Context: an optimization exercise on an open-source flow, tuned for small area and a short achievable clock period. The choices shown serve that exercise and are no tape-out recipe. At most, simulation tests tie the RTL to the original design; equivalence was not proved. Not every run is shown, and edits may drop behaviour that the tests do not exercise. Function not checked in runs 6 to 11: the RTL went through the layout flow alone.

==> run_1/layers.png <==
Scale bar: 50 µm. Only two layers are drawn.
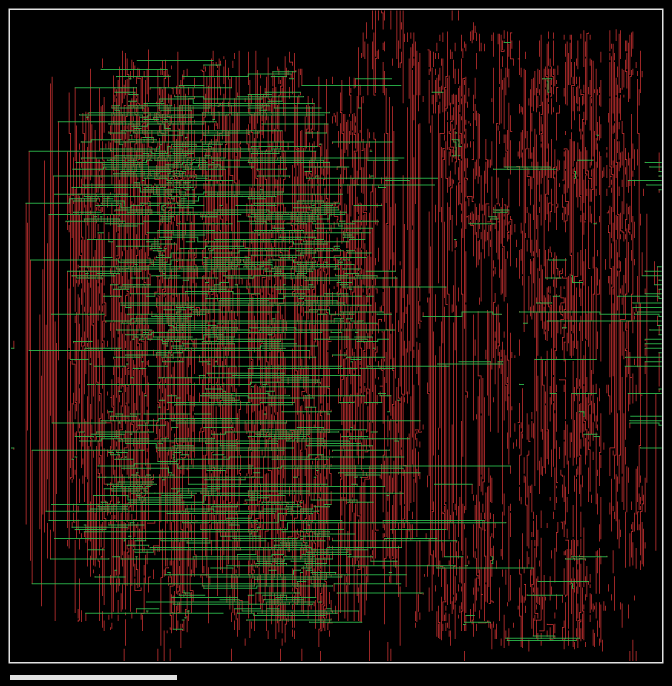
==> run_1/clock_wires.png <==
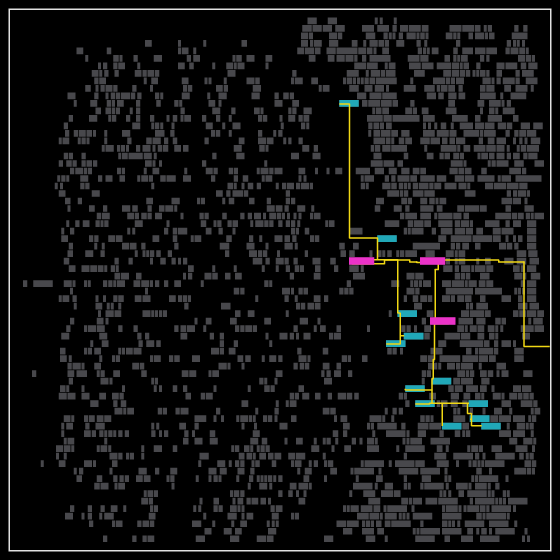
==> run_1/critical_path.png <==
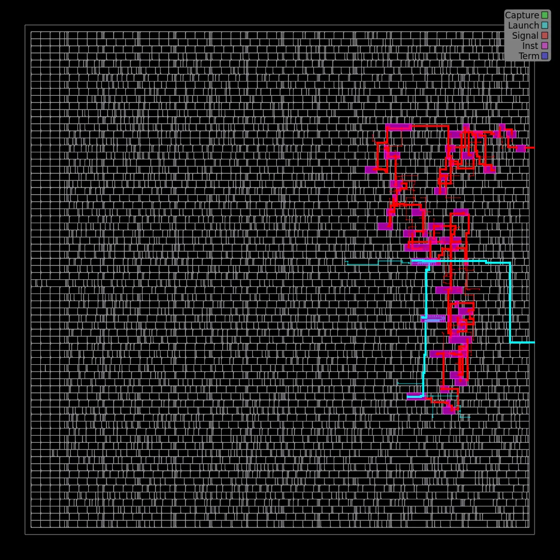
--- flow/design.v: outline only ---
// module fulladder1bit: 6 lines
// module s6bitadder: 14 lines
// module s6bitsubtractor: 10 lines
// module s6bitmultiplier: 38 lines
// module s6bitdivider: 2268 lines
// module s6bittobcd: 41 lines
// module s12bittobcd: 41 lines
// module bcd: 11 lines
// module lab1: 59 lines
module lab1(clear, sign, bcd_out, overflow, c, a, b, f, w, clk);
  // ...
==> flow/run.sh <==
#!/bin/bash
# synth_recipe.tcl (not shown) runs the flow's synth.tcl, then flattens the netlist and writes it again
# the make line also repeats each setting of config.mk as NAME=value (left out here)
make -C /OpenROAD-flow-scripts/flow DESIGN_CONFIG=/design/flow/config.mk WORK_HOME=/design/flow/orfs CLKGATE_MAP_FILE= SYNTH_SCRIPT=/design/flow/synth_recipe.tcl finish
==> flow/config.mk <==
export PLATFORM = sky130hd
export DESIGN_NAME = lab1
export DESIGN_NICKNAME = lab1
export VERILOG_FILES = /design/flow/design.v
export SDC_FILE = /design/flow/constraint.sdc
export NUM_CORES = 4
export LEC_CHECK = 0
export CAP_MARGIN = 20
export CORE_MARGIN = 2
export CORE_UTILIZATION = 30
export SLEW_MARGIN = 20
==> flow/constraint.sdc <==
create_clock -name core_clock -period 15.0 [get_ports {clk}]
set_input_delay 3.0000 -clock core_clock [delete_from_list [all_inputs] [get_ports {clk}]]
set_output_delay 3.0000 -clock core_clock [all_outputs]
set_load 0.01 [all_outputs]
==> flow_summary.json, run 1 <==
{
  "outcome": "complete, no violations",
  "use_met2": 0.632,
  "avgViaCountPerCell": 6.98,
  "async_flop_share": 0,
  "synth_edf_count": 0,
  "cts_hold_buf": 0,
  "vias": 15727,
  "critical_path_depth": 49,
  "cts_root_buf": "clkbuf_16",
  "min_path_cells": 3,
  "cts.reportedPaths.clkPinSlew_ns": 0.05,
  "rows": 70,
  "top_usage_layer": "met2",
  "yosys.area_share.simple": 0.281,
  "critPathRequiredTime_ns": 12.00,
  "drc": 0,
  "grt_pass1_vias": 14907,
  "synth.area.top_cells": "ha_1 (8.7%), nand2_1 (7.6%), a21oi_1 (6.7%)",
  "dieHeight_um": 196,
  "n_fill_cell": 4047,
  "routed.top_layer": "met5",
  "met1_length_um": 28300,
  "gp_congestion": 1.10,
  "coreArea_um2": 36400,
  "relSlewSlack": 0.154,
  "drtPass1Iterations": 6,
  "cts.path.max_buffers": 2,
  "area_growth_pct": 16.3,
  "holdWs_ns": 3.32,
  "crit_fanout": 7,
  "synth.ff_latch_count": 12,
  "ctsResizeCount": 3,
  "avgSynthCellArea_um2": 6.37,
  "drtAntennaViolNets": 0,
  "grt_max_degree": 85,
  "grt_pass1_wl_um": 111000,
  "slew_violations": 0,
  "largest_reg_flops": 12,
  "synth_top_cell_by_area": "ha_1",
  "wl_per_cell_um": 34.9
}
Notes on layers.png above:
Red marks M2, wire length 33.9 mm. Green marks M3, wire length 9590 µm.

Notes on clock_wires.png above:
Magenta marks clock-net drivers, count 3. Yellow marks clock wires, length 342 µm. Cyan marks flip-flops, count 12.
There are 4 routed clock nets.

Notes on critical_path.png above:
setup_tns: 0 ns
Final Util: 0.352
post-route minimum period: 14.54 ns
Post-Layout Cell Count: 2253
final worst slack: 0.459 ns

-- run 1: cells in the final DEF (no fill, tap or decap), types with 42 or more instances in the layout --
master           Yosys  routed
clkdlybuf4s50_1      0      50
a21oi_1            148     148
o21ai_0            145     143
nand3_1             43      42
inv_1               82      82
nor2_1             193     186
ha_1                77      70
nor3_1              72      62
nand2_1            224     223
buf_4                8     105
-- run 1: cell type report --
cell class                      instances  area [µm²]  area share
Inverter                               86         323      0.0252
Clock buffer                            4        88.8     0.00693
Antenna cell                            4        10.0    0.000780
Multi-Input combinational cell       1516       10200       0.797
Tap cell                              468         586      0.0457
Sequential cell                        12         240      0.0187
Timing Repair Buffer                  163        1350       0.105
==> run_1/m3.png <==
Scale bar: 50 µm.
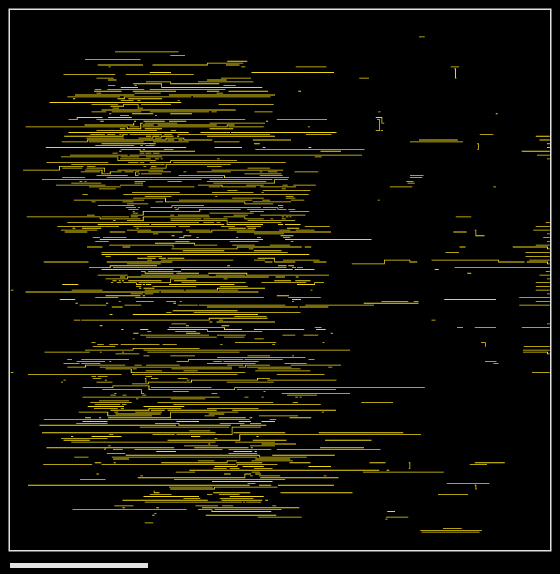

--- run 2 (changed files replaced; the others as in run 1) ---
==> flow/design.v <==
module mul6s(input [5:0] a, input [5:0] b, output [11:0] p);
wire n1, n2, n3, n4, n5, n6, n7, n8, n9, n10, n11, n12, n13, n14, n15, n16, n17, n18, n19, n20, n21, n22, n23, n24, n25, n26, n27, n28, n29, n30, n31, n32, n33, n34, n35, n36, n37, n38, n39, n40, n41, n42, n43, n44, n45, n46, n47, n48, n49, n50, n51, n52, n53, n54, n55, n56, n57, n58, n59, n60, n61, n62, n63, n64, n65, n66, n67, n68, n69, n70, n71, n72, n73, n74, n75, n76, n77, n78, n79, n80, n81, n82, n83, n84, n85, n86, n87, n88, n89, n90, n91, n92, n93, n94, n95, n96, n97, n98;
assign n1 = a[0] & b[0];
assign n2 = a[0] & b[1];
assign n3 = a[0] & b[2];
assign n4 = a[0] & b[3];
assign n5 = a[0] & b[4];
assign n6 = ~(a[0] & b[5]);
assign n7 = a[1] & b[0];
assign n8 = a[1] & b[1];
assign n9 = a[1] & b[2];
assign n10 = a[1] & b[3];
assign n11 = a[1] & b[4];
assign n12 = ~(a[1] & b[5]);
assign n13 = a[2] & b[0];
assign n14 = a[2] & b[1];
assign n15 = a[2] & b[2];
assign n16 = a[2] & b[3];
assign n17 = a[2] & b[4];
assign n18 = ~(a[2] & b[5]);
assign n19 = a[3] & b[0];
assign n20 = a[3] & b[1];
assign n21 = a[3] & b[2];
assign n22 = a[3] & b[3];
assign n23 = a[3] & b[4];
assign n24 = ~(a[3] & b[5]);
assign n25 = a[4] & b[0];
assign n26 = a[4] & b[1];
assign n27 = a[4] & b[2];
assign n28 = a[4] & b[3];
assign n29 = a[4] & b[4];
assign n30 = ~(a[4] & b[5]);
assign n31 = ~(a[5] & b[0]);
assign n32 = ~(a[5] & b[1]);
assign n33 = ~(a[5] & b[2]);
assign n34 = ~(a[5] & b[3]);
assign n35 = ~(a[5] & b[4]);
assign n36 = a[5] & b[5];
assign n37 = n5 ^ n10;
assign n38 = n5 & n10;
assign n39 = n6 ^ n11 ^ n16;
assign n40 = (n6 & n11) | (n6 & n16) | (n11 & n16);
assign n41 = n21 ^ n26;
assign n42 = n21 & n26;
assign n43 = n12 ^ n17 ^ n22;
assign n44 = (n12 & n17) | (n12 & n22) | (n17 & n22);
assign n45 = n27 ^ n32 ^ 1'b1;
assign n46 = (n27 & n32) | (n27 & 1'b1) | (n32 & 1'b1);
assign n47 = n18 ^ n23 ^ n28;
assign n48 = (n18 & n23) | (n18 & n28) | (n23 & n28);
assign n49 = n4 ^ n9;
assign n50 = n4 & n9;
assign n51 = n15 ^ n20 ^ n25;
assign n52 = (n15 & n20) | (n15 & n25) | (n20 & n25);
assign n53 = n31 ^ n38 ^ n39;
assign n54 = (n31 & n38) | (n31 & n39) | (n38 & n39);
assign n55 = n40 ^ n42 ^ n43;
assign n56 = (n40 & n42) | (n40 & n43) | (n42 & n43);
assign n57 = n33 ^ n44 ^ n46;
assign n58 = (n33 & n44) | (n33 & n46) | (n44 & n46);
assign n59 = n24 ^ n29 ^ n34;
assign n60 = (n24 & n29) | (n24 & n34) | (n29 & n34);
assign n61 = n3 ^ n8;
assign n62 = n3 & n8;
assign n63 = n14 ^ n19 ^ n49;
assign n64 = (n14 & n19) | (n14 & n49) | (n19 & n49);
assign n65 = n37 ^ n50 ^ n51;
assign n66 = (n37 & n50) | (n37 & n51) | (n50 & n51);
assign n67 = n41 ^ n52 ^ n53;
assign n68 = (n41 & n52) | (n41 & n53) | (n52 & n53);
assign n69 = n45 ^ n54 ^ n55;
assign n70 = (n45 & n54) | (n45 & n55) | (n54 & n55);
assign n71 = n47 ^ n56 ^ n57;
assign n72 = (n47 & n56) | (n47 & n57) | (n56 & n57);
assign n73 = n48 ^ n58 ^ n59;
assign n74 = (n48 & n58) | (n48 & n59) | (n58 & n59);
assign n75 = n30 ^ n35 ^ n60;
assign n76 = (n30 & n35) | (n30 & n60) | (n35 & n60);
assign n77 = n2 ^ n7;
assign n78 = n2 & n7;
assign n79 = n13 ^ n61 ^ n78;
assign n80 = (n13 & n61) | (n13 & n78) | (n61 & n78);
assign n81 = n62 ^ n63 ^ n80;
assign n82 = (n62 & n63) | (n62 & n80) | (n63 & n80);
assign n83 = n64 ^ n65 ^ n82;
assign n84 = (n64 & n65) | (n64 & n82) | (n65 & n82);
assign n85 = n66 ^ n67 ^ n84;
assign n86 = (n66 & n67) | (n66 & n84) | (n67 & n84);
assign n87 = n68 ^ n69 ^ n86;
assign n88 = (n68 & n69) | (n68 & n86) | (n69 & n86);
assign n89 = n70 ^ n71 ^ n88;
assign n90 = (n70 & n71) | (n70 & n88) | (n71 & n88);
assign n91 = n72 ^ n73 ^ n90;
assign n92 = (n72 & n73) | (n72 & n90) | (n73 & n90);
assign n93 = n74 ^ n75 ^ n92;
assign n94 = (n74 & n75) | (n74 & n92) | (n75 & n92);
assign n95 = n36 ^ n76 ^ n94;
assign n96 = (n36 & n76) | (n36 & n94) | (n76 & n94);
assign n97 = 1'b1 ^ n96;
assign n98 = 1'b1 & n96;
assign p[0] = n1;
assign p[1] = n77;
assign p[2] = n79;
assign p[3] = n81;
assign p[4] = n83;
assign p[5] = n85;
assign p[6] = n87;
assign p[7] = n89;
assign p[8] = n91;
assign p[9] = n93;
assign p[10] = n95;
assign p[11] = n97;
endmodule
module div6(a, b, qr);
  input [5:0] a;
  input [5:0] b;
  output [11:0] qr;
  wire new_n27, new_n28, new_n29, new_n30, new_n31, new_n32, new_n33,
    new_n34, new_n35, new_n36, new_n37, new_n38, new_n39, new_n40, new_n41,
    new_n42, new_n43, new_n44, new_n45, new_n46, new_n47, new_n48, new_n49,
    new_n50, new_n51, new_n52, new_n53, new_n54, new_n55, new_n56, new_n57,
    new_n58, new_n59, new_n60, new_n61, new_n62, new_n63, new_n64, new_n65,
    new_n66, new_n67, new_n68, new_n69, new_n70, new_n71, new_n72, new_n73,
    new_n74, new_n75, new_n76, new_n77, new_n78, new_n79, new_n80, new_n81,
    new_n82, new_n83, new_n84, new_n85, new_n86, new_n87, new_n88, new_n89,
    new_n90, new_n91, new_n92, new_n93, new_n94, new_n95, new_n96, new_n97,
    new_n98, new_n99, new_n100, new_n101, new_n102, new_n103, new_n104,
    new_n105, new_n107, new_n108, new_n109, new_n110, new_n111, new_n113,
    new_n114, new_n115, new_n116, new_n117, new_n119, new_n120, new_n121,
    new_n122, new_n124, new_n125, new_n130, new_n131;
  assign new_n27 = ~a[4] & b[4];
  assign new_n28 = ~b[3] & ~b[4];
  assign new_n29 = ~b[2] & new_n28;
  assign new_n30 = ~a[4] & b[1];
  assign new_n31 = new_n29 & ~new_n30;
  assign new_n32 = a[3] & ~new_n31;
  assign new_n33 = ~b[1] & new_n32;
  assign new_n34 = b[0] & b[1];
  assign new_n35 = new_n31 & new_n34;
  assign new_n36 = ~a[3] & new_n35;
  assign new_n37 = ~new_n33 & ~new_n36;
  assign new_n38 = ~a[2] & b[0];
  assign new_n39 = ~a[3] & b[1];
  assign new_n40 = ~new_n38 & ~new_n39;
  assign new_n41 = ~new_n35 & new_n40;
  assign new_n42 = new_n37 & ~new_n41;
  assign new_n43 = a[4] & new_n28;
  assign new_n44 = b[2] & new_n43;
  assign new_n45 = new_n42 & new_n44;
  assign new_n46 = ~a[1] & b[0];
  assign new_n47 = ~b[1] & ~new_n46;
  assign new_n48 = b[1] & new_n46;
  assign new_n49 = ~new_n29 & ~new_n43;
  assign new_n50 = ~new_n42 & ~new_n49;
  assign new_n51 = b[0] & new_n50;
  assign new_n52 = a[2] & ~new_n51;
  assign new_n53 = new_n38 & new_n50;
  assign new_n54 = ~new_n52 & ~new_n53;
  assign new_n55 = ~new_n48 & ~new_n54;
  assign new_n56 = ~new_n47 & ~new_n55;
  assign new_n57 = new_n45 & ~new_n56;
  assign new_n58 = ~new_n37 & ~new_n38;
  assign new_n59 = new_n32 & ~new_n50;
  assign new_n60 = ~new_n58 & ~new_n59;
  assign new_n61 = ~b[2] & ~new_n56;
  assign new_n62 = a[4] & ~b[4];
  assign new_n63 = ~new_n28 & ~new_n62;
  assign new_n64 = b[2] & new_n56;
  assign new_n65 = ~new_n63 & ~new_n64;
  assign new_n66 = ~new_n61 & new_n65;
  assign new_n67 = ~new_n60 & ~new_n66;
  assign new_n68 = ~new_n57 & ~new_n67;
  assign new_n69 = b[3] & new_n68;
  assign new_n70 = ~b[3] & ~new_n68;
  assign new_n71 = ~a[0] & b[0];
  assign new_n72 = ~b[1] & ~new_n71;
  assign new_n73 = b[1] & new_n71;
  assign new_n74 = new_n60 & ~new_n61;
  assign new_n75 = new_n65 & ~new_n74;
  assign new_n76 = ~new_n45 & ~new_n75;
  assign new_n77 = b[0] & ~new_n76;
  assign new_n78 = a[1] & ~new_n77;
  assign new_n79 = ~a[1] & new_n77;
  assign new_n80 = ~new_n78 & ~new_n79;
  assign new_n81 = ~new_n73 & ~new_n80;
  assign new_n82 = ~new_n72 & ~new_n81;
  assign new_n83 = b[2] & new_n82;
  assign new_n84 = ~b[2] & ~new_n82;
  assign new_n85 = ~new_n47 & ~new_n48;
  assign new_n86 = ~new_n76 & new_n85;
  assign new_n87 = new_n54 & new_n86;
  assign new_n88 = ~new_n54 & ~new_n86;
  assign new_n89 = ~new_n87 & ~new_n88;
  assign new_n90 = ~new_n84 & new_n89;
  assign new_n91 = ~new_n83 & ~new_n90;
  assign new_n92 = ~new_n70 & ~new_n91;
  assign new_n93 = ~new_n69 & ~new_n92;
  assign new_n94 = ~new_n27 & new_n93;
  assign new_n95 = b[3] & new_n62;
  assign new_n96 = ~new_n75 & new_n95;
  assign new_n97 = ~new_n94 & ~new_n96;
  assign new_n98 = b[0] & ~new_n97;
  assign new_n99 = a[0] & new_n98;
  assign new_n100 = ~b[1] & new_n29;
  assign new_n101 = ~b[0] & new_n100;
  assign new_n102 = ~a[5] & ~b[5];
  assign new_n103 = ~new_n101 & new_n102;
  assign new_n104 = ~a[0] & ~new_n98;
  assign new_n105 = new_n103 & ~new_n104;
  assign qr[0] = ~new_n99 & new_n105;
  assign new_n107 = ~new_n72 & ~new_n73;
  assign new_n108 = ~new_n97 & new_n107;
  assign new_n109 = ~new_n80 & new_n108;
  assign new_n110 = new_n80 & ~new_n108;
  assign new_n111 = new_n103 & ~new_n110;
  assign qr[1] = ~new_n109 & new_n111;
  assign new_n113 = ~new_n83 & ~new_n84;
  assign new_n114 = ~new_n97 & new_n113;
  assign new_n115 = ~new_n89 & new_n114;
  assign new_n116 = new_n89 & ~new_n114;
  assign new_n117 = new_n103 & ~new_n116;
  assign qr[2] = ~new_n115 & new_n117;
  assign new_n119 = ~new_n70 & ~new_n96;
  assign new_n120 = new_n91 & ~new_n119;
  assign new_n121 = ~new_n68 & ~new_n94;
  assign new_n122 = ~new_n120 & ~new_n121;
  assign qr[3] = new_n103 & ~new_n122;
  assign new_n124 = a[4] & new_n103;
  assign new_n125 = b[4] & new_n124;
  assign qr[4] = ~new_n93 & new_n125;
  assign qr[6] = ~new_n97 & new_n103;
  assign qr[7] = ~new_n76 & new_n103;
  assign qr[8] = new_n50 & new_n103;
  assign new_n130 = ~a[3] & b[0];
  assign new_n131 = new_n31 & ~new_n130;
  assign qr[9] = new_n103 & new_n131;
  assign qr[10] = new_n100 & new_n124;
  assign qr[5] = 1'b0;
  assign qr[11] = 1'b0;
endmodule
module bcd6(x, y);
  input [5:0] x;
  output [5:0] y;
  wire new_n14, new_n15, new_n16, new_n17, new_n18, new_n19, new_n20,
    new_n21, new_n22, new_n23, new_n24, new_n25, new_n26, new_n27, new_n28,
    new_n29, new_n30, new_n31, new_n32, new_n34, new_n35, new_n37, new_n38,
    new_n39, new_n40, new_n41, new_n42, new_n43, new_n44, new_n45, new_n46,
    new_n47, new_n49, new_n50, new_n51, new_n52, new_n53, new_n54, new_n55,
    new_n56, new_n57, new_n59, new_n60, new_n61;
  assign new_n14 = x[0] & x[5];
  assign new_n15 = x[1] & new_n14;
  assign new_n16 = ~x[1] & ~new_n14;
  assign new_n17 = ~new_n15 & ~new_n16;
  assign new_n18 = x[2] & ~x[4];
  assign new_n19 = ~x[3] & ~new_n18;
  assign new_n20 = x[5] & ~new_n15;
  assign new_n21 = new_n19 & new_n20;
  assign new_n22 = ~x[2] & x[4];
  assign new_n23 = x[3] & ~new_n22;
  assign new_n24 = x[1] & ~x[5];
  assign new_n25 = new_n23 & new_n24;
  assign new_n26 = ~x[3] & new_n22;
  assign new_n27 = ~x[0] & x[5];
  assign new_n28 = ~x[1] & new_n27;
  assign new_n29 = x[3] & new_n18;
  assign new_n30 = ~new_n28 & new_n29;
  assign new_n31 = ~new_n26 & ~new_n30;
  assign new_n32 = ~new_n25 & new_n31;
  assign y[4] = new_n21 | ~new_n32;
  assign new_n34 = ~new_n17 & ~y[4];
  assign new_n35 = new_n17 & y[4];
  assign y[1] = ~new_n34 & ~new_n35;
  assign new_n37 = ~new_n18 & ~new_n22;
  assign new_n38 = ~new_n14 & ~new_n37;
  assign new_n39 = x[3] & ~new_n38;
  assign new_n40 = new_n28 & new_n39;
  assign new_n41 = ~new_n19 & ~new_n23;
  assign new_n42 = ~new_n28 & new_n41;
  assign new_n43 = x[1] & ~new_n27;
  assign new_n44 = new_n18 & new_n43;
  assign new_n45 = new_n26 & ~new_n43;
  assign new_n46 = ~new_n44 & ~new_n45;
  assign new_n47 = ~new_n42 & new_n46;
  assign y[2] = new_n40 | ~new_n47;
  assign new_n49 = new_n19 & new_n43;
  assign new_n50 = ~y[1] & new_n49;
  assign new_n51 = ~x[1] & new_n41;
  assign new_n52 = ~new_n30 & ~new_n51;
  assign new_n53 = new_n27 & ~new_n52;
  assign new_n54 = x[5] & ~new_n18;
  assign new_n55 = ~x[1] & ~new_n54;
  assign new_n56 = new_n39 & new_n55;
  assign new_n57 = ~new_n53 & ~new_n56;
  assign y[3] = new_n50 | ~new_n57;
  assign new_n59 = x[4] & ~x[5];
  assign new_n60 = ~x[4] & x[5];
  assign new_n61 = ~new_n59 & ~new_n60;
  assign y[5] = new_n31 & ~new_n61;
  assign y[0] = x[0];
endmodule
module dd12(c, y);
  input [11:0] c;
  output [15:0] y;
  wire new_n31, new_n32, new_n33, new_n34, new_n35, new_n36, new_n37,
    new_n38, new_n39, new_n40, new_n41, new_n42, new_n43, new_n44, new_n45,
    new_n46, new_n47, new_n48, new_n49, new_n50, new_n51, new_n52, new_n53,
    new_n54, new_n55, new_n56, new_n57, new_n58, new_n59, new_n60, new_n61,
    new_n62, new_n63, new_n64, new_n65, new_n66, new_n67, new_n68, new_n69,
    new_n70, new_n71, new_n72, new_n73, new_n74, new_n75, new_n76, new_n77,
    new_n78, new_n79, new_n80, new_n81, new_n82, new_n83, new_n84, new_n85,
    new_n86, new_n87, new_n88, new_n89, new_n90, new_n91, new_n92, new_n93,
    new_n94, new_n95, new_n96, new_n97, new_n98, new_n99, new_n100,
    new_n101, new_n102, new_n103, new_n104, new_n105, new_n106, new_n107,
    new_n108, new_n109, new_n110, new_n111, new_n112, new_n113, new_n114,
    new_n115, new_n116, new_n117, new_n118, new_n119, new_n120, new_n121,
    new_n122, new_n123, new_n124, new_n125, new_n126, new_n127, new_n128,
    new_n129, new_n130, new_n131, new_n132, new_n133, new_n134, new_n135,
    new_n136, new_n137, new_n138, new_n139, new_n140, new_n141, new_n142,
    new_n143, new_n144, new_n145, new_n146, new_n147, new_n148, new_n149,
    new_n150, new_n151, new_n152, new_n153, new_n154, new_n155, new_n156,
    new_n157, new_n158, new_n159, new_n160, new_n161, new_n162, new_n163,
    new_n164, new_n165, new_n166, new_n167, new_n168, new_n169, new_n170,
    new_n171, new_n172, new_n173, new_n174, new_n175, new_n176, new_n177,
    new_n179, new_n180, new_n182, new_n183, new_n184, new_n187, new_n188,
    new_n189, new_n190, new_n191, new_n192, new_n193, new_n194, new_n195,
    new_n196, new_n197, new_n198, new_n199, new_n200, new_n201, new_n202,
    new_n203, new_n204, new_n205, new_n206, new_n207, new_n208, new_n209,
    new_n210, new_n211, new_n212, new_n213, new_n214, new_n215, new_n216,
    new_n217, new_n218, new_n219, new_n220, new_n222, new_n223, new_n226,
    new_n227, new_n229, new_n230, new_n231, new_n232, new_n233, new_n234,
    new_n235, new_n236, new_n237, new_n238, new_n239, new_n240, new_n241,
    new_n242, new_n243, new_n244, new_n245, new_n247, new_n248, new_n250,
    new_n251, new_n252, new_n253, new_n254, new_n255, new_n256;
  assign new_n31 = c[0] & c[1];
  assign new_n32 = c[11] & new_n31;
  assign new_n33 = ~c[0] & ~c[1];
  assign new_n34 = c[11] & ~new_n33;
  assign new_n35 = ~c[1] & ~new_n34;
  assign new_n36 = ~new_n32 & ~new_n35;
  assign new_n37 = ~c[2] & ~new_n34;
  assign new_n38 = c[2] & new_n34;
  assign new_n39 = ~new_n37 & ~new_n38;
  assign new_n40 = ~c[2] & new_n33;
  assign new_n41 = c[11] & ~new_n40;
  assign new_n42 = ~c[3] & ~new_n41;
  assign new_n43 = c[3] & new_n41;
  assign new_n44 = ~new_n42 & ~new_n43;
  assign new_n45 = ~c[3] & new_n40;
  assign new_n46 = ~c[4] & new_n45;
  assign new_n47 = ~c[5] & new_n46;
  assign new_n48 = c[11] & ~new_n47;
  assign new_n49 = c[6] & ~new_n48;
  assign new_n50 = ~c[6] & new_n48;
  assign new_n51 = ~new_n49 & ~new_n50;
  assign new_n52 = ~c[8] & c[10];
  assign new_n53 = c[8] & ~c[10];
  assign new_n54 = ~new_n52 & ~new_n53;
  assign new_n55 = c[9] & ~c[10];
  assign new_n56 = ~c[9] & c[10];
  assign new_n57 = ~new_n55 & ~new_n56;
  assign new_n58 = ~new_n54 & new_n57;
  assign new_n59 = ~new_n51 & ~new_n58;
  assign new_n60 = c[11] & ~new_n46;
  assign new_n61 = c[5] & ~new_n60;
  assign new_n62 = ~c[5] & new_n60;
  assign new_n63 = ~new_n61 & ~new_n62;
  assign new_n64 = ~c[6] & new_n47;
  assign new_n65 = c[11] & ~new_n64;
  assign new_n66 = ~c[7] & ~new_n65;
  assign new_n67 = c[7] & new_n65;
  assign new_n68 = ~new_n66 & ~new_n67;
  assign new_n69 = ~new_n63 & ~new_n68;
  assign new_n70 = ~c[7] & new_n64;
  assign new_n71 = new_n52 & new_n70;
  assign new_n72 = c[11] & ~new_n71;
  assign new_n73 = ~c[9] & ~new_n72;
  assign new_n74 = c[11] & new_n70;
  assign new_n75 = ~new_n54 & ~new_n74;
  assign new_n76 = c[10] & ~c[11];
  assign new_n77 = ~c[10] & c[11];
  assign new_n78 = ~new_n76 & ~new_n77;
  assign new_n79 = new_n75 & ~new_n78;
  assign new_n80 = c[9] & new_n72;
  assign new_n81 = ~new_n79 & ~new_n80;
  assign new_n82 = ~new_n73 & new_n81;
  assign new_n83 = ~new_n69 & new_n82;
  assign new_n84 = new_n63 & new_n68;
  assign new_n85 = ~new_n82 & ~new_n84;
  assign new_n86 = ~new_n83 & ~new_n85;
  assign new_n87 = new_n51 & new_n75;
  assign new_n88 = new_n54 & new_n74;
  assign new_n89 = ~new_n87 & ~new_n88;
  assign new_n90 = c[9] & new_n70;
  assign new_n91 = ~new_n54 & ~new_n57;
  assign new_n92 = ~new_n90 & new_n91;
  assign new_n93 = new_n89 & ~new_n92;
  assign new_n94 = ~new_n86 & ~new_n93;
  assign new_n95 = new_n86 & ~new_n92;
  assign new_n96 = ~new_n94 & ~new_n95;
  assign new_n97 = new_n59 & ~new_n96;
  assign new_n98 = ~new_n59 & new_n96;
  assign new_n99 = ~new_n97 & ~new_n98;
  assign new_n100 = c[11] & ~new_n45;
  assign new_n101 = c[4] & ~new_n100;
  assign new_n102 = ~c[4] & new_n100;
  assign new_n103 = ~new_n101 & ~new_n102;
  assign new_n104 = ~new_n99 & ~new_n103;
  assign new_n105 = ~new_n92 & new_n99;
  assign new_n106 = new_n68 & ~new_n105;
  assign new_n107 = ~new_n68 & ~new_n89;
  assign new_n108 = ~new_n92 & new_n107;
  assign new_n109 = ~new_n68 & ~new_n92;
  assign new_n110 = ~new_n63 & ~new_n109;
  assign new_n111 = new_n89 & new_n110;
  assign new_n112 = ~new_n108 & ~new_n111;
  assign new_n113 = ~new_n106 & new_n112;
  assign new_n114 = ~new_n82 & ~new_n113;
  assign new_n115 = new_n68 & new_n89;
  assign new_n116 = new_n82 & ~new_n115;
  assign new_n117 = ~new_n114 & ~new_n116;
  assign new_n118 = new_n54 & ~new_n116;
  assign new_n119 = ~new_n107 & ~new_n118;
  assign new_n120 = new_n83 & ~new_n119;
  assign new_n121 = ~new_n117 & ~new_n120;
  assign new_n122 = new_n63 & ~new_n121;
  assign new_n123 = ~new_n63 & ~new_n117;
  assign new_n124 = ~new_n122 & ~new_n123;
  assign new_n125 = new_n51 & ~new_n82;
  assign new_n126 = ~new_n51 & new_n82;
  assign new_n127 = ~new_n125 & ~new_n126;
  assign new_n128 = ~new_n54 & ~new_n69;
  assign new_n129 = ~new_n127 & new_n128;
  assign new_n130 = new_n69 & new_n127;
  assign new_n131 = ~new_n129 & ~new_n130;
  assign new_n132 = ~new_n96 & new_n131;
  assign new_n133 = ~new_n124 & new_n132;
  assign new_n134 = ~new_n104 & ~new_n133;
  assign new_n135 = new_n44 & ~new_n134;
  assign new_n136 = new_n39 & new_n135;
  assign new_n137 = ~new_n39 & ~new_n44;
  assign new_n138 = new_n99 & new_n103;
  assign new_n139 = new_n124 & ~new_n138;
  assign new_n140 = ~new_n104 & ~new_n124;
  assign new_n141 = ~new_n139 & ~new_n140;
  assign new_n142 = ~new_n137 & new_n141;
  assign new_n143 = ~new_n132 & ~new_n138;
  assign new_n144 = ~new_n124 & ~new_n143;
  assign new_n145 = new_n103 & new_n132;
  assign new_n146 = new_n144 & ~new_n145;
  assign new_n147 = ~new_n44 & ~new_n104;
  assign new_n148 = new_n139 & new_n147;
  assign new_n149 = ~new_n146 & ~new_n148;
  assign new_n150 = ~new_n142 & new_n149;
  assign new_n151 = ~new_n136 & new_n150;
  assign new_n152 = ~new_n39 & ~new_n151;
  assign new_n153 = ~c[2] & ~new_n151;
  assign new_n154 = c[2] & new_n151;
  assign new_n155 = ~new_n153 & ~new_n154;
  assign new_n156 = ~new_n31 & ~new_n155;
  assign new_n157 = new_n139 & ~new_n147;
  assign new_n158 = ~new_n144 & ~new_n157;
  assign new_n159 = ~new_n44 & ~new_n158;
  assign new_n160 = new_n44 & new_n158;
  assign new_n161 = ~new_n159 & ~new_n160;
  assign new_n162 = c[1] & new_n155;
  assign new_n163 = ~new_n161 & ~new_n162;
  assign new_n164 = ~new_n156 & new_n163;
  assign new_n165 = ~new_n149 & new_n161;
  assign new_n166 = ~new_n39 & new_n141;
  assign new_n167 = ~new_n165 & new_n166;
  assign new_n168 = new_n39 & new_n165;
  assign new_n169 = new_n135 & new_n151;
  assign new_n170 = ~new_n168 & ~new_n169;
  assign new_n171 = ~new_n167 & new_n170;
  assign new_n172 = ~new_n164 & new_n171;
  assign new_n173 = ~new_n152 & new_n172;
  assign new_n174 = new_n39 & new_n151;
  assign new_n175 = ~new_n161 & ~new_n174;
  assign new_n176 = ~new_n173 & ~new_n175;
  assign new_n177 = ~new_n161 & new_n173;
  assign y[4] = new_n176 | new_n177;
  assign new_n179 = ~new_n36 & y[4];
  assign new_n180 = new_n36 & ~y[4];
  assign y[1] = new_n179 | new_n180;
  assign new_n182 = ~new_n152 & ~new_n174;
  assign new_n183 = ~new_n179 & new_n182;
  assign new_n184 = new_n179 & ~new_n182;
  assign y[2] = ~new_n183 & ~new_n184;
  assign y[3] = ~new_n172 & ~y[2];
  assign new_n187 = new_n57 & ~new_n78;
  assign new_n188 = new_n119 & new_n187;
  assign new_n189 = new_n78 & ~new_n92;
  assign new_n190 = ~new_n188 & ~new_n189;
  assign new_n191 = ~new_n117 & new_n190;
  assign new_n192 = new_n117 & ~new_n190;
  assign new_n193 = ~new_n120 & ~new_n192;
  assign new_n194 = ~new_n191 & new_n193;
  assign new_n195 = new_n158 & new_n194;
  assign new_n196 = ~new_n158 & ~new_n194;
  assign new_n197 = ~new_n195 & ~new_n196;
  assign new_n198 = new_n114 & ~new_n194;
  assign new_n199 = ~new_n195 & ~new_n198;
  assign new_n200 = new_n78 & ~new_n119;
  assign new_n201 = ~new_n92 & ~new_n188;
  assign new_n202 = ~new_n200 & new_n201;
  assign new_n203 = new_n199 & ~new_n202;
  assign new_n204 = ~new_n120 & new_n203;
  assign new_n205 = ~new_n197 & ~new_n204;
  assign new_n206 = new_n99 & ~new_n146;
  assign new_n207 = ~new_n133 & ~new_n206;
  assign new_n208 = ~new_n199 & new_n202;
  assign new_n209 = ~new_n203 & ~new_n208;
  assign new_n210 = ~new_n207 & new_n209;
  assign new_n211 = new_n207 & ~new_n209;
  assign new_n212 = ~new_n210 & ~new_n211;
  assign new_n213 = new_n151 & new_n212;
  assign new_n214 = ~new_n210 & ~new_n213;
  assign new_n215 = ~new_n205 & new_n214;
  assign new_n216 = ~new_n196 & new_n204;
  assign new_n217 = ~new_n214 & ~new_n216;
  assign new_n218 = ~new_n215 & ~new_n217;
  assign new_n219 = ~new_n151 & ~new_n212;
  assign new_n220 = ~new_n213 & ~new_n219;
  assign y[5] = ~new_n218 & ~new_n220;
  assign new_n222 = new_n215 & ~new_n216;
  assign new_n223 = new_n205 & ~new_n214;
  assign y[6] = new_n222 | new_n223;
  assign y[7] = new_n218 & ~new_n219;
  assign new_n226 = ~new_n212 & ~new_n218;
  assign new_n227 = new_n151 & new_n218;
  assign y[8] = ~new_n226 & ~new_n227;
  assign new_n229 = ~new_n117 & new_n189;
  assign new_n230 = ~new_n158 & new_n229;
  assign new_n231 = ~new_n207 & new_n230;
  assign new_n232 = new_n89 & new_n158;
  assign new_n233 = ~new_n207 & ~new_n232;
  assign new_n234 = ~new_n82 & ~new_n115;
  assign new_n235 = ~new_n233 & new_n234;
  assign new_n236 = new_n202 & ~new_n235;
  assign new_n237 = ~new_n231 & new_n236;
  assign new_n238 = ~new_n99 & new_n158;
  assign new_n239 = ~new_n117 & ~new_n238;
  assign new_n240 = new_n187 & ~new_n239;
  assign new_n241 = ~new_n120 & ~new_n240;
  assign new_n242 = new_n114 & ~new_n207;
  assign new_n243 = ~new_n202 & ~new_n230;
  assign new_n244 = ~new_n242 & new_n243;
  assign new_n245 = new_n241 & new_n244;
  assign y[9] = ~new_n237 & ~new_n245;
  assign new_n247 = ~new_n236 & new_n241;
  assign new_n248 = new_n236 & ~new_n241;
  assign y[10] = ~new_n247 & ~new_n248;
  assign new_n250 = new_n82 & ~new_n194;
  assign new_n251 = ~new_n238 & ~new_n250;
  assign new_n252 = ~new_n78 & new_n207;
  assign new_n253 = ~new_n251 & ~new_n252;
  assign new_n254 = new_n57 & new_n253;
  assign new_n255 = ~new_n187 & ~new_n253;
  assign new_n256 = ~new_n254 & ~new_n255;
  assign y[11] = ~y[10] & new_n256;
  assign y[12] = ~new_n189 & ~new_n253;
  assign y[13] = ~new_n78 & new_n253;
  assign y[14] = 1'b0;
  assign y[15] = 1'b0;
  assign y[0] = c[0];
endmodule
module segm(x, y, f, bcd_out);
  input [15:0] x;
  input [13:0] y;
  input [1:0] f;
  output [27:0] bcd_out;
  wire new_n62, new_n63, new_n64, new_n65, new_n66, new_n67, new_n68,
    new_n69, new_n70, new_n71, new_n72, new_n73, new_n74, new_n75, new_n76,
    new_n77, new_n78, new_n80, new_n81, new_n82, new_n83, new_n85, new_n91,
    new_n92, new_n93, new_n94, new_n95, new_n96, new_n97, new_n98, new_n99,
    new_n100, new_n102, new_n103, new_n104, new_n105, new_n106, new_n107,
    new_n108, new_n111, new_n114, new_n117, new_n118, new_n119, new_n120,
    new_n121, new_n122, new_n123, new_n124, new_n125, new_n126, new_n127,
    new_n128, new_n129, new_n130, new_n132, new_n133, new_n134, new_n135,
    new_n136, new_n137, new_n140, new_n141, new_n146, new_n147, new_n148,
    new_n149, new_n150, new_n151, new_n152, new_n153, new_n154, new_n155,
    new_n157, new_n158, new_n159, new_n160, new_n161, new_n162, new_n163,
    new_n166, new_n169;
  assign new_n62 = ~f[0] & f[1];
  assign new_n63 = x[2] & new_n62;
  assign new_n64 = y[2] & ~new_n62;
  assign new_n65 = ~new_n63 & ~new_n64;
  assign new_n66 = x[1] & new_n62;
  assign new_n67 = y[1] & ~new_n62;
  assign new_n68 = ~new_n66 & ~new_n67;
  assign new_n69 = x[0] & new_n62;
  assign new_n70 = y[0] & ~new_n62;
  assign new_n71 = ~new_n69 & ~new_n70;
  assign new_n72 = ~new_n68 & ~new_n71;
  assign new_n73 = ~new_n65 & ~new_n72;
  assign new_n74 = new_n68 & new_n71;
  assign new_n75 = x[3] & new_n62;
  assign new_n76 = y[3] & ~new_n62;
  assign new_n77 = ~new_n75 & ~new_n76;
  assign new_n78 = ~new_n74 & new_n77;
  assign bcd_out[4] = new_n73 & new_n78;
  assign new_n80 = new_n65 & new_n74;
  assign new_n81 = new_n65 & ~new_n68;
  assign new_n82 = new_n77 & ~new_n81;
  assign new_n83 = ~new_n80 & new_n82;
  assign bcd_out[0] = ~bcd_out[4] & new_n83;
  assign new_n85 = new_n71 & new_n78;
  assign bcd_out[1] = new_n65 & new_n85;
  assign bcd_out[2] = ~new_n80 & ~new_n85;
  assign bcd_out[3] = ~new_n73 & new_n82;
  assign bcd_out[5] = ~new_n73 & new_n78;
  assign bcd_out[6] = new_n68 & bcd_out[0];
  assign new_n91 = ~x[4] & ~x[7];
  assign new_n92 = new_n62 & new_n91;
  assign new_n93 = x[4] & x[5];
  assign new_n94 = x[6] & ~new_n93;
  assign new_n95 = ~x[7] & ~new_n94;
  assign new_n96 = new_n62 & ~new_n95;
  assign new_n97 = x[5] & new_n62;
  assign new_n98 = ~x[6] & new_n97;
  assign new_n99 = y[5] & ~new_n62;
  assign new_n100 = ~new_n98 & ~new_n99;
  assign bcd_out[10] = ~new_n96 & new_n100;
  assign new_n102 = ~new_n92 & ~bcd_out[10];
  assign new_n103 = ~y[4] & ~new_n62;
  assign new_n104 = ~x[4] & ~x[5];
  assign new_n105 = ~x[6] & new_n62;
  assign new_n106 = new_n104 & new_n105;
  assign new_n107 = ~new_n103 & ~new_n106;
  assign new_n108 = new_n91 & new_n97;
  assign bcd_out[9] = new_n107 & ~new_n108;
  assign bcd_out[7] = ~new_n102 & bcd_out[9];
  assign new_n111 = ~new_n96 & new_n107;
  assign bcd_out[12] = new_n99 | new_n111;
  assign bcd_out[8] = ~bcd_out[9] & bcd_out[12];
  assign new_n114 = ~x[7] & ~new_n104;
  assign bcd_out[11] = new_n96 & new_n114;
  assign bcd_out[13] = ~new_n97 & bcd_out[7];
  assign new_n117 = x[8] & new_n62;
  assign new_n118 = y[6] & ~new_n62;
  assign new_n119 = ~new_n117 & ~new_n118;
  assign new_n120 = ~x[11] & new_n62;
  assign new_n121 = x[9] & new_n120;
  assign new_n122 = ~y[9] & ~new_n62;
  assign new_n123 = y[7] & new_n122;
  assign new_n124 = ~new_n121 & ~new_n123;
  assign new_n125 = ~y[8] & ~new_n62;
  assign new_n126 = ~y[7] & new_n125;
  assign new_n127 = ~x[10] & new_n62;
  assign new_n128 = ~x[9] & new_n127;
  assign new_n129 = ~new_n126 & ~new_n128;
  assign new_n130 = new_n124 & new_n129;
  assign bcd_out[16] = ~new_n119 | new_n130;
  assign new_n132 = ~new_n120 & ~new_n122;
  assign new_n133 = ~new_n125 & ~new_n127;
  assign new_n134 = ~new_n124 & ~new_n133;
  assign new_n135 = new_n119 & ~new_n134;
  assign new_n136 = ~new_n132 & ~new_n135;
  assign new_n137 = new_n124 & ~new_n136;
  assign bcd_out[19] = ~new_n130 & new_n136;
  assign bcd_out[18] = ~new_n137 & ~bcd_out[19];
  assign new_n140 = ~new_n132 & ~new_n134;
  assign new_n141 = ~bcd_out[18] & new_n140;
  assign bcd_out[14] = bcd_out[16] & new_n141;
  assign bcd_out[15] = new_n119 & new_n134;
  assign bcd_out[17] = ~new_n130 & new_n141;
  assign bcd_out[20] = new_n124 & bcd_out[14];
  assign new_n146 = ~x[12] & ~x[15];
  assign new_n147 = new_n62 & new_n146;
  assign new_n148 = x[12] & x[13];
  assign new_n149 = x[14] & ~new_n148;
  assign new_n150 = ~x[15] & ~new_n149;
  assign new_n151 = new_n62 & ~new_n150;
  assign new_n152 = x[13] & new_n62;
  assign new_n153 = ~x[14] & new_n152;
  assign new_n154 = y[11] & ~new_n62;
  assign new_n155 = ~new_n153 & ~new_n154;
  assign bcd_out[24] = ~new_n151 & new_n155;
  assign new_n157 = ~new_n147 & ~bcd_out[24];
  assign new_n158 = ~y[10] & ~new_n62;
  assign new_n159 = ~x[12] & ~x[13];
  assign new_n160 = ~x[14] & new_n62;
  assign new_n161 = new_n159 & new_n160;
  assign new_n162 = ~new_n158 & ~new_n161;
  assign new_n163 = new_n146 & new_n152;
  assign bcd_out[23] = new_n162 & ~new_n163;
  assign bcd_out[21] = ~new_n157 & bcd_out[23];
  assign new_n166 = ~new_n151 & new_n162;
  assign bcd_out[26] = new_n154 | new_n166;
  assign bcd_out[22] = ~bcd_out[23] & bcd_out[26];
  assign new_n169 = ~x[15] & ~new_n159;
  assign bcd_out[25] = new_n151 & new_n169;
  assign bcd_out[27] = ~new_n152 & bcd_out[21];
endmodule
module lab1(clear, sign, bcd_out, overflow, c, a, b, f, w, clk);
   input [5:0] a, b;
   input [1:0] f;
   input       w;
   input       clk;
   output reg [11:0] c;
   output        overflow;
   output [27:0] bcd_out;
   output        sign;
   output [5:0]  clear;
   wire       sub = f[0];
   wire [5:0] bx = b ^ {6{sub}};
   wire [5:0] as = a + bx + {5'd0, sub};
   wire [11:0] prod, qr;
   mul6s mul(.a(a), .b(b), .p(prod));
   div6  div(.a(a), .b(b), .qr(qr));
   assign overflow = ~f[1] & (a[5] ~^ bx[5]) & (as[5] ^ a[5]);
   assign clear = 6'b111111;
   always @(posedge clk)
     if (w) c <= {a, b};
     else if (f[1]) c <= f[0] ? qr : prod;
     else c <= {6'b0, as};
   wire [15:0] bw;
   wire [5:0]  bl, bh;
   dd12 conv12(.c(c), .y(bw));
   bcd6 conv_lo(.x(c[5:0]), .y(bl));
   bcd6 conv_hi(.x(c[11:6]), .y(bh));
   segm disp(.x(bw), .y({2'b00, bh, bl}), .f(f), .bcd_out(bcd_out));
   assign sign = f[1] ? ~c[11] : ~c[5];
endmodule
==> run_2/m3.png <==
Scale bar: 50 µm.
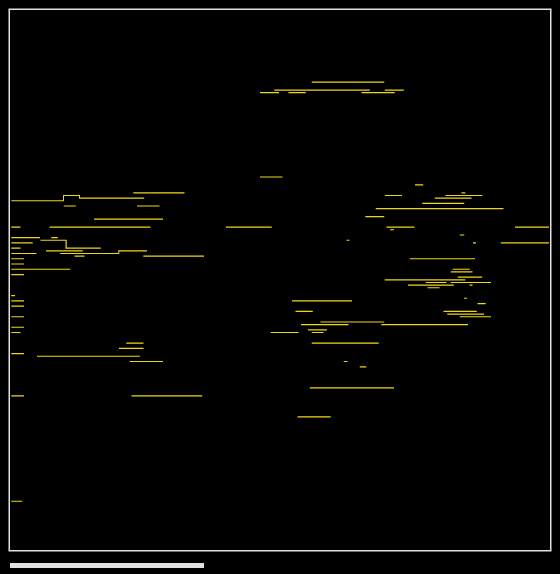
The wires run mostly horizontal. 72 nets have wire on it. The layer holds 4.4% of the routed length. The layer carries 727 µm of wire. The longest straight run is 32.7 µm.
met3 GRT Util: 0.0120
via count: 5601
routed wire length: 16400 µm

==> run_2/critical_path.png <==
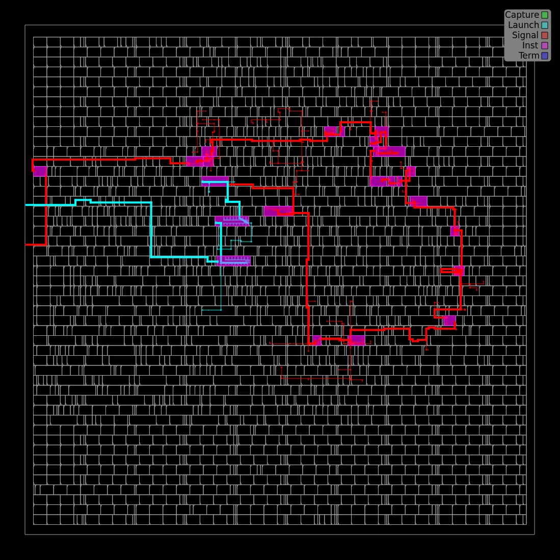
Post-Layout Cell Count: 1010
Final Util: 0.341

==> run 2 against run 1 <==
Against the previous run: still clean on timing, DRC and antenna; synthesized cell count shrank 56%; first-iteration DRC count down 87%; routed wire length decreased by 79%; critical endpoint is now bcd_out[17].
==> flow_summary.json, run 2 <==
{
  "cts_root_buf": "clkbuf_16",
  "grt_pass1_wl_um": 27700,
  "area_growth_pct": 11.6,
  "cts_hold_buf": 0,
  "grt_pass1_vias": 5311,
  "async_flop_share": 0,
  "largest_reg_flops": 12,
  "critPathRequiredTime_ns": 12.00,
  "layout_common_cells": "nor2_1 (76), nand2_1 (69), inv_1 (67)",
  "crit_fanout": 16,
  "ctsResizeCount": 0,
  "synth_edf_count": 0,
  "dieHeight_um": 139,
  "avgSynthCellArea_um2": 7.14,
  "slew_violations": 0,
  "outcome": "complete, no violations",
  "avgViaCountPerCell": 5.55,
  "start_util": 0.306,
  "min_path_cells": 3,
  "cts.path.max_buffers": 2,
  "final_common_cell": "nor2_1",
  "cts_tree": "yes",
  "yosys.area_share.simple": 0.288,
  "drc": 0,
  "synth.ff_latch_count": 12,
  "rows": 49,
  "relSlewSlack": 0.355,
  "finalWorstSetupSlack_ns": 4.83,
  "synth_top_cell_by_area": "fa_1",
  "fin_crit_ns": 10.17,
  "drtPass1Iterations": 5,
  "finalSetupTns_ns": 0,
  "antennaDiodeCount": 0,
  "coreArea_um2": 18000,
  "gp_congestion": 0.875,
  "cts.reportedPaths.clkPinSlew_ns": 0.04,
  "synth.area.top_cells": "fa_1 (9.5%), ha_1 (6.6%), nor2_1 (5.2%)",
  "holdWs_ns": 3.63
}
[run 2: cell types whose count changed in the layout (fill, tap and decap cells not counted), moves of 16 or more]
cell      change
nor2_1      -110
o22ai_1      -30
buf_4       -101
mux2i_1      -17
nand2_1     -154
nor3_1       -41
ha_1         -41
o21ai_0     -106
a21oi_1     -111
a211oi_1     -18
nand3_1      -20
a31oi_1      -16
[run 2: area by class of cell]
cell class / count / area, µm²
well taps: 229 / 287
multi-input cells: 638 / 4670
clock buffers: 4 / 88.8
repair buffers: 60 / 591
inverters: 67 / 251
fillers: 1916 / 11800
flip-flops and latches: 12 / 240
[run 2: layer usage]
layer,GRT usage,wire [µm],vias to the layer above
met5,0,0,-
met4,0.0218,143,0
met3,0.0120,727,14
met2,0.294,8000,149
met1,0.230,7560,2681
li1,-,-,2757
==> run_2/util_map.png <==
Scale bar: 50 µm. 14 x 14 tiles, from dark blue (low) to red (high), 0 to 100% covered.
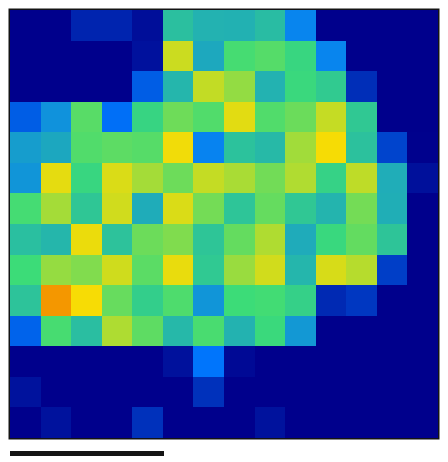

==> run 3, diff against run 2 <==
--- a/flow/config.mk
+++ b/flow/config.mk
@@ -5,6 +5,7 @@
 export SDC_FILE = /design/flow/constraint.sdc
 export NUM_CORES = 4
 export LEC_CHECK = 0
+export ABC_AREA = 1
 export CAP_MARGIN = 20
 export CORE_MARGIN = 2
 export CORE_UTILIZATION = 30
==> run_3/util_map.png <==
Scale bar: 50 µm. 13 x 13 tiles, from dark blue (low) to red (high), 0 to 100% covered.
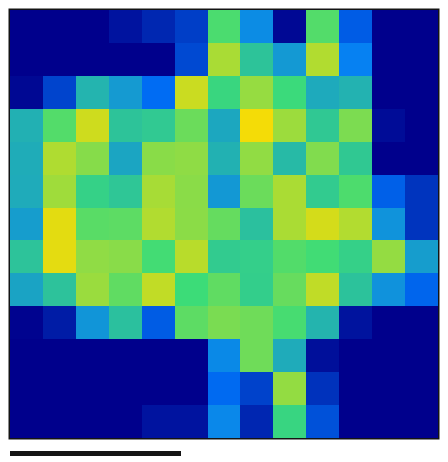
The fullest tile reaches 74%. The mean over all tiles is 31%. The emptiest ninth of the die: south-west. 28% of the tiles are nearly empty.
Initial Util: 0.305
Core Area: 14400 µm²
Final Util: 0.356

==> run_3/clock_wires.png <==
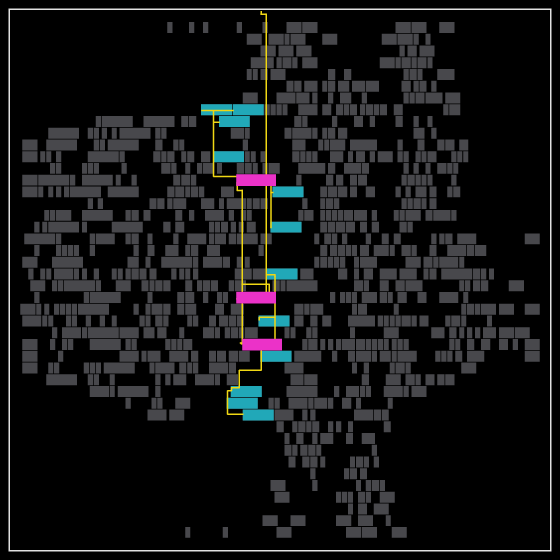
Cyan marks flip-flops, count 12. Magenta marks clock-net drivers, count 3. Yellow marks clock wires, length 222 µm.
There are 4 routed clock nets.

==> run 3 against run 2 <==
Against the previous run: still clean on timing, DRC and antenna; sequential cell count unchanged; setup slack improved by 1.0 ns; critical path depth decreased by 10; critical path type is now in2out; critical endpoint is now bcd_out[6]; largest cell class unchanged.
==> flow_summary.json, run 3 <==
{
  "finalWorstSetupSlack_ns": 5.84,
  "synth_edf_count": 0,
  "finalInstanceArea_um2": 5140,
  "rsz0062_at_grt": "no",
  "critPathRequiredTime_ns": 12.00,
  "drc": 0,
  "cts_hold_buf": 0,
  "cts_sinks": 12,
  "fin_cells": 946,
  "htreeDepth": 1,
  "outcome": "complete, no violations",
  "grtUsageMet3": 0.00599,
  "grt_pass1_wl_um": 19500,
  "met3WireLength_um": 304,
  "met2_wirelength_um": 5690,
  "cts_root_buf": "clkbuf_16",
  "cp_top_family": "buffers and inverters",
  "ctsResizeCount": 0,
  "drtPass1Iterations": 4,
  "synth.area.top_cells": "nand2_1 (13%), inv_1 (12%), fa_1 (12%)",
  "antennaDiodeCount": 0,
  "gp_congestion": 0.889,
  "finalSetupTns_ns": 0,
  "holdWs_ns": 3.60,
  "cts.path.max_buffers": 2,
  "synth_top_cell_by_area": "nand2_1",
  "finalHoldViolCount": 0,
  "routed.top_layer": "met4",
  "final_common_cell": "nand2_1",
  "met1_length_um": 5360,
  "avgViaCountPerCell": 4.75,
  "cts_tree": "yes",
  "synth-seq-area-share": 0.0546,
  "slew_violations": 0,
  "avgSynthCellArea_um2": 6.07,
  "relSlewSlack": 0.561,
  "top_usage_layer": "met2",
  "fin_crit_ns": 9.16,
  "routed_wl_um": 11600,
  "async_flop_share": 0,
  "min_path_cells": 3,
  "largest_reg_flops": 12,
  "synth.ff_latch_count": 12,
  "track_usage": 0.146,
  "layout_common_cells": "nand2_1 (149), inv_1 (141), nor2_1 (57)",
  "area_growth_pct": 16.9,
  "grt_max_degree": 18,
  "grt_use_met1": 0.189,
  "dieHeight_um": 125,
  "crit_fanout": 17,
  "cts.reportedPaths.clkPinSlew_ns": 0.04,
  "use_met2": 0.264,
  "grt_pass1_vias": 4206,
  "vias": 4492,
  "rows": 44
}
run 3: cell count changes in the layout (fill, tap and decap cells not counted), moves of 12 or more:
cell,before,now
a31oi_1,16,1
nand3_1,22,44
xor2_1,20,8
and2_1,26,3
nor2_1,76,57
nand2_1,69,149
inv_2,0,13
inv_1,67,141
nand2_2,0,29
nor2b_1,12,0
xnor2_1,18,6
run 3: layout make-up:
class	instances	area, µm²
Inverter	158	598
Multi-Input combinational cell	532	3430
Sequential cell	12	240
Fill cell	1593	9280
Clock buffer	3	75.1
Tap cell	184	230
Timing Repair Buffer	57	568
run 3: cells by family (layout without fill, tap and decap cells):
kind of cell | Yosys count | in the layout | synth area share
fa+ha+maj | 55 | 55 | 0.201
buf+inv | 186 | 218 | 0.170
compound gates | 113 | 113 | 0.154
simple gates | 343 | 343 | 0.391
xor+xnor | 14 | 14 | 0.0279
other cells | 2 | 7 | 0.00171
flops | 12 | 12 | 0.0546
==> run_3/m3.png <==
Scale bar: 50 µm.
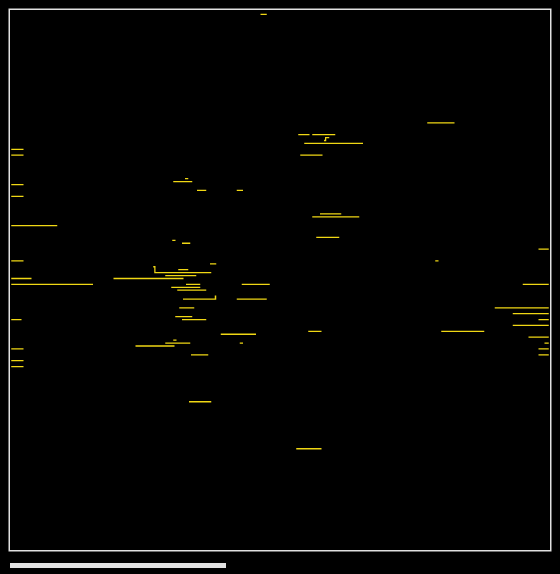

==> run 4, diff against run 3 <==
==> flow/flow/run.sh (new file) <==
#!/bin/bash
# The standard layout (standard.sh, unchanged synthesis), with one change:
# the port buffers that ORFS inserts at global placement use sky130_fd_sc_hd__buf_2
# instead of the cell buffer_ports picks by default (clkdlybuf4s50_1, a slow delay cell).
set -euo pipefail
export BUFFER_PORTS_ARGS="-buffer_cell sky130_fd_sc_hd__buf_2"
bash standard.sh > standard_flow.log 2>&1
==> flow/standard.sh (new file) <==
#!/bin/bash
# synth_recipe.tcl (not shown) runs the flow's synth.tcl, then flattens the netlist and writes it again
# the make line also repeats each setting of config.mk as NAME=value (left out here)
make -C /OpenROAD-flow-scripts/flow DESIGN_CONFIG=/design/flow/config.mk WORK_HOME=/design/flow/orfs CLKGATE_MAP_FILE= SYNTH_SCRIPT=/design/flow/synth_recipe.tcl "${@:-finish}"
removed: flow/run.sh
==> run_4/m3.png <==
Scale bar: 50 µm.
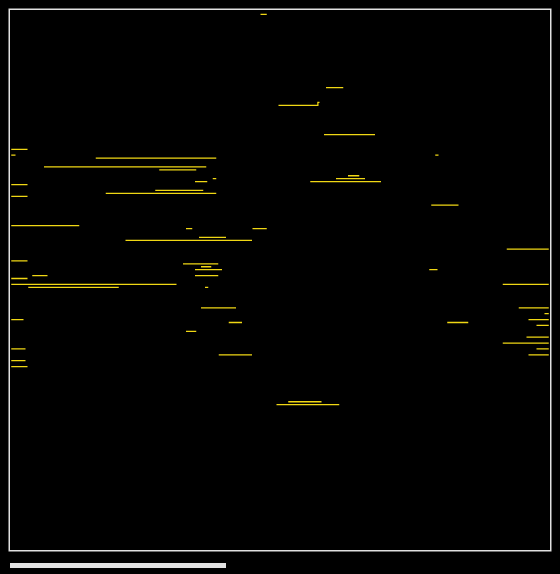
The wires run mostly horizontal. The layer carries 441 µm of wire.
via count: 4534
met3 GRT Util: 0.00856
routed wire length: 11600 µm

==> run_4/clock_wires.png <==
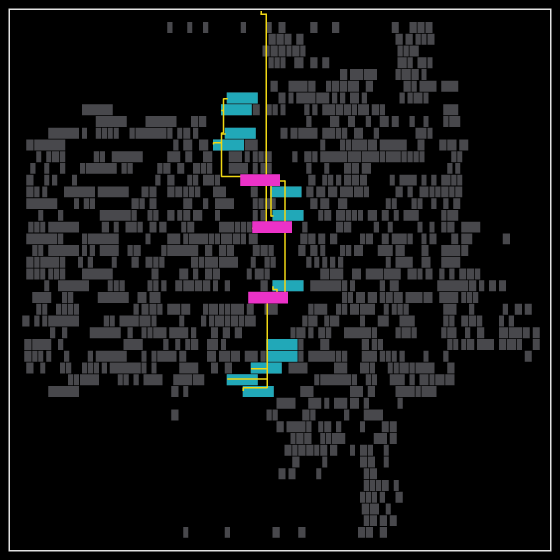
Magenta marks clock-net drivers, count 3. Cyan marks flip-flops, count 12. Yellow marks clock wires, length 187 µm.
There are 4 routed clock nets.

==> run 4 against run 3 <==
Against the previous run: synthesized area unchanged; critical path type is now reg2out; via count up 0.93%; non-clock buffer count stayed put.
==> flow_summary.json, run 4 <==
{
  "holdWs_ns": 3.10,
  "cp_common_cell": "nand2_1",
  "cts_tree": "yes",
  "drtPass1Iterations": 5,
  "ctsResizeCount": 0,
  "n_fill_cell": 1642,
  "fmaxAchievable_ghz": 0.122,
  "io_pins": 64,
  "rows": 44,
  "start_util": 0.305,
  "rsz0062_at_grt": "no",
  "synth-seq-area-share": 0.0546,
  "avgViaCountPerCell": 4.79,
  "grt_pass1_vias": 4197,
  "layout-drive-gt1-share": 0.185,
  "synthesis.area_um2": 4400,
  "grt_max_degree": 18,
  "critPathMaxStageDelay_ns": 0.75,
  "antennaDiodeCount": 0,
  "yosysWarnings": 1,
  "cts_sinks": 12,
  "synth_edf_count": 0,
  "gr-total-overflow": 0,
  "slowest_stage": "dfxtp_1",
  "drv_cap": 0,
  "nNetsFinal": 835,
  "final_common_cell": "nand2_1",
  "portBuffers": 56,
  "min_path_cells": 2,
  "synth_top_cell_by_area": "nand2_1",
  "dieHeight_um": 125,
  "synth.ff_latch_count": 12,
  "yosysMostFrequentCell": "nand2_1",
  "drc": 0,
  "critical_path_arrival_ns": 5.21,
  "track_usage": 0.146,
  "avgSynthCellArea_um2": 6.07,
  "criticalPathCategory": "reg2out",
  "syn_inst": 725,
  "fin_crit_ns": 8.21,
  "slew_violations": 0,
  "ys_types": 53,
  "min_period_over_period": 0.547,
  "cp-end-kind": "output pin",
  "cts_setup_buffers": 0,
  "tritoncts.num_buffers": 3,
  "largest_reg_flops": 12,
  "async_flop_share": 0,
  "layout_common_cells": "nand2_1 (149), inv_1 (141), nor2_1 (57)",
  "synth.area.top_cells": "nand2_1 (13%), inv_1 (12%), fa_1 (12%)",
  "finalInstanceArea_um2": 4860,
  "htreeDepth": 1,
  "finalWorstSetupSlack_ns": 6.79,
  "antenna_found_initial": 1,
  "area_growth_pct": 10.5,
  "critPathLaunchType": "register",
  "critPathRequiredTime_ns": 12.00,
  "grt_pass1_wl_um": 19500,
  "finalHoldViolCount": 0,
  "setup_viol": 0,
  "cts_hold_buf": 0,
  "cts.path.max_buffers": 2,
  "relSlewSlack": 0.548,
  "cts_root_buf": "clkbuf_16",
  "dieArea_um2": 15600,
  "hold_path.class": "in2reg",
  "coreArea_um2": 14400,
  "post-route-util": 0.337,
  "fin_cells": 946,
  "finalSetupTns_ns": 0,
  "crit_fanout": 16,
  "outcome": "complete, no violations",
  "cts.reportedPaths.clkPinSlew_ns": 0.04,
  "gp_congestion": 0.880,
  "worst_pin_slew_ns": 0.677
}
==> run 4: critical path: cells and delay by family, from the launching register on <==
kind                       cells  cell delay (ns)
buffers and inverters          7             0.78
adders and majority gates      2             0.72
AOI/OAI and AO/OA              4             0.72
DFF                            1             0.75
and+or+nand+nor               21             1.97
==> run 4: cell families after synthesis <==
| kind of cell | after synthesis | synth area share |
|---|---|---|
| simple gates | 343 | 0.391 |
| buf+inv | 186 | 0.170 |
| compound gates | 113 | 0.154 |
| fa+ha+maj | 55 | 0.201 |
| xor+xnor | 14 | 0.0279 |
| flops | 12 | 0.0546 |
| other cells | 2 | 0.00171 |
==> run 4: metal layers <==
layer	vias up	global-route usage	share of wire
met5	-	0	0
met1	2076	0.189	0.46
met4	0	0.0320	0.016
met3	14	0.00856	0.038
li1	2359	-	-
met2	85	0.267	0.49
==> run 4: final cells by class <==
type | instances | area [µm²] | area share
well taps | 184 | 230 | 0.0474
multi-input cells | 532 | 3430 | 0.706
flip-flops and latches | 12 | 240 | 0.0494
inverters | 158 | 598 | 0.123
clock buffers | 3 | 75.1 | 0.0154
repair buffers | 57 | 288 | 0.0592
==> run_4/critical_path.png <==
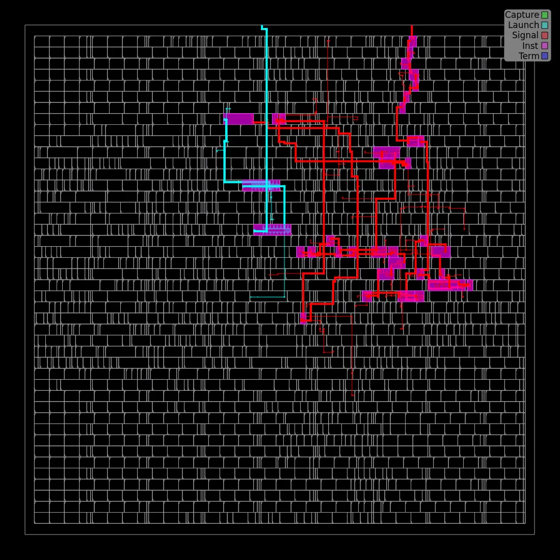

==> run 5, diff against run 4 <==
==> flow/flow/run.sh (replaced) <==
#!/bin/bash
# The standard layout (standard.sh), with two changes:
# - the port buffers that ORFS inserts at global placement use sky130_fd_sc_hd__buf_2
#   instead of the default pick (clkdlybuf4s50_1, a slow delay cell);
# - no adder map file, so Yosys's extract_fa step is skipped and ABC maps the adder
#   logic with the other gates (extract_fa wraps its full adders in inverters).
#   The registers are the same as the standard synthesis's.
set -euo pipefail
export BUFFER_PORTS_ARGS="-buffer_cell sky130_fd_sc_hd__buf_2"
export ADDER_MAP_FILE=
bash standard.sh > standard_flow.log 2>&1
==> run_5/critical_path.png <==
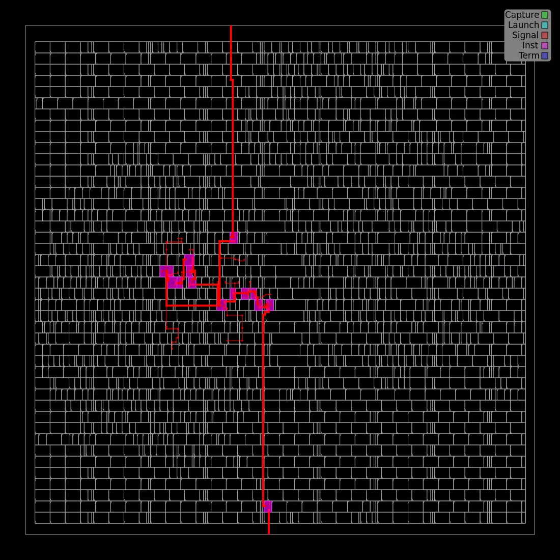
Final Util: 0.339
final worst slack: 6.92 ns
post-route minimum period: 8.08 ns
Post-Layout Cell Count: 1053

==> run_5/util_map.png <==
Scale bar: 20 µm. 12 x 12 tiles, from dark blue (low) to red (high), 0 to 100% covered.
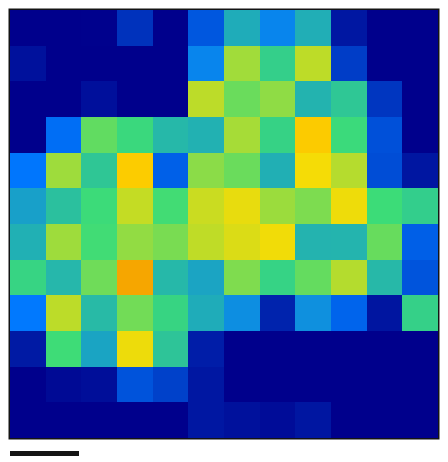
28% of the tiles are nearly empty. The fullest tile reaches 81%. The mean over all tiles is 29%. The emptiest ninth of the die: south-east. 2.1% of the tiles are over 75% full.
Initial Util: 0.308
Core Area: 13900 µm²

==> run 5 against run 4 <==
Against the previous run: still clean on timing, DRC and antenna; synthesized area shrank 2.4%; utilization increased by 0.17 points; routed wire length is 5.7% higher.
==> flow_summary.json, run 5 <==
{
  "outcome": "complete, no violations",
  "gp_congestion": 0.919,
  "slowest_stage": "or2_2",
  "synth.ff_latch_count": 12,
  "hold_path.class": "in2reg",
  "critical_path_depth": 14,
  "worst_pin_slew_ns": 0.601,
  "ys_types": 53,
  "dieArea_um2": 15300,
  "min_path_cells": 3,
  "critPathLaunchType": "input port",
  "relSlewSlack": 0.599,
  "routed_wl_um": 12300,
  "rows": 43,
  "use_met2": 0.287,
  "portBuffers": 56,
  "final_common_cell": "nand2_1",
  "setup_viol": 0,
  "crit_fanout": 14,
  "ctsResizeCount": 0,
  "async_flop_share": 0,
  "drtPass1Iterations": 5,
  "grt_use_met1": 0.216,
  "avgViaCountPerCell": 4.92,
  "dieHeight_um": 124,
  "synth.area.top_cells": "nand2_1 (22%), inv_1 (10%), nor2_1 (7.8%)",
  "finalInstanceArea_um2": 4720,
  "cts.reportedPaths.clkPinSlew_ns": 0.04,
  "min_period_over_period": 0.539,
  "grt_pass1_vias": 4648,
  "tritoncts.num_buffers": 3,
  "synth-seq-area-share": 0.0559,
  "largest_reg_flops": 12,
  "area_growth_pct": 9.91,
  "routed.top_layer": "met4",
  "vias": 5176,
  "drc": 0,
  "grt_max_degree": 18,
  "cts.path.max_buffers": 2,
  "cp.buffers_inverters": 2,
  "yosysMostFrequentCell": "nand2_1",
  "critPathMaxStageDelay_ns": 0.30,
  "avgSynthCellArea_um2": 5.14,
  "cts_root_buf": "clkbuf_16",
  "cts_tree": "yes",
  "synth_edf_count": 0,
  "antenna_found_initial": 0,
  "criticalPathCategory": "in2out",
  "top_usage_layer": "met2",
  "met3WireLength_um": 714,
  "grtUsageMet3": 0.0110,
  "syn_inst": 836,
  "cts_sinks": 12,
  "synth_top_cell_by_area": "nand2_1",
  "layout_common_cells": "nand2_1 (252), inv_1 (118), nor2_1 (89)",
  "gr-total-overflow": 0,
  "synthesis.area_um2": 4290,
  "layout-drive-gt1-share": 0.163,
  "met2_wirelength_um": 5750,
  "antennaDiodeCount": 0,
  "cts_setup_buffers": 0,
  "grt_pass1_wl_um": 20700
}
## run 5: changes by cell type after synthesis, moves of 5 or more
cell     previous run  this run
inv_1             141       118
fa_1               26         0
or2_2               1        10
nand2_2            29        22
ha_1               29         0
nand2_1           149       252
xor2_1              8        20
xnor2_1             6        15
nor2_1             57        89
nand3_1            44        57
o21ai_0            37        52
nor3_1             10        15
## run 5: area by class of cell
type	count	area (µm²)	area share
clock buffers	3	75.1	0.0159
inverters	131	493	0.104
multi-input cells	670	3400	0.720
flip-flops and latches	12	240	0.0509
well taps	180	225	0.0477
repair buffers	57	288	0.0610
## run 5: kinds of logic after synthesis
family                     share of synthesized area
AOI/OAI and AO/OA                              0.173
xor gates and xnor gates                      0.0714
other                                        0.00175
DFF                                           0.0559
buffers and inverters                          0.157
adders and majority gates                    0.00233
and+or+nand+nor                                0.538
==> run_5/layers.png <==
Scale bar: 20 µm. Only two layers are drawn.
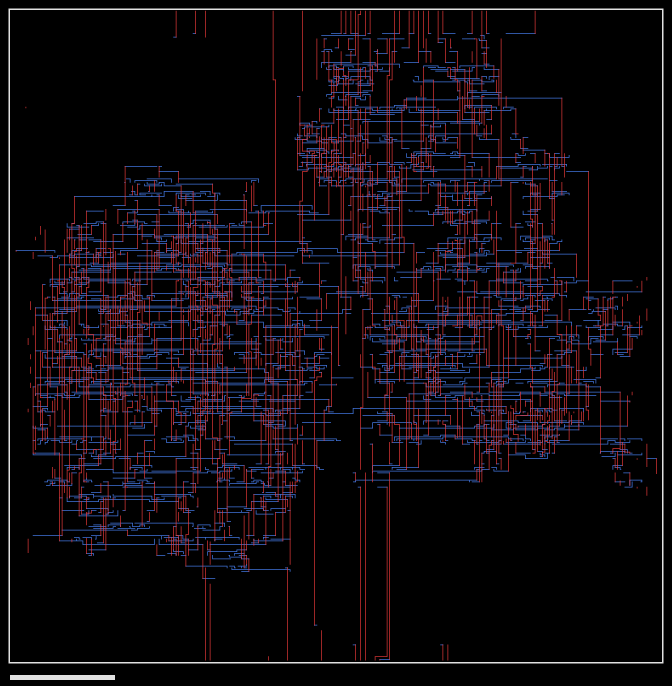

--- run 6: outline of the changes from run 5 ---
flow/design.v: 724 -> 649 lines; modules unchanged: 2
  fseg: new, 74 lines
  segb: new, 304 lines
  lab1: edited, 30 -> 31 lines
  removed: bcd6, dd12, segm
==> module lab1 as of run 6 <==
module lab1(clear, sign, bcd_out, overflow, c, a, b, f, w, clk);
   input [5:0] a, b;
   input [1:0] f;
   input       w;
   input       clk;
   output reg [11:0] c;
   output        overflow;
   output [27:0] bcd_out;
   output        sign;
   output [5:0]  clear;
   wire       sub = f[0];
   wire [5:0] bx = b ^ {6{sub}};
   wire [5:0] as = a + bx + {5'd0, sub};
   wire [11:0] prod, qr;
   mul6s mul(.a(a), .b(b), .p(prod));
   div6  div(.a(a), .b(b), .qr(qr));
   assign overflow = ~f[1] & (a[5] ~^ bx[5]) & (as[5] ^ a[5]);
   assign clear = 6'b111111;
   always @(posedge clk)
     if (w) c <= {a, b};
     else if (f[1]) c <= f[0] ? qr : prod;
     else c <= {6'b0, as};
   wire [13:0] seg_lo, seg_hi;
   wire [27:0] seg_w;
   fseg conv_lo(.x(c[5:0]), .y(seg_lo));
   fseg conv_hi(.x(c[11:6]), .y(seg_hi));
   segb conv12(.c(c), .y(seg_w));
   wire m2 = f[1] & ~f[0];
   assign bcd_out = m2 ? seg_w : {seg_hi[13:7], seg_hi[6:0], seg_lo[13:7], seg_lo[6:0]};
   assign sign = f[1] ? ~c[11] : ~c[5];
endmodule
==> module fseg as of run 6 <==
module fseg(x, y);
  input [5:0] x;
  output [13:0] y;
  wire new_n22, new_n23, new_n24, new_n25, new_n26, new_n27, new_n28,
    new_n29, new_n30, new_n31, new_n32, new_n33, new_n34, new_n35, new_n36,
    new_n37, new_n38, new_n39, new_n40, new_n41, new_n42, new_n43, new_n44,
    new_n45, new_n46, new_n47, new_n50, new_n51, new_n53, new_n55, new_n56,
    new_n57, new_n58, new_n60, new_n62, new_n64, new_n65, new_n66, new_n67,
    new_n68, new_n69, new_n70, new_n71, new_n72, new_n73, new_n74, new_n77,
    new_n78, new_n79;
  assign new_n22 = x[2] & ~x[4];
  assign new_n23 = ~x[2] & x[4];
  assign new_n24 = ~new_n22 & ~new_n23;
  assign new_n25 = x[1] & ~x[3];
  assign new_n26 = ~x[1] & x[3];
  assign new_n27 = ~new_n25 & ~new_n26;
  assign new_n28 = new_n24 & new_n27;
  assign new_n29 = x[0] & ~new_n28;
  assign new_n30 = ~new_n24 & ~new_n26;
  assign new_n31 = ~new_n22 & ~new_n25;
  assign new_n32 = ~new_n30 & ~new_n31;
  assign new_n33 = new_n23 & new_n27;
  assign new_n34 = ~new_n24 & ~new_n25;
  assign new_n35 = ~new_n33 & new_n34;
  assign new_n36 = x[5] & ~new_n35;
  assign new_n37 = ~new_n32 & ~new_n36;
  assign new_n38 = new_n22 & new_n25;
  assign new_n39 = ~new_n33 & ~new_n38;
  assign new_n40 = ~new_n32 & new_n39;
  assign new_n41 = x[5] & ~new_n40;
  assign new_n42 = ~new_n37 & ~new_n41;
  assign new_n43 = x[5] & ~new_n27;
  assign new_n44 = new_n42 & new_n43;
  assign new_n45 = ~x[5] & new_n40;
  assign new_n46 = new_n35 & new_n45;
  assign new_n47 = ~x[0] & ~new_n46;
  assign y[2] = new_n44 | ~new_n47;
  assign y[6] = ~new_n29 & y[2];
  assign new_n50 = x[0] & ~new_n45;
  assign new_n51 = new_n37 & new_n50;
  assign y[0] = y[6] | new_n51;
  assign new_n53 = new_n42 & ~y[6];
  assign y[1] = ~x[0] & new_n53;
  assign new_n55 = ~x[0] & x[5];
  assign new_n56 = new_n32 & new_n55;
  assign new_n57 = ~new_n28 & ~new_n51;
  assign new_n58 = ~new_n55 & ~new_n57;
  assign y[3] = new_n56 | new_n58;
  assign new_n60 = new_n39 & ~new_n46;
  assign y[4] = ~y[0] & ~new_n60;
  assign new_n62 = x[0] & ~new_n57;
  assign y[5] = new_n53 | new_n62;
  assign new_n64 = x[5] & ~new_n22;
  assign new_n65 = ~new_n29 & new_n64;
  assign new_n66 = ~new_n23 & ~new_n65;
  assign new_n67 = ~x[3] & ~new_n66;
  assign new_n68 = x[4] & ~new_n67;
  assign new_n69 = x[1] & ~x[5];
  assign new_n70 = ~new_n23 & new_n69;
  assign new_n71 = ~new_n22 & ~new_n70;
  assign new_n72 = x[3] & ~new_n71;
  assign new_n73 = ~new_n56 & new_n72;
  assign new_n74 = ~x[4] & ~new_n73;
  assign y[7] = ~new_n68 & ~new_n74;
  assign y[9] = new_n67 | new_n73;
  assign new_n77 = ~x[4] & ~x[5];
  assign new_n78 = x[4] & x[5];
  assign new_n79 = ~new_n77 & ~new_n78;
  assign y[8] = ~y[9] & new_n79;
  assign y[10] = y[7] | ~new_n79;
  assign y[12] = y[7] | new_n79;
  assign y[11] = 1'b0;
  assign y[13] = y[7];
endmodule
==> flow/flow/run.sh (replaced) <==
#!/bin/bash
# The standard layout (standard.sh, unchanged synthesis), with two changes:
# - the port buffers that ORFS inserts at global placement use sky130_fd_sc_hd__buf_2
#   instead of the default pick (clkdlybuf4s50_1, a slow delay cell);
# - repair_timing aims for 9 ns of setup slack instead of 0, so that it keeps sizing
#   and buffering the paths that set the achieved period.
set -euo pipefail
export BUFFER_PORTS_ARGS="-buffer_cell sky130_fd_sc_hd__buf_2"
export SETUP_SLACK_MARGIN=9
bash standard.sh > standard_flow.log 2>&1
==> run_6/layers.png <==
Scale bar: 50 µm. Only two layers are drawn.
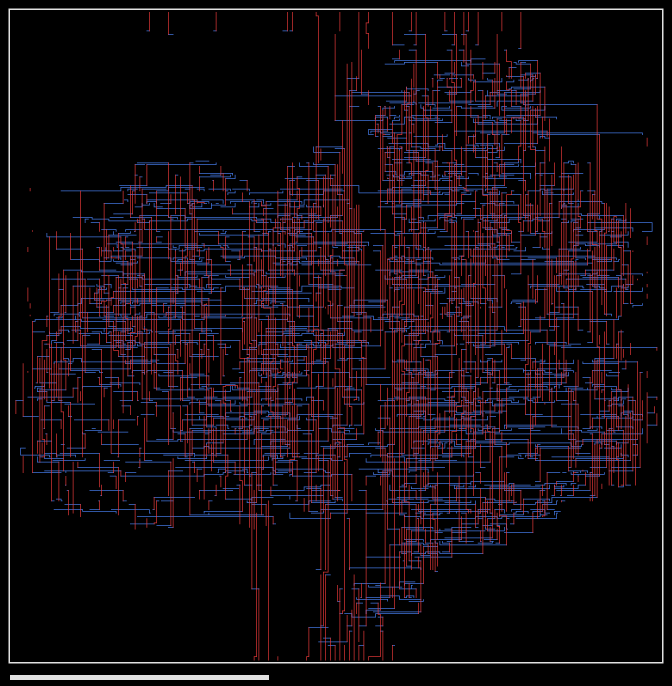
Red marks M2, wire length 8430 µm. Blue marks M1, wire length 6660 µm.
via count: 5220
total track usage: 0.188
routed wire length: 16100 µm
Wirelength per Cell: 15.1 µm

==> run 6 against run 5 <==
Against the previous run: critical path type unchanged; first-iteration DRC count shrank 42%; sequential share of layout area shrank 1.2 points; setup slack gained 0.16 ns; worst hold slack lost 0.035 ns; maximum frequency grew 2.0%; via count grew 0.85%; cell count grew 1.3%; routed wire length grew 31%; critical path depth is the same; sequential cell count is the same; utilization grew 14 points.
==> flow_summary.json, run 6 <==
{
  "outcome": "complete, no violations",
  "yosysWarnings": 1,
  "cp_common_cell": "nor2_1",
  "cp.buffers_inverters": 3,
  "synth.ff_latch_count": 12,
  "largest_reg_flops": 12,
  "synth_ff_type": "dfxtp_1",
  "post-route-util": 0.480,
  "gp_congestion": 0.872,
  "relSlewSlack": 0.651,
  "synth_edf_count": 0,
  "portBuffers": 56,
  "holdWs_ns": 3.03,
  "htreeDepth": 1,
  "avgSynthCellArea_um2": 5.94,
  "finalSetupTns_ns": 0,
  "grt_pass1_vias": 5111,
  "avgViaCountPerCell": 4.89,
  "dp_hpwl_um": 10200,
  "synthMuxAreaShare": 0,
  "cts_hold_buf": 0,
  "fin_crit_ns": 7.92,
  "critical_path_depth": 14,
  "placed_cells": 967,
  "cts.path.max_buffers": 2,
  "synthAdderAreaFrac": 0.219,
  "cp_top_family": "simple AND/OR/NAND/NOR gates",
  "gr-total-overflow": 0,
  "area_growth_pct": 56.5,
  "synth-compound-area-share": 0.145,
  "synth_top_family_by_area": "simple AND/OR/NAND/NOR gates",
  "min_path_cells": 3,
  "setup_viol": 0,
  "antennaDiodeCount": 0,
  "cts.reportedPaths.clkPinSlew_ns": 0.04,
  "rsz0062_at_grt": "yes",
  "hold_path.class": "in2reg",
  "fin_cells": 1067,
  "layout-drive-gt1-share": 0.428,
  "finalWorstSetupSlack_ns": 7.08,
  "fmaxAchievable_ghz": 0.126,
  "synth.area.top_cells": "nand2_1 (17%), inv_1 (13%), fa_1 (11%)",
  "tritoncts.num_buffers": 3,
  "synth_top_cell_by_area": "nand2_1",
  "critPathMaxStageDelay_ns": 0.31,
  "criticalPathCategory": "in2out",
  "drtAntennaViolNets": 0,
  "final_common_cell": "nand2_1",
  "drc": 0,
  "cts_sinks": 12,
  "grt_pass1_wl_um": 24700,
  "yosys.area_share.simple": 0.385,
  "dieHeight_um": 126,
  "yosysMostFrequentCell": "nand2_1",
  "die_w_um": 126,
  "layout_common_cells": "nand2_1 (161), inv_1 (134), buf_4 (55)",
  "cts_root_buf": "clkbuf_16",
  "syn_inst": 750,
  "preCtsSetupSlack_ns": 6.98,
  "rows": 44,
  "ys_types": 53,
  "critPathLaunchType": "input port",
  "coreArea_um2": 14500,
  "cts_tree": "yes",
  "grt_max_degree": 19,
  "slowest_stage": "ha_1",
  "min_period_over_period": 0.528,
  "cp-end-kind": "output pin",
  "slew_violations": 0,
  "synth_commonest_cells": "nand2_1 (198), inv_1 (150), nand3_1 (51), nor2_1 (39), ha_1 (38)",
  "initialDrtViolationCount": 252,
  "synth-seq-area-share": 0.0539,
  "cp_cell_sequence": "buf_12 > xnor2_4 > inv_1 > ha_1 > nand2_2 > nor2_2 > a211oi_2 > nor2_1 > nor2_1 > nor2_1 > nor2_2 > o21ai_2 > a21oi_4 > buf_6",
  "crit_fanout": 4,
  "antenna_found_initial": 0,
  "critical_path_arrival_ns": 4.92,
  "drtPass1Iterations": 5,
  "start_util": 0.307,
  "place_area_um2": 5170,
  "worst_pin_slew_ns": 0.520,
  "synth-xor-area-share": 0.0216,
  "dieArea_um2": 15900,
  "finalInstanceArea_um2": 6980,
  "synthesis.area_um2": 4460,
  "synth.top_cell.area_share": 0.167,
  "async_flop_share": 0,
  "finalHoldViolCount": 0,
  "drv_cap": 0
}
==> run_6/m3.png <==
Scale bar: 50 µm.
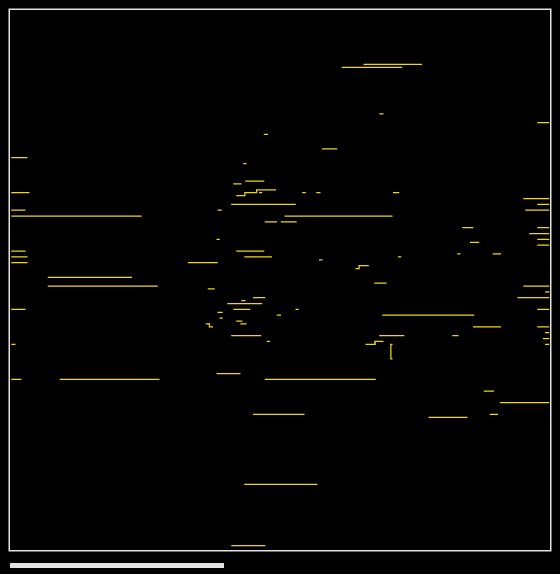
The longest straight run is 30.1 µm. The layer holds 2.9% of the routed length. The layer carries 464 µm of wire. The wires run mostly horizontal. 60 nets have wire on it.

## run 6: cells by family (layout without fill, tap and decap cells)
kind of cell,Yosys count,count (layout)
AOI/OAI and AO/OA,108,108
buffers and inverters,193,321
other,2,7
adders and majority gates,63,63
DFF,12,12
xor gates and xnor gates,11,11
and+or+nand+nor,361,361
## run 6: final cells by class
cell class | count | area [µm²]
sequential | 12 | 270
clock buffer | 4 | 88.8
multi-input combinational | 550 | 4350
fill | 1410 | 7560
inverter | 164 | 658
timing repair buffer | 153 | 1380
tap | 184 | 230
## run 6: what timing repair did
action / 4_1_cts / 5_1_grt
endpoints found under the setup margin: 39 / 39
pin swaps: 63 / 60
setup buffers: 68 / 26
gates cloned: 2 / 0
resized for setup: 138 / 93
## run 6: metal layers
metal / up-vias / part of all wire / GRT usage
met5: - / 0 / 0
met4: 0 / 0.037 / 0.0743
met3: 44 / 0.029 / 0.0102
met2: 114 / 0.52 / 0.350
met1: 2447 / 0.41 / 0.224
li1: 2615 / - / -
==> run_6/clock_wires.png <==
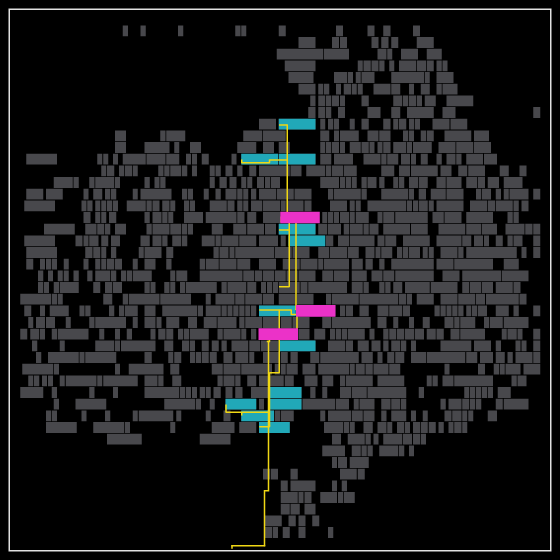

==> run 7, diff against run 6 <==
--- a/flow/config.mk
+++ b/flow/config.mk
@@ -10,3 +10,4 @@
 export CORE_MARGIN = 2
 export CORE_UTILIZATION = 30
 export SLEW_MARGIN = 20
+export TNS_END_PERCENT = 0
==> run_7/clock_wires.png <==
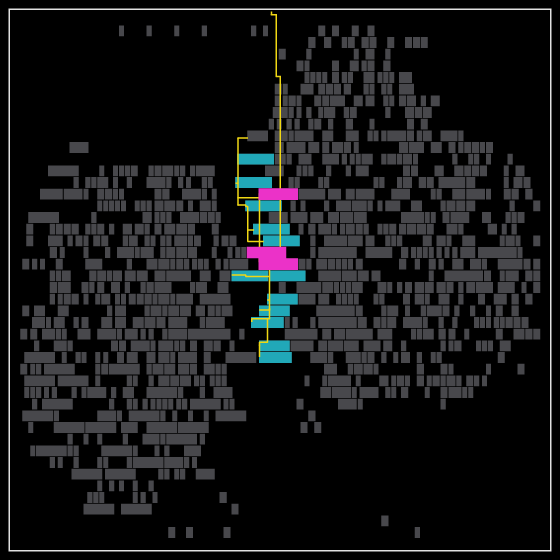
Cyan marks flip-flops, count 12. Yellow marks clock wires, length 178 µm. Magenta marks clock-net drivers, count 3.
There are 4 routed clock nets.

==> run 7 against run 6 <==
Against the previous run: final area is 19% lower; global-route usage is 2.3 points lower; via count is 4.1% lower; synthesized area stayed put; worst hold slack better by 0.083 ns.
==> flow_summary.json, run 7 <==
{
  "outcome": "complete, no violations",
  "criticalPathCategory": "in2reg",
  "htreeDepth": 1,
  "dp_hpwl_um": 10100,
  "gp_congestion": 0.868,
  "cp-end-kind": "register",
  "top_usage_layer": "met2",
  "cts_root_buf": "clkbuf_16",
  "layout-drive-gt1-share": 0.282,
  "cts.reportedPaths.clkPinSlew_ns": 0.04,
  "grt_max_degree": 33,
  "rows": 44,
  "dieHeight_um": 126,
  "tritoncts.num_buffers": 3,
  "min_period_over_period": 0.524,
  "final_common_cell": "nand2_1",
  "dieArea_um2": 15900,
  "regArea_um2": 269,
  "crit_fanout": 3,
  "synth.top_cell.area_share": 0.167,
  "drtPass1Iterations": 5,
  "n_fill_cell": 1607,
  "synth.ff_latch_count": 12,
  "synthMuxAreaShare": 0,
  "finalInstanceArea_um2": 5650,
  "cts_hold_buf": 0,
  "met2_wirelength_um": 6700,
  "coreArea_um2": 14500,
  "ctsResizeCount": 49,
  "gr-total-overflow": 0,
  "synthesis.area_um2": 4460,
  "fin_crit_ns": 7.86,
  "grt_use_met1": 0.218,
  "hold_path.class": "in2reg",
  "met3WireLength_um": 560,
  "place_area_um2": 4870,
  "critPathLaunchType": "input port",
  "yosysWarnings": 1,
  "layout_common_cells": "nand2_1 (191), inv_1 (146), buf_2 (52)",
  "antennaDiodeCount": 0,
  "drv_cap": 0,
  "rsz0062_at_grt": "yes",
  "cts_tree": "yes",
  "met1_length_um": 6140,
  "grt_pass1_wl_um": 21800,
  "antenna_found_initial": 0,
  "ys_types": 53,
  "syn_inst": 750,
  "start_util": 0.307,
  "cts.path.max_buffers": 2,
  "finalSetupTns_ns": 0,
  "die_w_um": 126,
  "synth_commonest_cells": "nand2_1 (198), inv_1 (150), nand3_1 (51), nor2_1 (39), ha_1 (38)",
  "yosys.area_share.simple": 0.385,
  "setup_viol": 0,
  "wl_per_cell_um": 13.5,
  "portBuffers": 56,
  "initialDrtViolationCount": 332,
  "synth-xor-area-share": 0.0216,
  "drtAntennaViolNets": 0,
  "finalWorstSetupSlack_ns": 7.14,
  "synth_ff_type": "dfxtp_1",
  "grt_pass1_vias": 4593,
  "slowest_stage": "ha_1",
  "synth_edf_count": 0,
  "largest_reg_flops": 12,
  "synth.area.top_cells": "nand2_1 (17%), inv_1 (13%), fa_1 (11%)",
  "synth_top_family_by_area": "simple AND/OR/NAND/NOR gates",
  "area_growth_pct": 26.7,
  "avgSynthCellArea_um2": 5.94,
  "cp_common_cell": "buf_4",
  "critPathMaxStageDelay_ns": 0.34,
  "min_path_cells": 3,
  "async_flop_share": 0,
  "preCtsSetupSlack_ns": 7.03,
  "critical_path_arrival_ns": 7.99,
  "finalHoldViolCount": 0
}
==> run_7/m3.png <==
Scale bar: 50 µm.
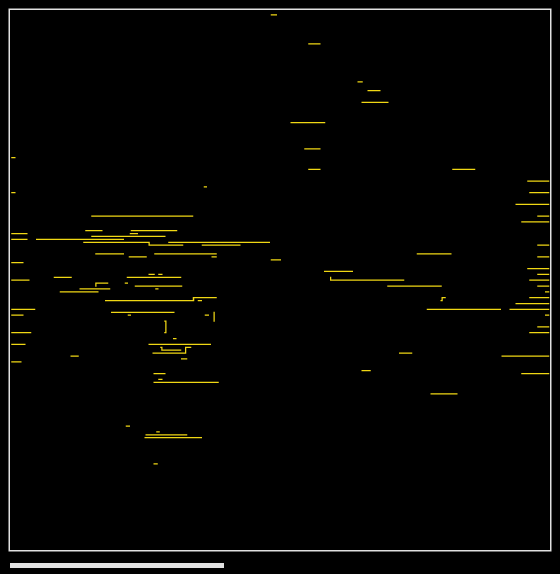
The layer carries 560 µm of wire. The layer holds 4.1% of the routed length. The longest straight run is 23.5 µm. The wires run mostly horizontal.
via count: 5006
routed wire length: 13800 µm
met3 GRT Util: 0.00765

[run 7: per-stage QoR]
step / hold WS (ns) / utilization / instances
3_3_place_gp: 3.36 / 0.335 / 967
4_1_cts: 3.11 / 0.374 / 1013
6_report: 3.11 / 0.389 / 1025
5_1_grt: 3.14 / 0.389 / 1025
2_1_floorplan: 3.10 / - / 755
3_5_place_dp: 3.36 / 0.335 / 967
[run 7: area by class of cell]
cell class	count	share of cell area
clock buffers	4	0.0157
inverters	164	0.110
multi-input cells	550	0.652
flip-flops and latches	12	0.0476
well taps	184	0.0407
repair buffers	111	0.134
[run 7: worst max-delay path, delay by kind of cell]
family / cells / cell delay [ns]
xor gates and xnor gates: 1 / 0.16
adders and majority gates: 1 / 0.34
and+or+nand+nor: 4 / 0.35
AOI/OAI and AO/OA: 3 / 0.49
buffers and inverters: 30 / 3.66
==> run_7/critical_path.png <==
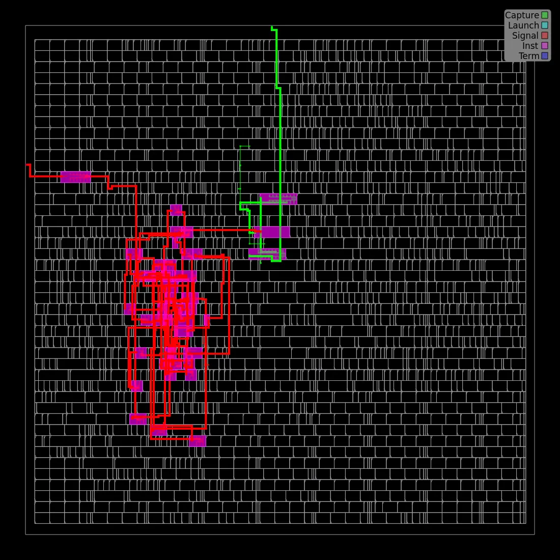

==> run 8, diff against run 7 <==
==> flow/flow/run.sh (replaced) <==
#!/bin/bash
# The standard layout (standard.sh, unchanged synthesis), with two changes:
# - the port buffers that ORFS inserts at global placement use sky130_fd_sc_hd__buf_2
#   instead of the default pick (clkdlybuf4s50_1, a slow delay cell);
# - repair_timing aims for 8 ns of setup slack instead of 0, so that it keeps sizing
#   and buffering the paths that set the achieved period.
set -euo pipefail
export BUFFER_PORTS_ARGS="-buffer_cell sky130_fd_sc_hd__buf_2"
export SETUP_SLACK_MARGIN=8
bash standard.sh > standard_flow.log 2>&1
--- a/flow/config.mk
+++ b/flow/config.mk
@@ -10,4 +10,3 @@
 export CORE_MARGIN = 2
 export CORE_UTILIZATION = 30
 export SLEW_MARGIN = 20
-export TNS_END_PERCENT = 0
==> run_8/critical_path.png <==
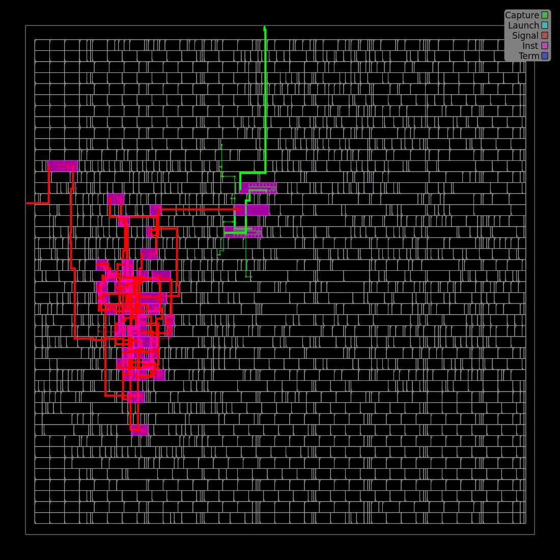
Final Util: 0.462
Post-Layout Cell Count: 1078
post-route minimum period: 7.75 ns
final worst slack: 7.25 ns

==> run 8 against run 7 <==
Against the previous run: worst hold slack got worse by 0.030 ns; final area up 19%; setup slack improved by 0.11 ns; synthesized cell count unchanged; global-route usage grew 2.2 points; via count up 7.7%; critical endpoint unchanged; cell count rose by 5.2%; critical path depth unchanged; die area unchanged; non-clock buffer count increased by 53.
==> flow_summary.json, run 8 <==
{
  "min_period_over_period": 0.516,
  "drv_cap": 0,
  "synth_edf_count": 0,
  "grt_pass1_vias": 5145,
  "largest_reg_flops": 12,
  "setup_viol": 0,
  "place_area_um2": 4980,
  "grt_pass1_wl_um": 24800,
  "min_path_cells": 3,
  "synth.ff_latch_count": 12,
  "htreeDepth": 1,
  "finalHoldViolCount": 0,
  "synth_commonest_cells": "nand2_1 (198), inv_1 (150), nand3_1 (51), nor2_1 (39), ha_1 (38)",
  "crit_fanout": 3,
  "cp-end-kind": "register",
  "cts.reportedPaths.clkPinSlew_ns": 0.04,
  "outcome": "complete, no violations",
  "layout-drive-gt1-share": 0.387,
  "cts_root_buf": "clkbuf_16",
  "drtAntennaViolNets": 0,
  "synth_top_family_by_area": "simple AND/OR/NAND/NOR gates",
  "gp_congestion": 0.871,
  "finalSetupTns_ns": 0,
  "start_util": 0.307,
  "layout_common_cells": "nand2_1 (178), inv_1 (138), buf_4 (90)",
  "yosysWarnings": 1,
  "vias": 5390,
  "async_flop_share": 0,
  "cts_hold_buf": 0,
  "ctsResizeCount": 128,
  "synthMuxAreaShare": 0,
  "area_growth_pct": 50.7,
  "drtPass1Iterations": 5,
  "tritoncts.num_buffers": 3,
  "cts_tree": "yes",
  "critPathMaxStageDelay_ns": 0.34,
  "final_common_cell": "nand2_1",
  "critical_path_arrival_ns": 7.89,
  "cp.buffers_inverters": 30,
  "synth.top_cell.area_share": 0.167,
  "slowest_stage": "ha_1",
  "synth-xor-area-share": 0.0216,
  "synthesis.area_um2": 4460,
  "dieHeight_um": 126,
  "critPathLaunchType": "input port",
  "dp_hpwl_um": 10300,
  "portBuffers": 56,
  "hold_path.class": "in2reg",
  "criticalPathCategory": "in2reg",
  "initialDrtViolationCount": 373,
  "routed_wl_um": 15800,
  "yosys.area_share.simple": 0.385
}
==> run_8/util_map.png <==
Scale bar: 50 µm. 13 x 13 tiles, from dark blue (low) to red (high), 0 to 100% covered.
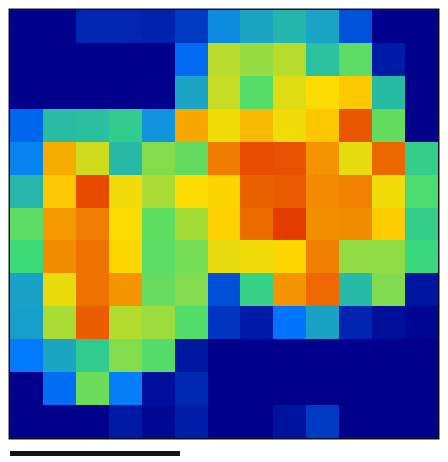
The emptiest ninth of the die: south-east. The mean over all tiles is 41%. 25% of the tiles are nearly empty. 21% of the tiles are over 75% full.

==> run 8: cell counts after synthesis <==
No cell type changed its count.
==> run 8: layout make-up <==
cell class	instances	area, µm²
well taps	184	230
inverters	164	659
fillers	1446	7820
clock buffers	4	78.8
repair buffers	164	1360
flip-flops and latches	12	279
multi-input cells	550	4110
==> run 8: per-stage QoR <==
step	cells	utilization	hold slack [ns]
floorplan	755	-	3.10
global placement	967	0.343	3.35
detailed placement	967	0.343	3.35
CTS	1058	0.428	3.07
global route	1078	0.462	3.09
finish	1078	0.462	3.08
==> run 8: routing by layer <==
layer,vias up,part of all wire,GRT usage
met5,-,0,0
met4,0,0.028,0.0459
met3,45,0.059,0.0119
met2,218,0.51,0.336
met1,2489,0.40,0.241
li1,2638,-,-
==> run_8/layers.png <==
Scale bar: 50 µm. Only two layers are drawn.
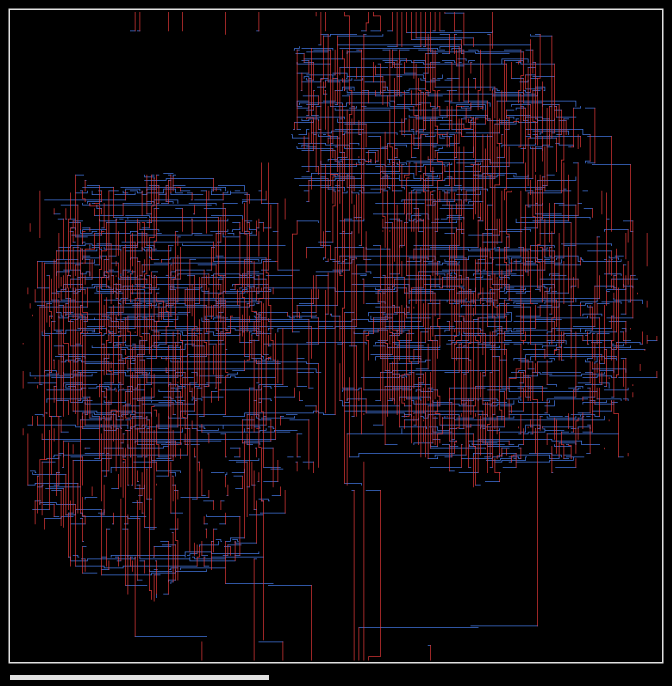

==> run 9, diff against run 8 <==
--- a/flow/config.mk
+++ b/flow/config.mk
@@ -10,3 +10,4 @@
 export CORE_MARGIN = 2
 export CORE_UTILIZATION = 30
 export SLEW_MARGIN = 20
+export TNS_END_PERCENT = 0
==> run_9/layers.png <==
Scale bar: 50 µm. Only two layers are drawn.
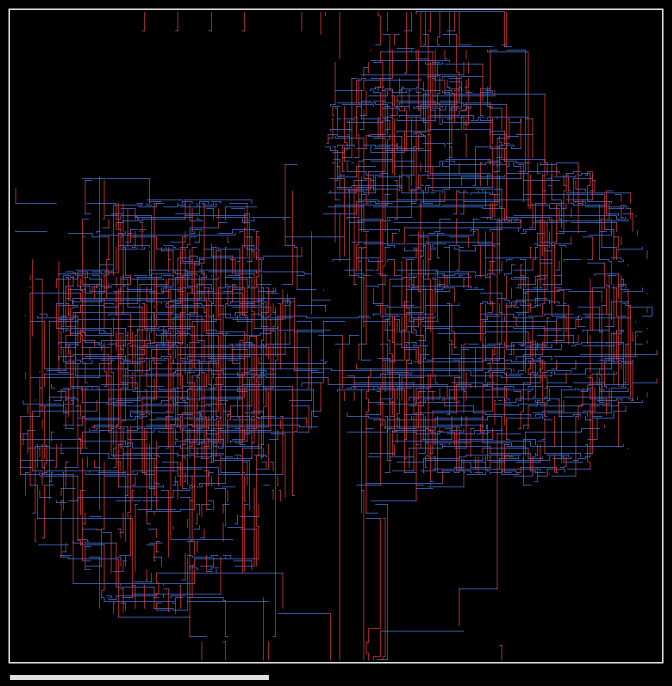
Red marks M2, wire length 6700 µm. Blue marks M1, wire length 6140 µm.

==> run 9 against run 8 <==
Against the previous run: cell count fell by 4.9%; sequential cell count did not move; critical path depth did not move; sequential share of layout area rose by 0.61 points; global-route usage fell by 2.2 points; die area did not move; routed wire length fell by 13%; count of clock-buffer cells in the layout did not move; critical path type unchanged; critical endpoint unchanged.
==> flow_summary.json, run 9 <==
{
  "gp_congestion": 0.868,
  "slew_violations": 0,
  "finalSetupTns_ns": 0,
  "drv_cap": 0,
  "finalWorstSetupSlack_ns": 7.14,
  "min_path_cells": 3,
  "routed.top_layer": "met4",
  "critPathLaunchType": "input port",
  "critical_path_arrival_ns": 7.99,
  "fin_crit_ns": 7.86,
  "synth_commonest_cells": "nand2_1 (198), inv_1 (150), nand3_1 (51), nor2_1 (39), ha_1 (38)",
  "cts_sinks": 12,
  "synth-seq-area-share": 0.0539,
  "largest_reg_flops": 12,
  "portBuffers": 56,
  "cp-end-kind": "register",
  "met1_length_um": 6140,
  "synth.top_cell.area_share": 0.167,
  "holdWs_ns": 3.11,
  "cts.reportedPaths.clkPinSlew_ns": 0.04,
  "fin_cells": 1025,
  "place_area_um2": 4870,
  "routed_wl_um": 13800,
  "async_flop_share": 0,
  "ys_types": 53,
  "met3WireLength_um": 560,
  "criticalPathCategory": "in2reg",
  "min_period_over_period": 0.524,
  "synth_top_cell_by_area": "nand2_1",
  "grt_pass1_wl_um": 21800,
  "rsz0062_at_grt": "yes",
  "layout-drive-gt1-share": 0.282,
  "setup_viol": 0,
  "drtPass1Iterations": 5,
  "dp_hpwl_um": 10100,
  "placed_cells": 967,
  "cp.buffers_inverters": 30,
  "met2_wirelength_um": 6700,
  "htreeDepth": 1,
  "grt_pass1_vias": 4593,
  "cts_tree": "yes",
  "outcome": "complete, no violations",
  "slowest_stage": "ha_1",
  "layout_common_cells": "nand2_1 (191), inv_1 (146), buf_2 (52)",
  "synthesis.area_um2": 4460,
  "vias": 5006,
  "cts.path.max_buffers": 2,
  "synth.ff_latch_count": 12,
  "critPathMaxStageDelay_ns": 0.34,
  "synth_edf_count": 0,
  "yosysWarnings": 1,
  "crit_fanout": 3,
  "dieHeight_um": 126,
  "cts_root_buf": "clkbuf_16",
  "io_pins": 64,
  "tritoncts.num_buffers": 3,
  "drtAntennaViolNets": 0,
  "hold_path.class": "in2reg",
  "final_common_cell": "nand2_1",
  "finalHoldViolCount": 0,
  "area_growth_pct": 26.7,
  "initialDrtViolationCount": 332
}
==> run_9/util_map.png <==
Scale bar: 50 µm. 13 x 13 tiles, from dark blue (low) to red (high), 0 to 100% covered.
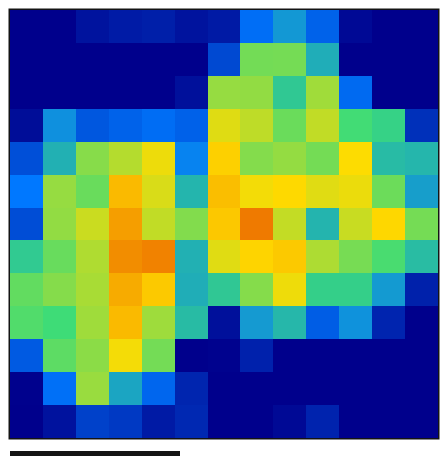
The emptiest ninth of the die: south-east. The densest ninth of the die: centre. 8.9% of the tiles are over 75% full.
Final Util: 0.389
Core Area: 14500 µm²
Initial Util: 0.307

[run 9: kinds of logic after synthesis]
group	count (synthesis)	synth area share
simple gates	361	0.385
buf+inv	193	0.174
compound gates	108	0.145
fa+ha+maj	63	0.219
flops	12	0.0539
xor+xnor	11	0.0216
other cells	2	0.00168
[run 9: final cells by class]
type	instances	area (µm²)
clock buffer	4	88.8
fill	1607	8880
inverter	164	619
multi-input combinational	550	3680
sequential	12	269
tap	184	230
timing repair buffer	111	758
[run 9: layer usage]
layer  vias to the layer above  global-route usage
li1                       2530                   -
met1                      2307               0.218
met2                       139               0.287
met3                        30             0.00765
met4                         0              0.0517
met5                         -                   0
[run 9: repair_timing]
item	in CTS	in global routing
cloned	0	0
hold buffers	0	0
resized for setup	49	35
pin swaps	24	31
endpoints found under the setup margin	32	33
setup buffers	42	12
==> run 10, diff against run 9 <==
==> flow/flow/run.sh (replaced) <==
#!/bin/bash
# The standard layout (standard.sh), with two changes:
# - the port buffers that ORFS inserts at global placement use sky130_fd_sc_hd__buf_2
#   instead of the default pick (clkdlybuf4s50_1, a slow delay cell);
# - no adder map file, so Yosys's extract_fa step is skipped and ABC maps the adder
#   logic with the other gates (extract_fa wraps its full adders in inverters).
#   The registers are the same as the standard synthesis's.
set -euo pipefail
export BUFFER_PORTS_ARGS="-buffer_cell sky130_fd_sc_hd__buf_2"
export ADDER_MAP_FILE=
bash standard.sh > standard_flow.log 2>&1
--- a/flow/config.mk
+++ b/flow/config.mk
@@ -10,4 +10,3 @@
 export CORE_MARGIN = 2
 export CORE_UTILIZATION = 30
 export SLEW_MARGIN = 20
-export TNS_END_PERCENT = 0
==> run_10/util_map.png <==
Scale bar: 20 µm. 12 x 12 tiles, from dark blue (low) to red (high), 0 to 100% covered.
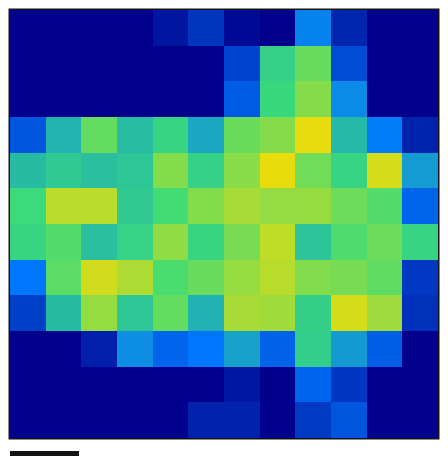
The emptiest ninth of the die: north-west. The mean over all tiles is 30%. 31% of the tiles are nearly empty. The fullest tile reaches 72%.

==> run_10/clock_wires.png <==
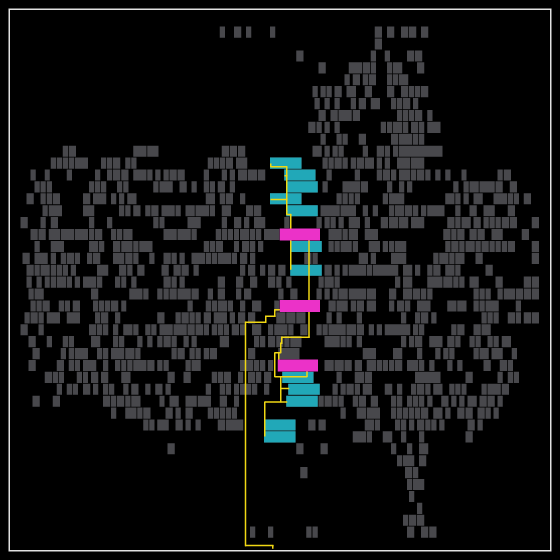
Cyan marks flip-flops, count 12. Yellow marks clock wires, length 186 µm. Magenta marks clock-net drivers, count 3.
There are 4 routed clock nets.

==> run 10 against run 9 <==
Against the previous run: largest cell class unchanged; synthesized area decreased by 4.1%; via count increased by 2.9%; count of clock-buffer cells in the layout did not move; worst hold slack got worse by 0.0021 ns; non-clock buffer count is 54 lower; setup slack worse by 0.32 ns; still clean on timing, DRC and antenna; first-iteration DRC count decreased by 1.5%; highest routed layer unchanged; cell count rose by 2.5%.
==> flow_summary.json, run 10 <==
{
  "cts_root_buf": "clkbuf_16",
  "cts_hold_buf": 0,
  "outcome": "complete, no violations",
  "met1_length_um": 5920,
  "rsz0062_at_grt": "no",
  "routed.top_layer": "met4",
  "tritoncts.num_buffers": 3,
  "grt_pass1_wl_um": 21800,
  "dp_hpwl_um": 10500,
  "gp_congestion": 0.904,
  "synth.top_cell.area_share": 0.225,
  "cts.reportedPaths.clkPinSlew_ns": 0.04,
  "criticalPathCategory": "in2out",
  "fin_crit_ns": 8.17,
  "setup_viol": 0,
  "routed_wl_um": 12900,
  "cts.path.max_buffers": 2,
  "dieHeight_um": 123,
  "synth_top_cell_by_area": "nand2_1",
  "final_common_cell": "nand2_1",
  "synth-seq-area-share": 0.0562,
  "grt_pass1_vias": 4722,
  "area_growth_pct": 10.6,
  "portBuffers": 56,
  "top_usage_layer": "met2",
  "cts_sinks": 12,
  "synth.ff_latch_count": 12,
  "slew_violations": 0,
  "use_met2": 0.312,
  "post-route-util": 0.341,
  "io_pins": 64,
  "start_util": 0.308,
  "grtUsageMet3": 0.0129,
  "drv_cap": 0,
  "layout_common_cells": "nand2_1 (256), inv_1 (104), nor2_1 (77)",
  "grt_use_met1": 0.225,
  "finalHoldViolCount": 0,
  "crit_fanout": 25,
  "yosysWarnings": 1,
  "drtAntennaViolNets": 0,
  "synth_commonest_cells": "nand2_1 (256), inv_1 (104), nor2_1 (77), nand3_1 (72), o21ai_0 (49)",
  "htreeDepth": 1,
  "met3WireLength_um": 800,
  "ctsResizeCount": 0,
  "min_period_over_period": 0.545,
  "layout-drive-gt1-share": 0.155,
  "largest_reg_flops": 12,
  "ys_types": 53,
  "min_path_cells": 3,
  "initialDrtViolationCount": 327,
  "finalSetupTns_ns": 0,
  "critical_path_arrival_ns": 5.17,
  "vias": 5151,
  "met2_wirelength_um": 5990
}
[run 10: cell families after synthesis]
kind of cell,count (synthesis),synth area share
simple gates,492,0.513
compound gates,135,0.192
mux,1,0.00234
other cells,2,0.00176
xor+xnor,40,0.0881
flops,12,0.0562
buf+inv,153,0.147
[run 10: metrics by stage]
stage / hold WS [ns] / cells / setup WS, ns
floorplan: 3.11 / 840 / 7.15
finish: 3.11 / 1051 / 6.83
detailed placement: 3.35 / 1047 / 6.79
global route: 3.12 / 1051 / 6.60
CTS: 3.10 / 1051 / 6.80
global placement: 3.37 / 1047 / 6.85
[run 10: worst max-delay path, cell delays in order]
cell      delay (ns)
buf_2           0.14
inv_1           0.13
nor2_1          0.11
buf_4           0.27
clkinv_1        0.65
nand3_1         0.41
o21ai_0         0.12
o21bai_1        0.16
buf_2           0.16
[run 10: final cells by class]
cell class	instances	area [µm²]
fillers	1624	9150
multi-input cells	675	3430
inverters	123	462
repair buffers	57	288
flip-flops and latches	12	240
well taps	180	225
clock buffers	4	88.8
==> run_10/m3.png <==
Scale bar: 20 µm.
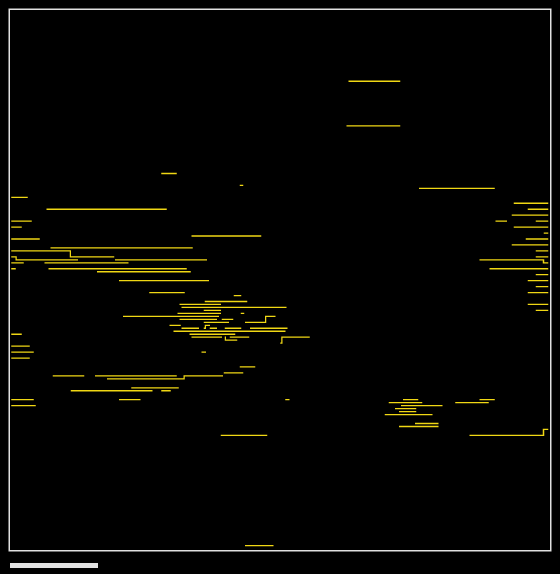

==> run 11, diff against run 10 <==
==> flow/flow/run.sh (replaced) <==
#!/bin/bash
# The standard layout (standard.sh, unchanged synthesis), with one change:
# the port buffers that ORFS inserts at global placement use sky130_fd_sc_hd__buf_2
# instead of the cell buffer_ports picks by default (clkdlybuf4s50_1, a slow delay cell).
set -euo pipefail
export BUFFER_PORTS_ARGS="-buffer_cell sky130_fd_sc_hd__buf_2"
bash standard.sh > standard_flow.log 2>&1
==> run_11/m3.png <==
Scale bar: 50 µm.
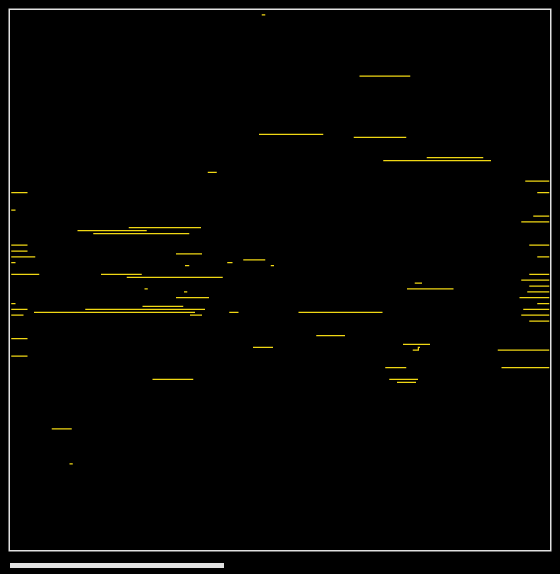
The wires run mostly horizontal. The longest straight run is 37.3 µm. 58 nets have wire on it.
routed wire length: 12200 µm
met3 GRT Util: 0.00637
via count: 4642

==> run_11/clock_wires.png <==
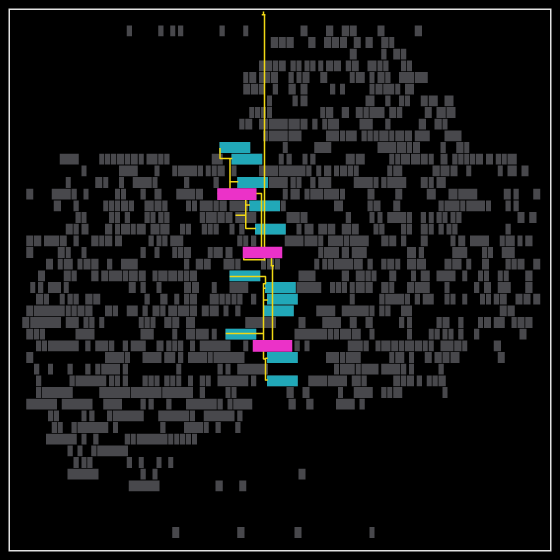
Cyan marks flip-flops, count 12. Magenta marks clock-net drivers, count 3. Yellow marks clock wires, length 198 µm.
Position of the flops: centre.

==> run 11 against run 10 <==
Against the previous run: maximum frequency fell by 0.76%; synthesized cell count fell by 10%; first-iteration DRC count fell by 1.2%; cell count fell by 7.6%; highest routed layer unchanged; still clean; final area rose by 4.2%; non-clock buffer count did not move; count of clock-buffer cells in the layout did not move; routed wire length fell by 5.1%; via count fell by 9.9%; die area rose by 4.1%; synthesized area rose by 4.3%.
==> flow_summary.json, run 11 <==
{
  "portBuffers": 56,
  "multi_input_area_um2": 3460,
  "drv_cap": 0,
  "placed_cells": 967,
  "synth-seq-area-share": 0.0539,
  "min_path_cells": 3,
  "start_util": 0.307,
  "regArea_um2": 240,
  "cts_hold_buf": 0,
  "dieHeight_um": 126,
  "cts.path.max_buffers": 2,
  "finalHoldViolCount": 0,
  "dp_hpwl_um": 10100,
  "grt_pass1_vias": 4319,
  "slew_violations": 0,
  "slowest_stage": "dfxtp_1",
  "gp_congestion": 0.892,
  "drtAntennaViolNets": 0,
  "fin_cells": 971,
  "largest_reg_flops": 12,
  "synth.ff_latch_count": 12,
  "layout-drive-gt1-share": 0.169,
  "tritoncts.num_buffers": 3,
  "fin_crit_ns": 8.23,
  "finalWorstSetupSlack_ns": 6.77,
  "setup_viol": 0,
  "n_fill_cell": 1636,
  "critical_path_arrival_ns": 5.23,
  "grt_pass1_wl_um": 21100,
  "yosysWarnings": 1,
  "outcome": "complete, no violations",
  "cp_common_cell": "ha_1",
  "crit_fanout": 12,
  "synth_top_cell_by_area": "nand2_1",
  "cp_top_family": "adder cells",
  "criticalPathCategory": "reg2out",
  "rsz0062_at_grt": "no",
  "synth_commonest_cells": "nand2_1 (198), inv_1 (150), nand3_1 (51), nor2_1 (39), ha_1 (38)",
  "synth.top_cell.area_share": 0.167,
  "post-route-util": 0.339,
  "critPathMaxStageDelay_ns": 0.65,
  "finalSetupTns_ns": 0,
  "layout_common_cells": "nand2_1 (198), inv_1 (150), buf_2 (56)",
  "area_growth_pct": 10.5,
  "initialDrtViolationCount": 323,
  "htreeDepth": 1,
  "ctsResizeCount": 0,
  "min_period_over_period": 0.549,
  "cts_sinks": 12
}
## run 11: changes by cell type after synthesis, sizes merged, moves of 10 or more
| cell | before | now |
|---|---|---|
| or2 | 12 | 2 |
| ha | 0 | 38 |
| inv | 120 | 163 |
| nand2 | 281 | 225 |
| nand3 | 77 | 66 |
| xnor2 | 14 | 2 |
| o21ai | 61 | 42 |
| fa | 0 | 25 |
| xor2 | 26 | 9 |
| nor2 | 85 | 45 |
## run 11: logic make-up (layout without fill, tap and decap cells)
group                      after synthesis  after routing  synth area share
other                                    2              7           0.00168
DFF                                     12             12            0.0539
buffers and inverters                  193            225             0.174
and+or+nand+nor                        361            361             0.385
AOI/OAI and AO/OA                      108            108             0.145
xor gates and xnor gates                11             11            0.0216
adders and majority gates               63             63             0.219
## run 11: layout make-up
type	count	share of cell area
Timing Repair Buffer	57	0.0584
Clock buffer	4	0.0180
Multi-Input combinational cell	550	0.703
Sequential cell	12	0.0488
Tap cell	184	0.0467
Inverter	164	0.125
## run 11: per-layer routing
metal	GRT usage	part of all wire	wire length [µm]
met1	0.227	0.49	5950
met2	0.262	0.46	5660
met3	0.00637	0.039	470
met4	0.0323	0.0097	118
met5	0	0	0

==> notes/layouts.md <==
Pictures saved along the way, in no particular order.

Path with the least slack.
picture 1
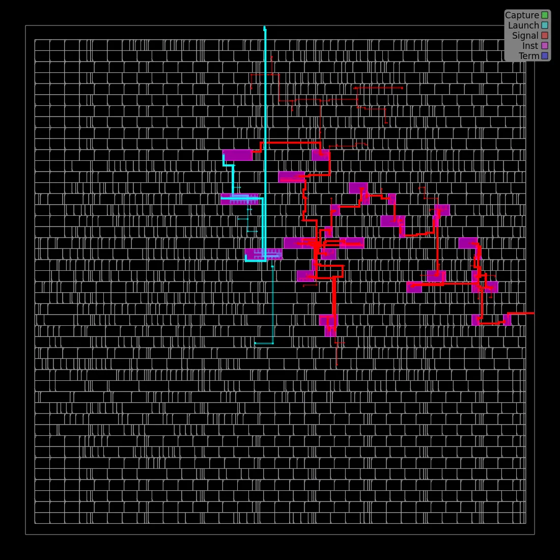
picture 2
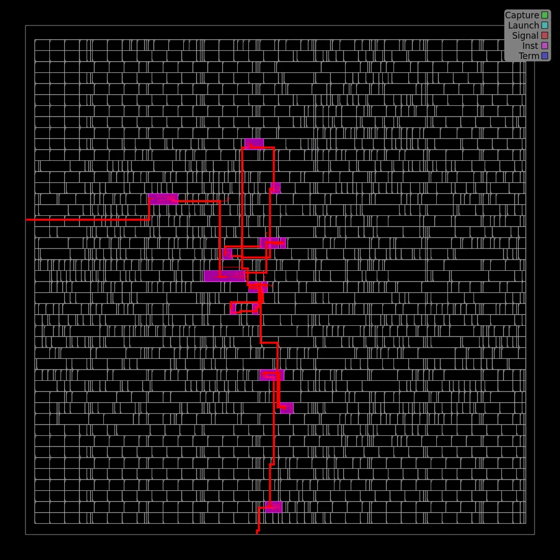
Run 6 is picture 2.
Run 11 is picture 1.


## Gallery

Routed clock nets over the placement.
image #1
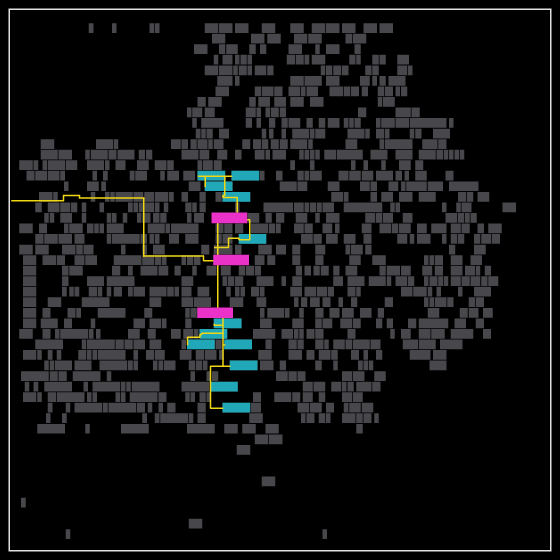
image #2
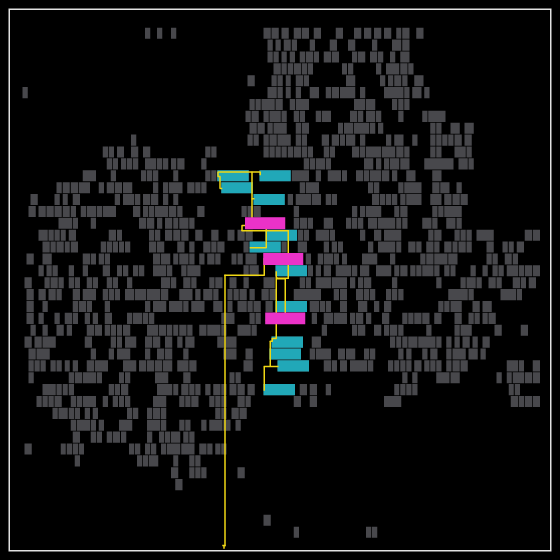
image #3
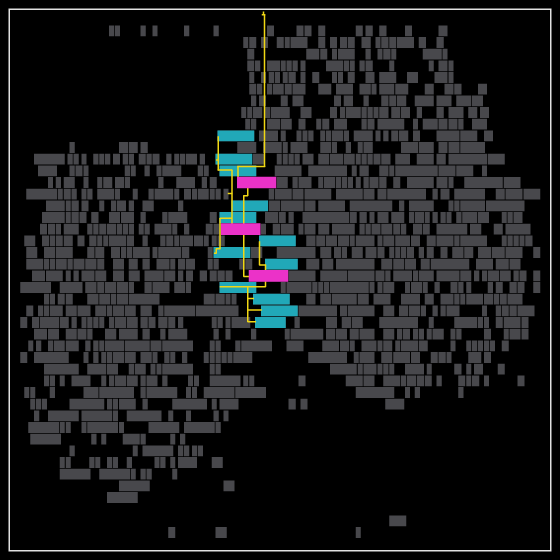
| from | picture |
|---|---|
| run 5 | image #2 |
| run 2 | image #1 |
| run 8 | image #3 |

port drivers added, routing unchanged:
No port has a modelled driver above. Below, the same layouts with a new extraction and two added sets of constraints.
Step 1, drivers: a clkbuf_16 drives clk and a buf_2 each remaining input, both assumed.
Step 2 moves the port delays by t, midway between the first and last clock arrival at a register: inputs arrive t later, outputs are due t later. That takes back most of the time a late clock gives input paths.
a / b / c = no drivers / after step 1 / after step 2; a / b = the first two.
run	shift t [ns]	setup slack, ns	hold slack, ns	cell pins on the clock port's net
run 1	0.286	0.459 / 0.422 / 0.709	3.322 / 3.303 / 3.589	1
run 2	0.271	4.826 / 4.792 / 5.062	3.632 / 3.630 / 3.834	1
run 3	0.274	5.839 / 5.801 / 5.801	3.596 / 3.585 / 3.812	1
run 4	0.266	6.788 / 6.756 / 6.826	3.098 / 3.099 / 3.365	1
run 5	0.271	6.916 / 6.870 / 6.870	3.061 / 3.046 / 3.317	1
run 6	0.273	7.078 / 7.018 / 6.807	3.025 / 3.054 / 3.327	1
run 7	0.266	7.144 / 7.120 / 6.864	3.108 / 3.123 / 3.389	1
run 8	0.263	7.253 / 7.234 / 6.971	3.078 / 3.085 / 3.348	1
run 9	0.266	7.144 / 7.120 / 6.864	3.108 / 3.123 / 3.389	1
run 10	0.267	6.828 / 6.781 / 6.781	3.106 / 3.093 / 3.360	1
run 11	0.272	6.765 / 6.732 / 6.927	3.112 / 3.103 / 3.375	1
After both steps every run listed still meets setup and hold. The setup slack of run 8, which loses most, moves by -0.019 ns with the drivers and by -0.282 ns with both steps.
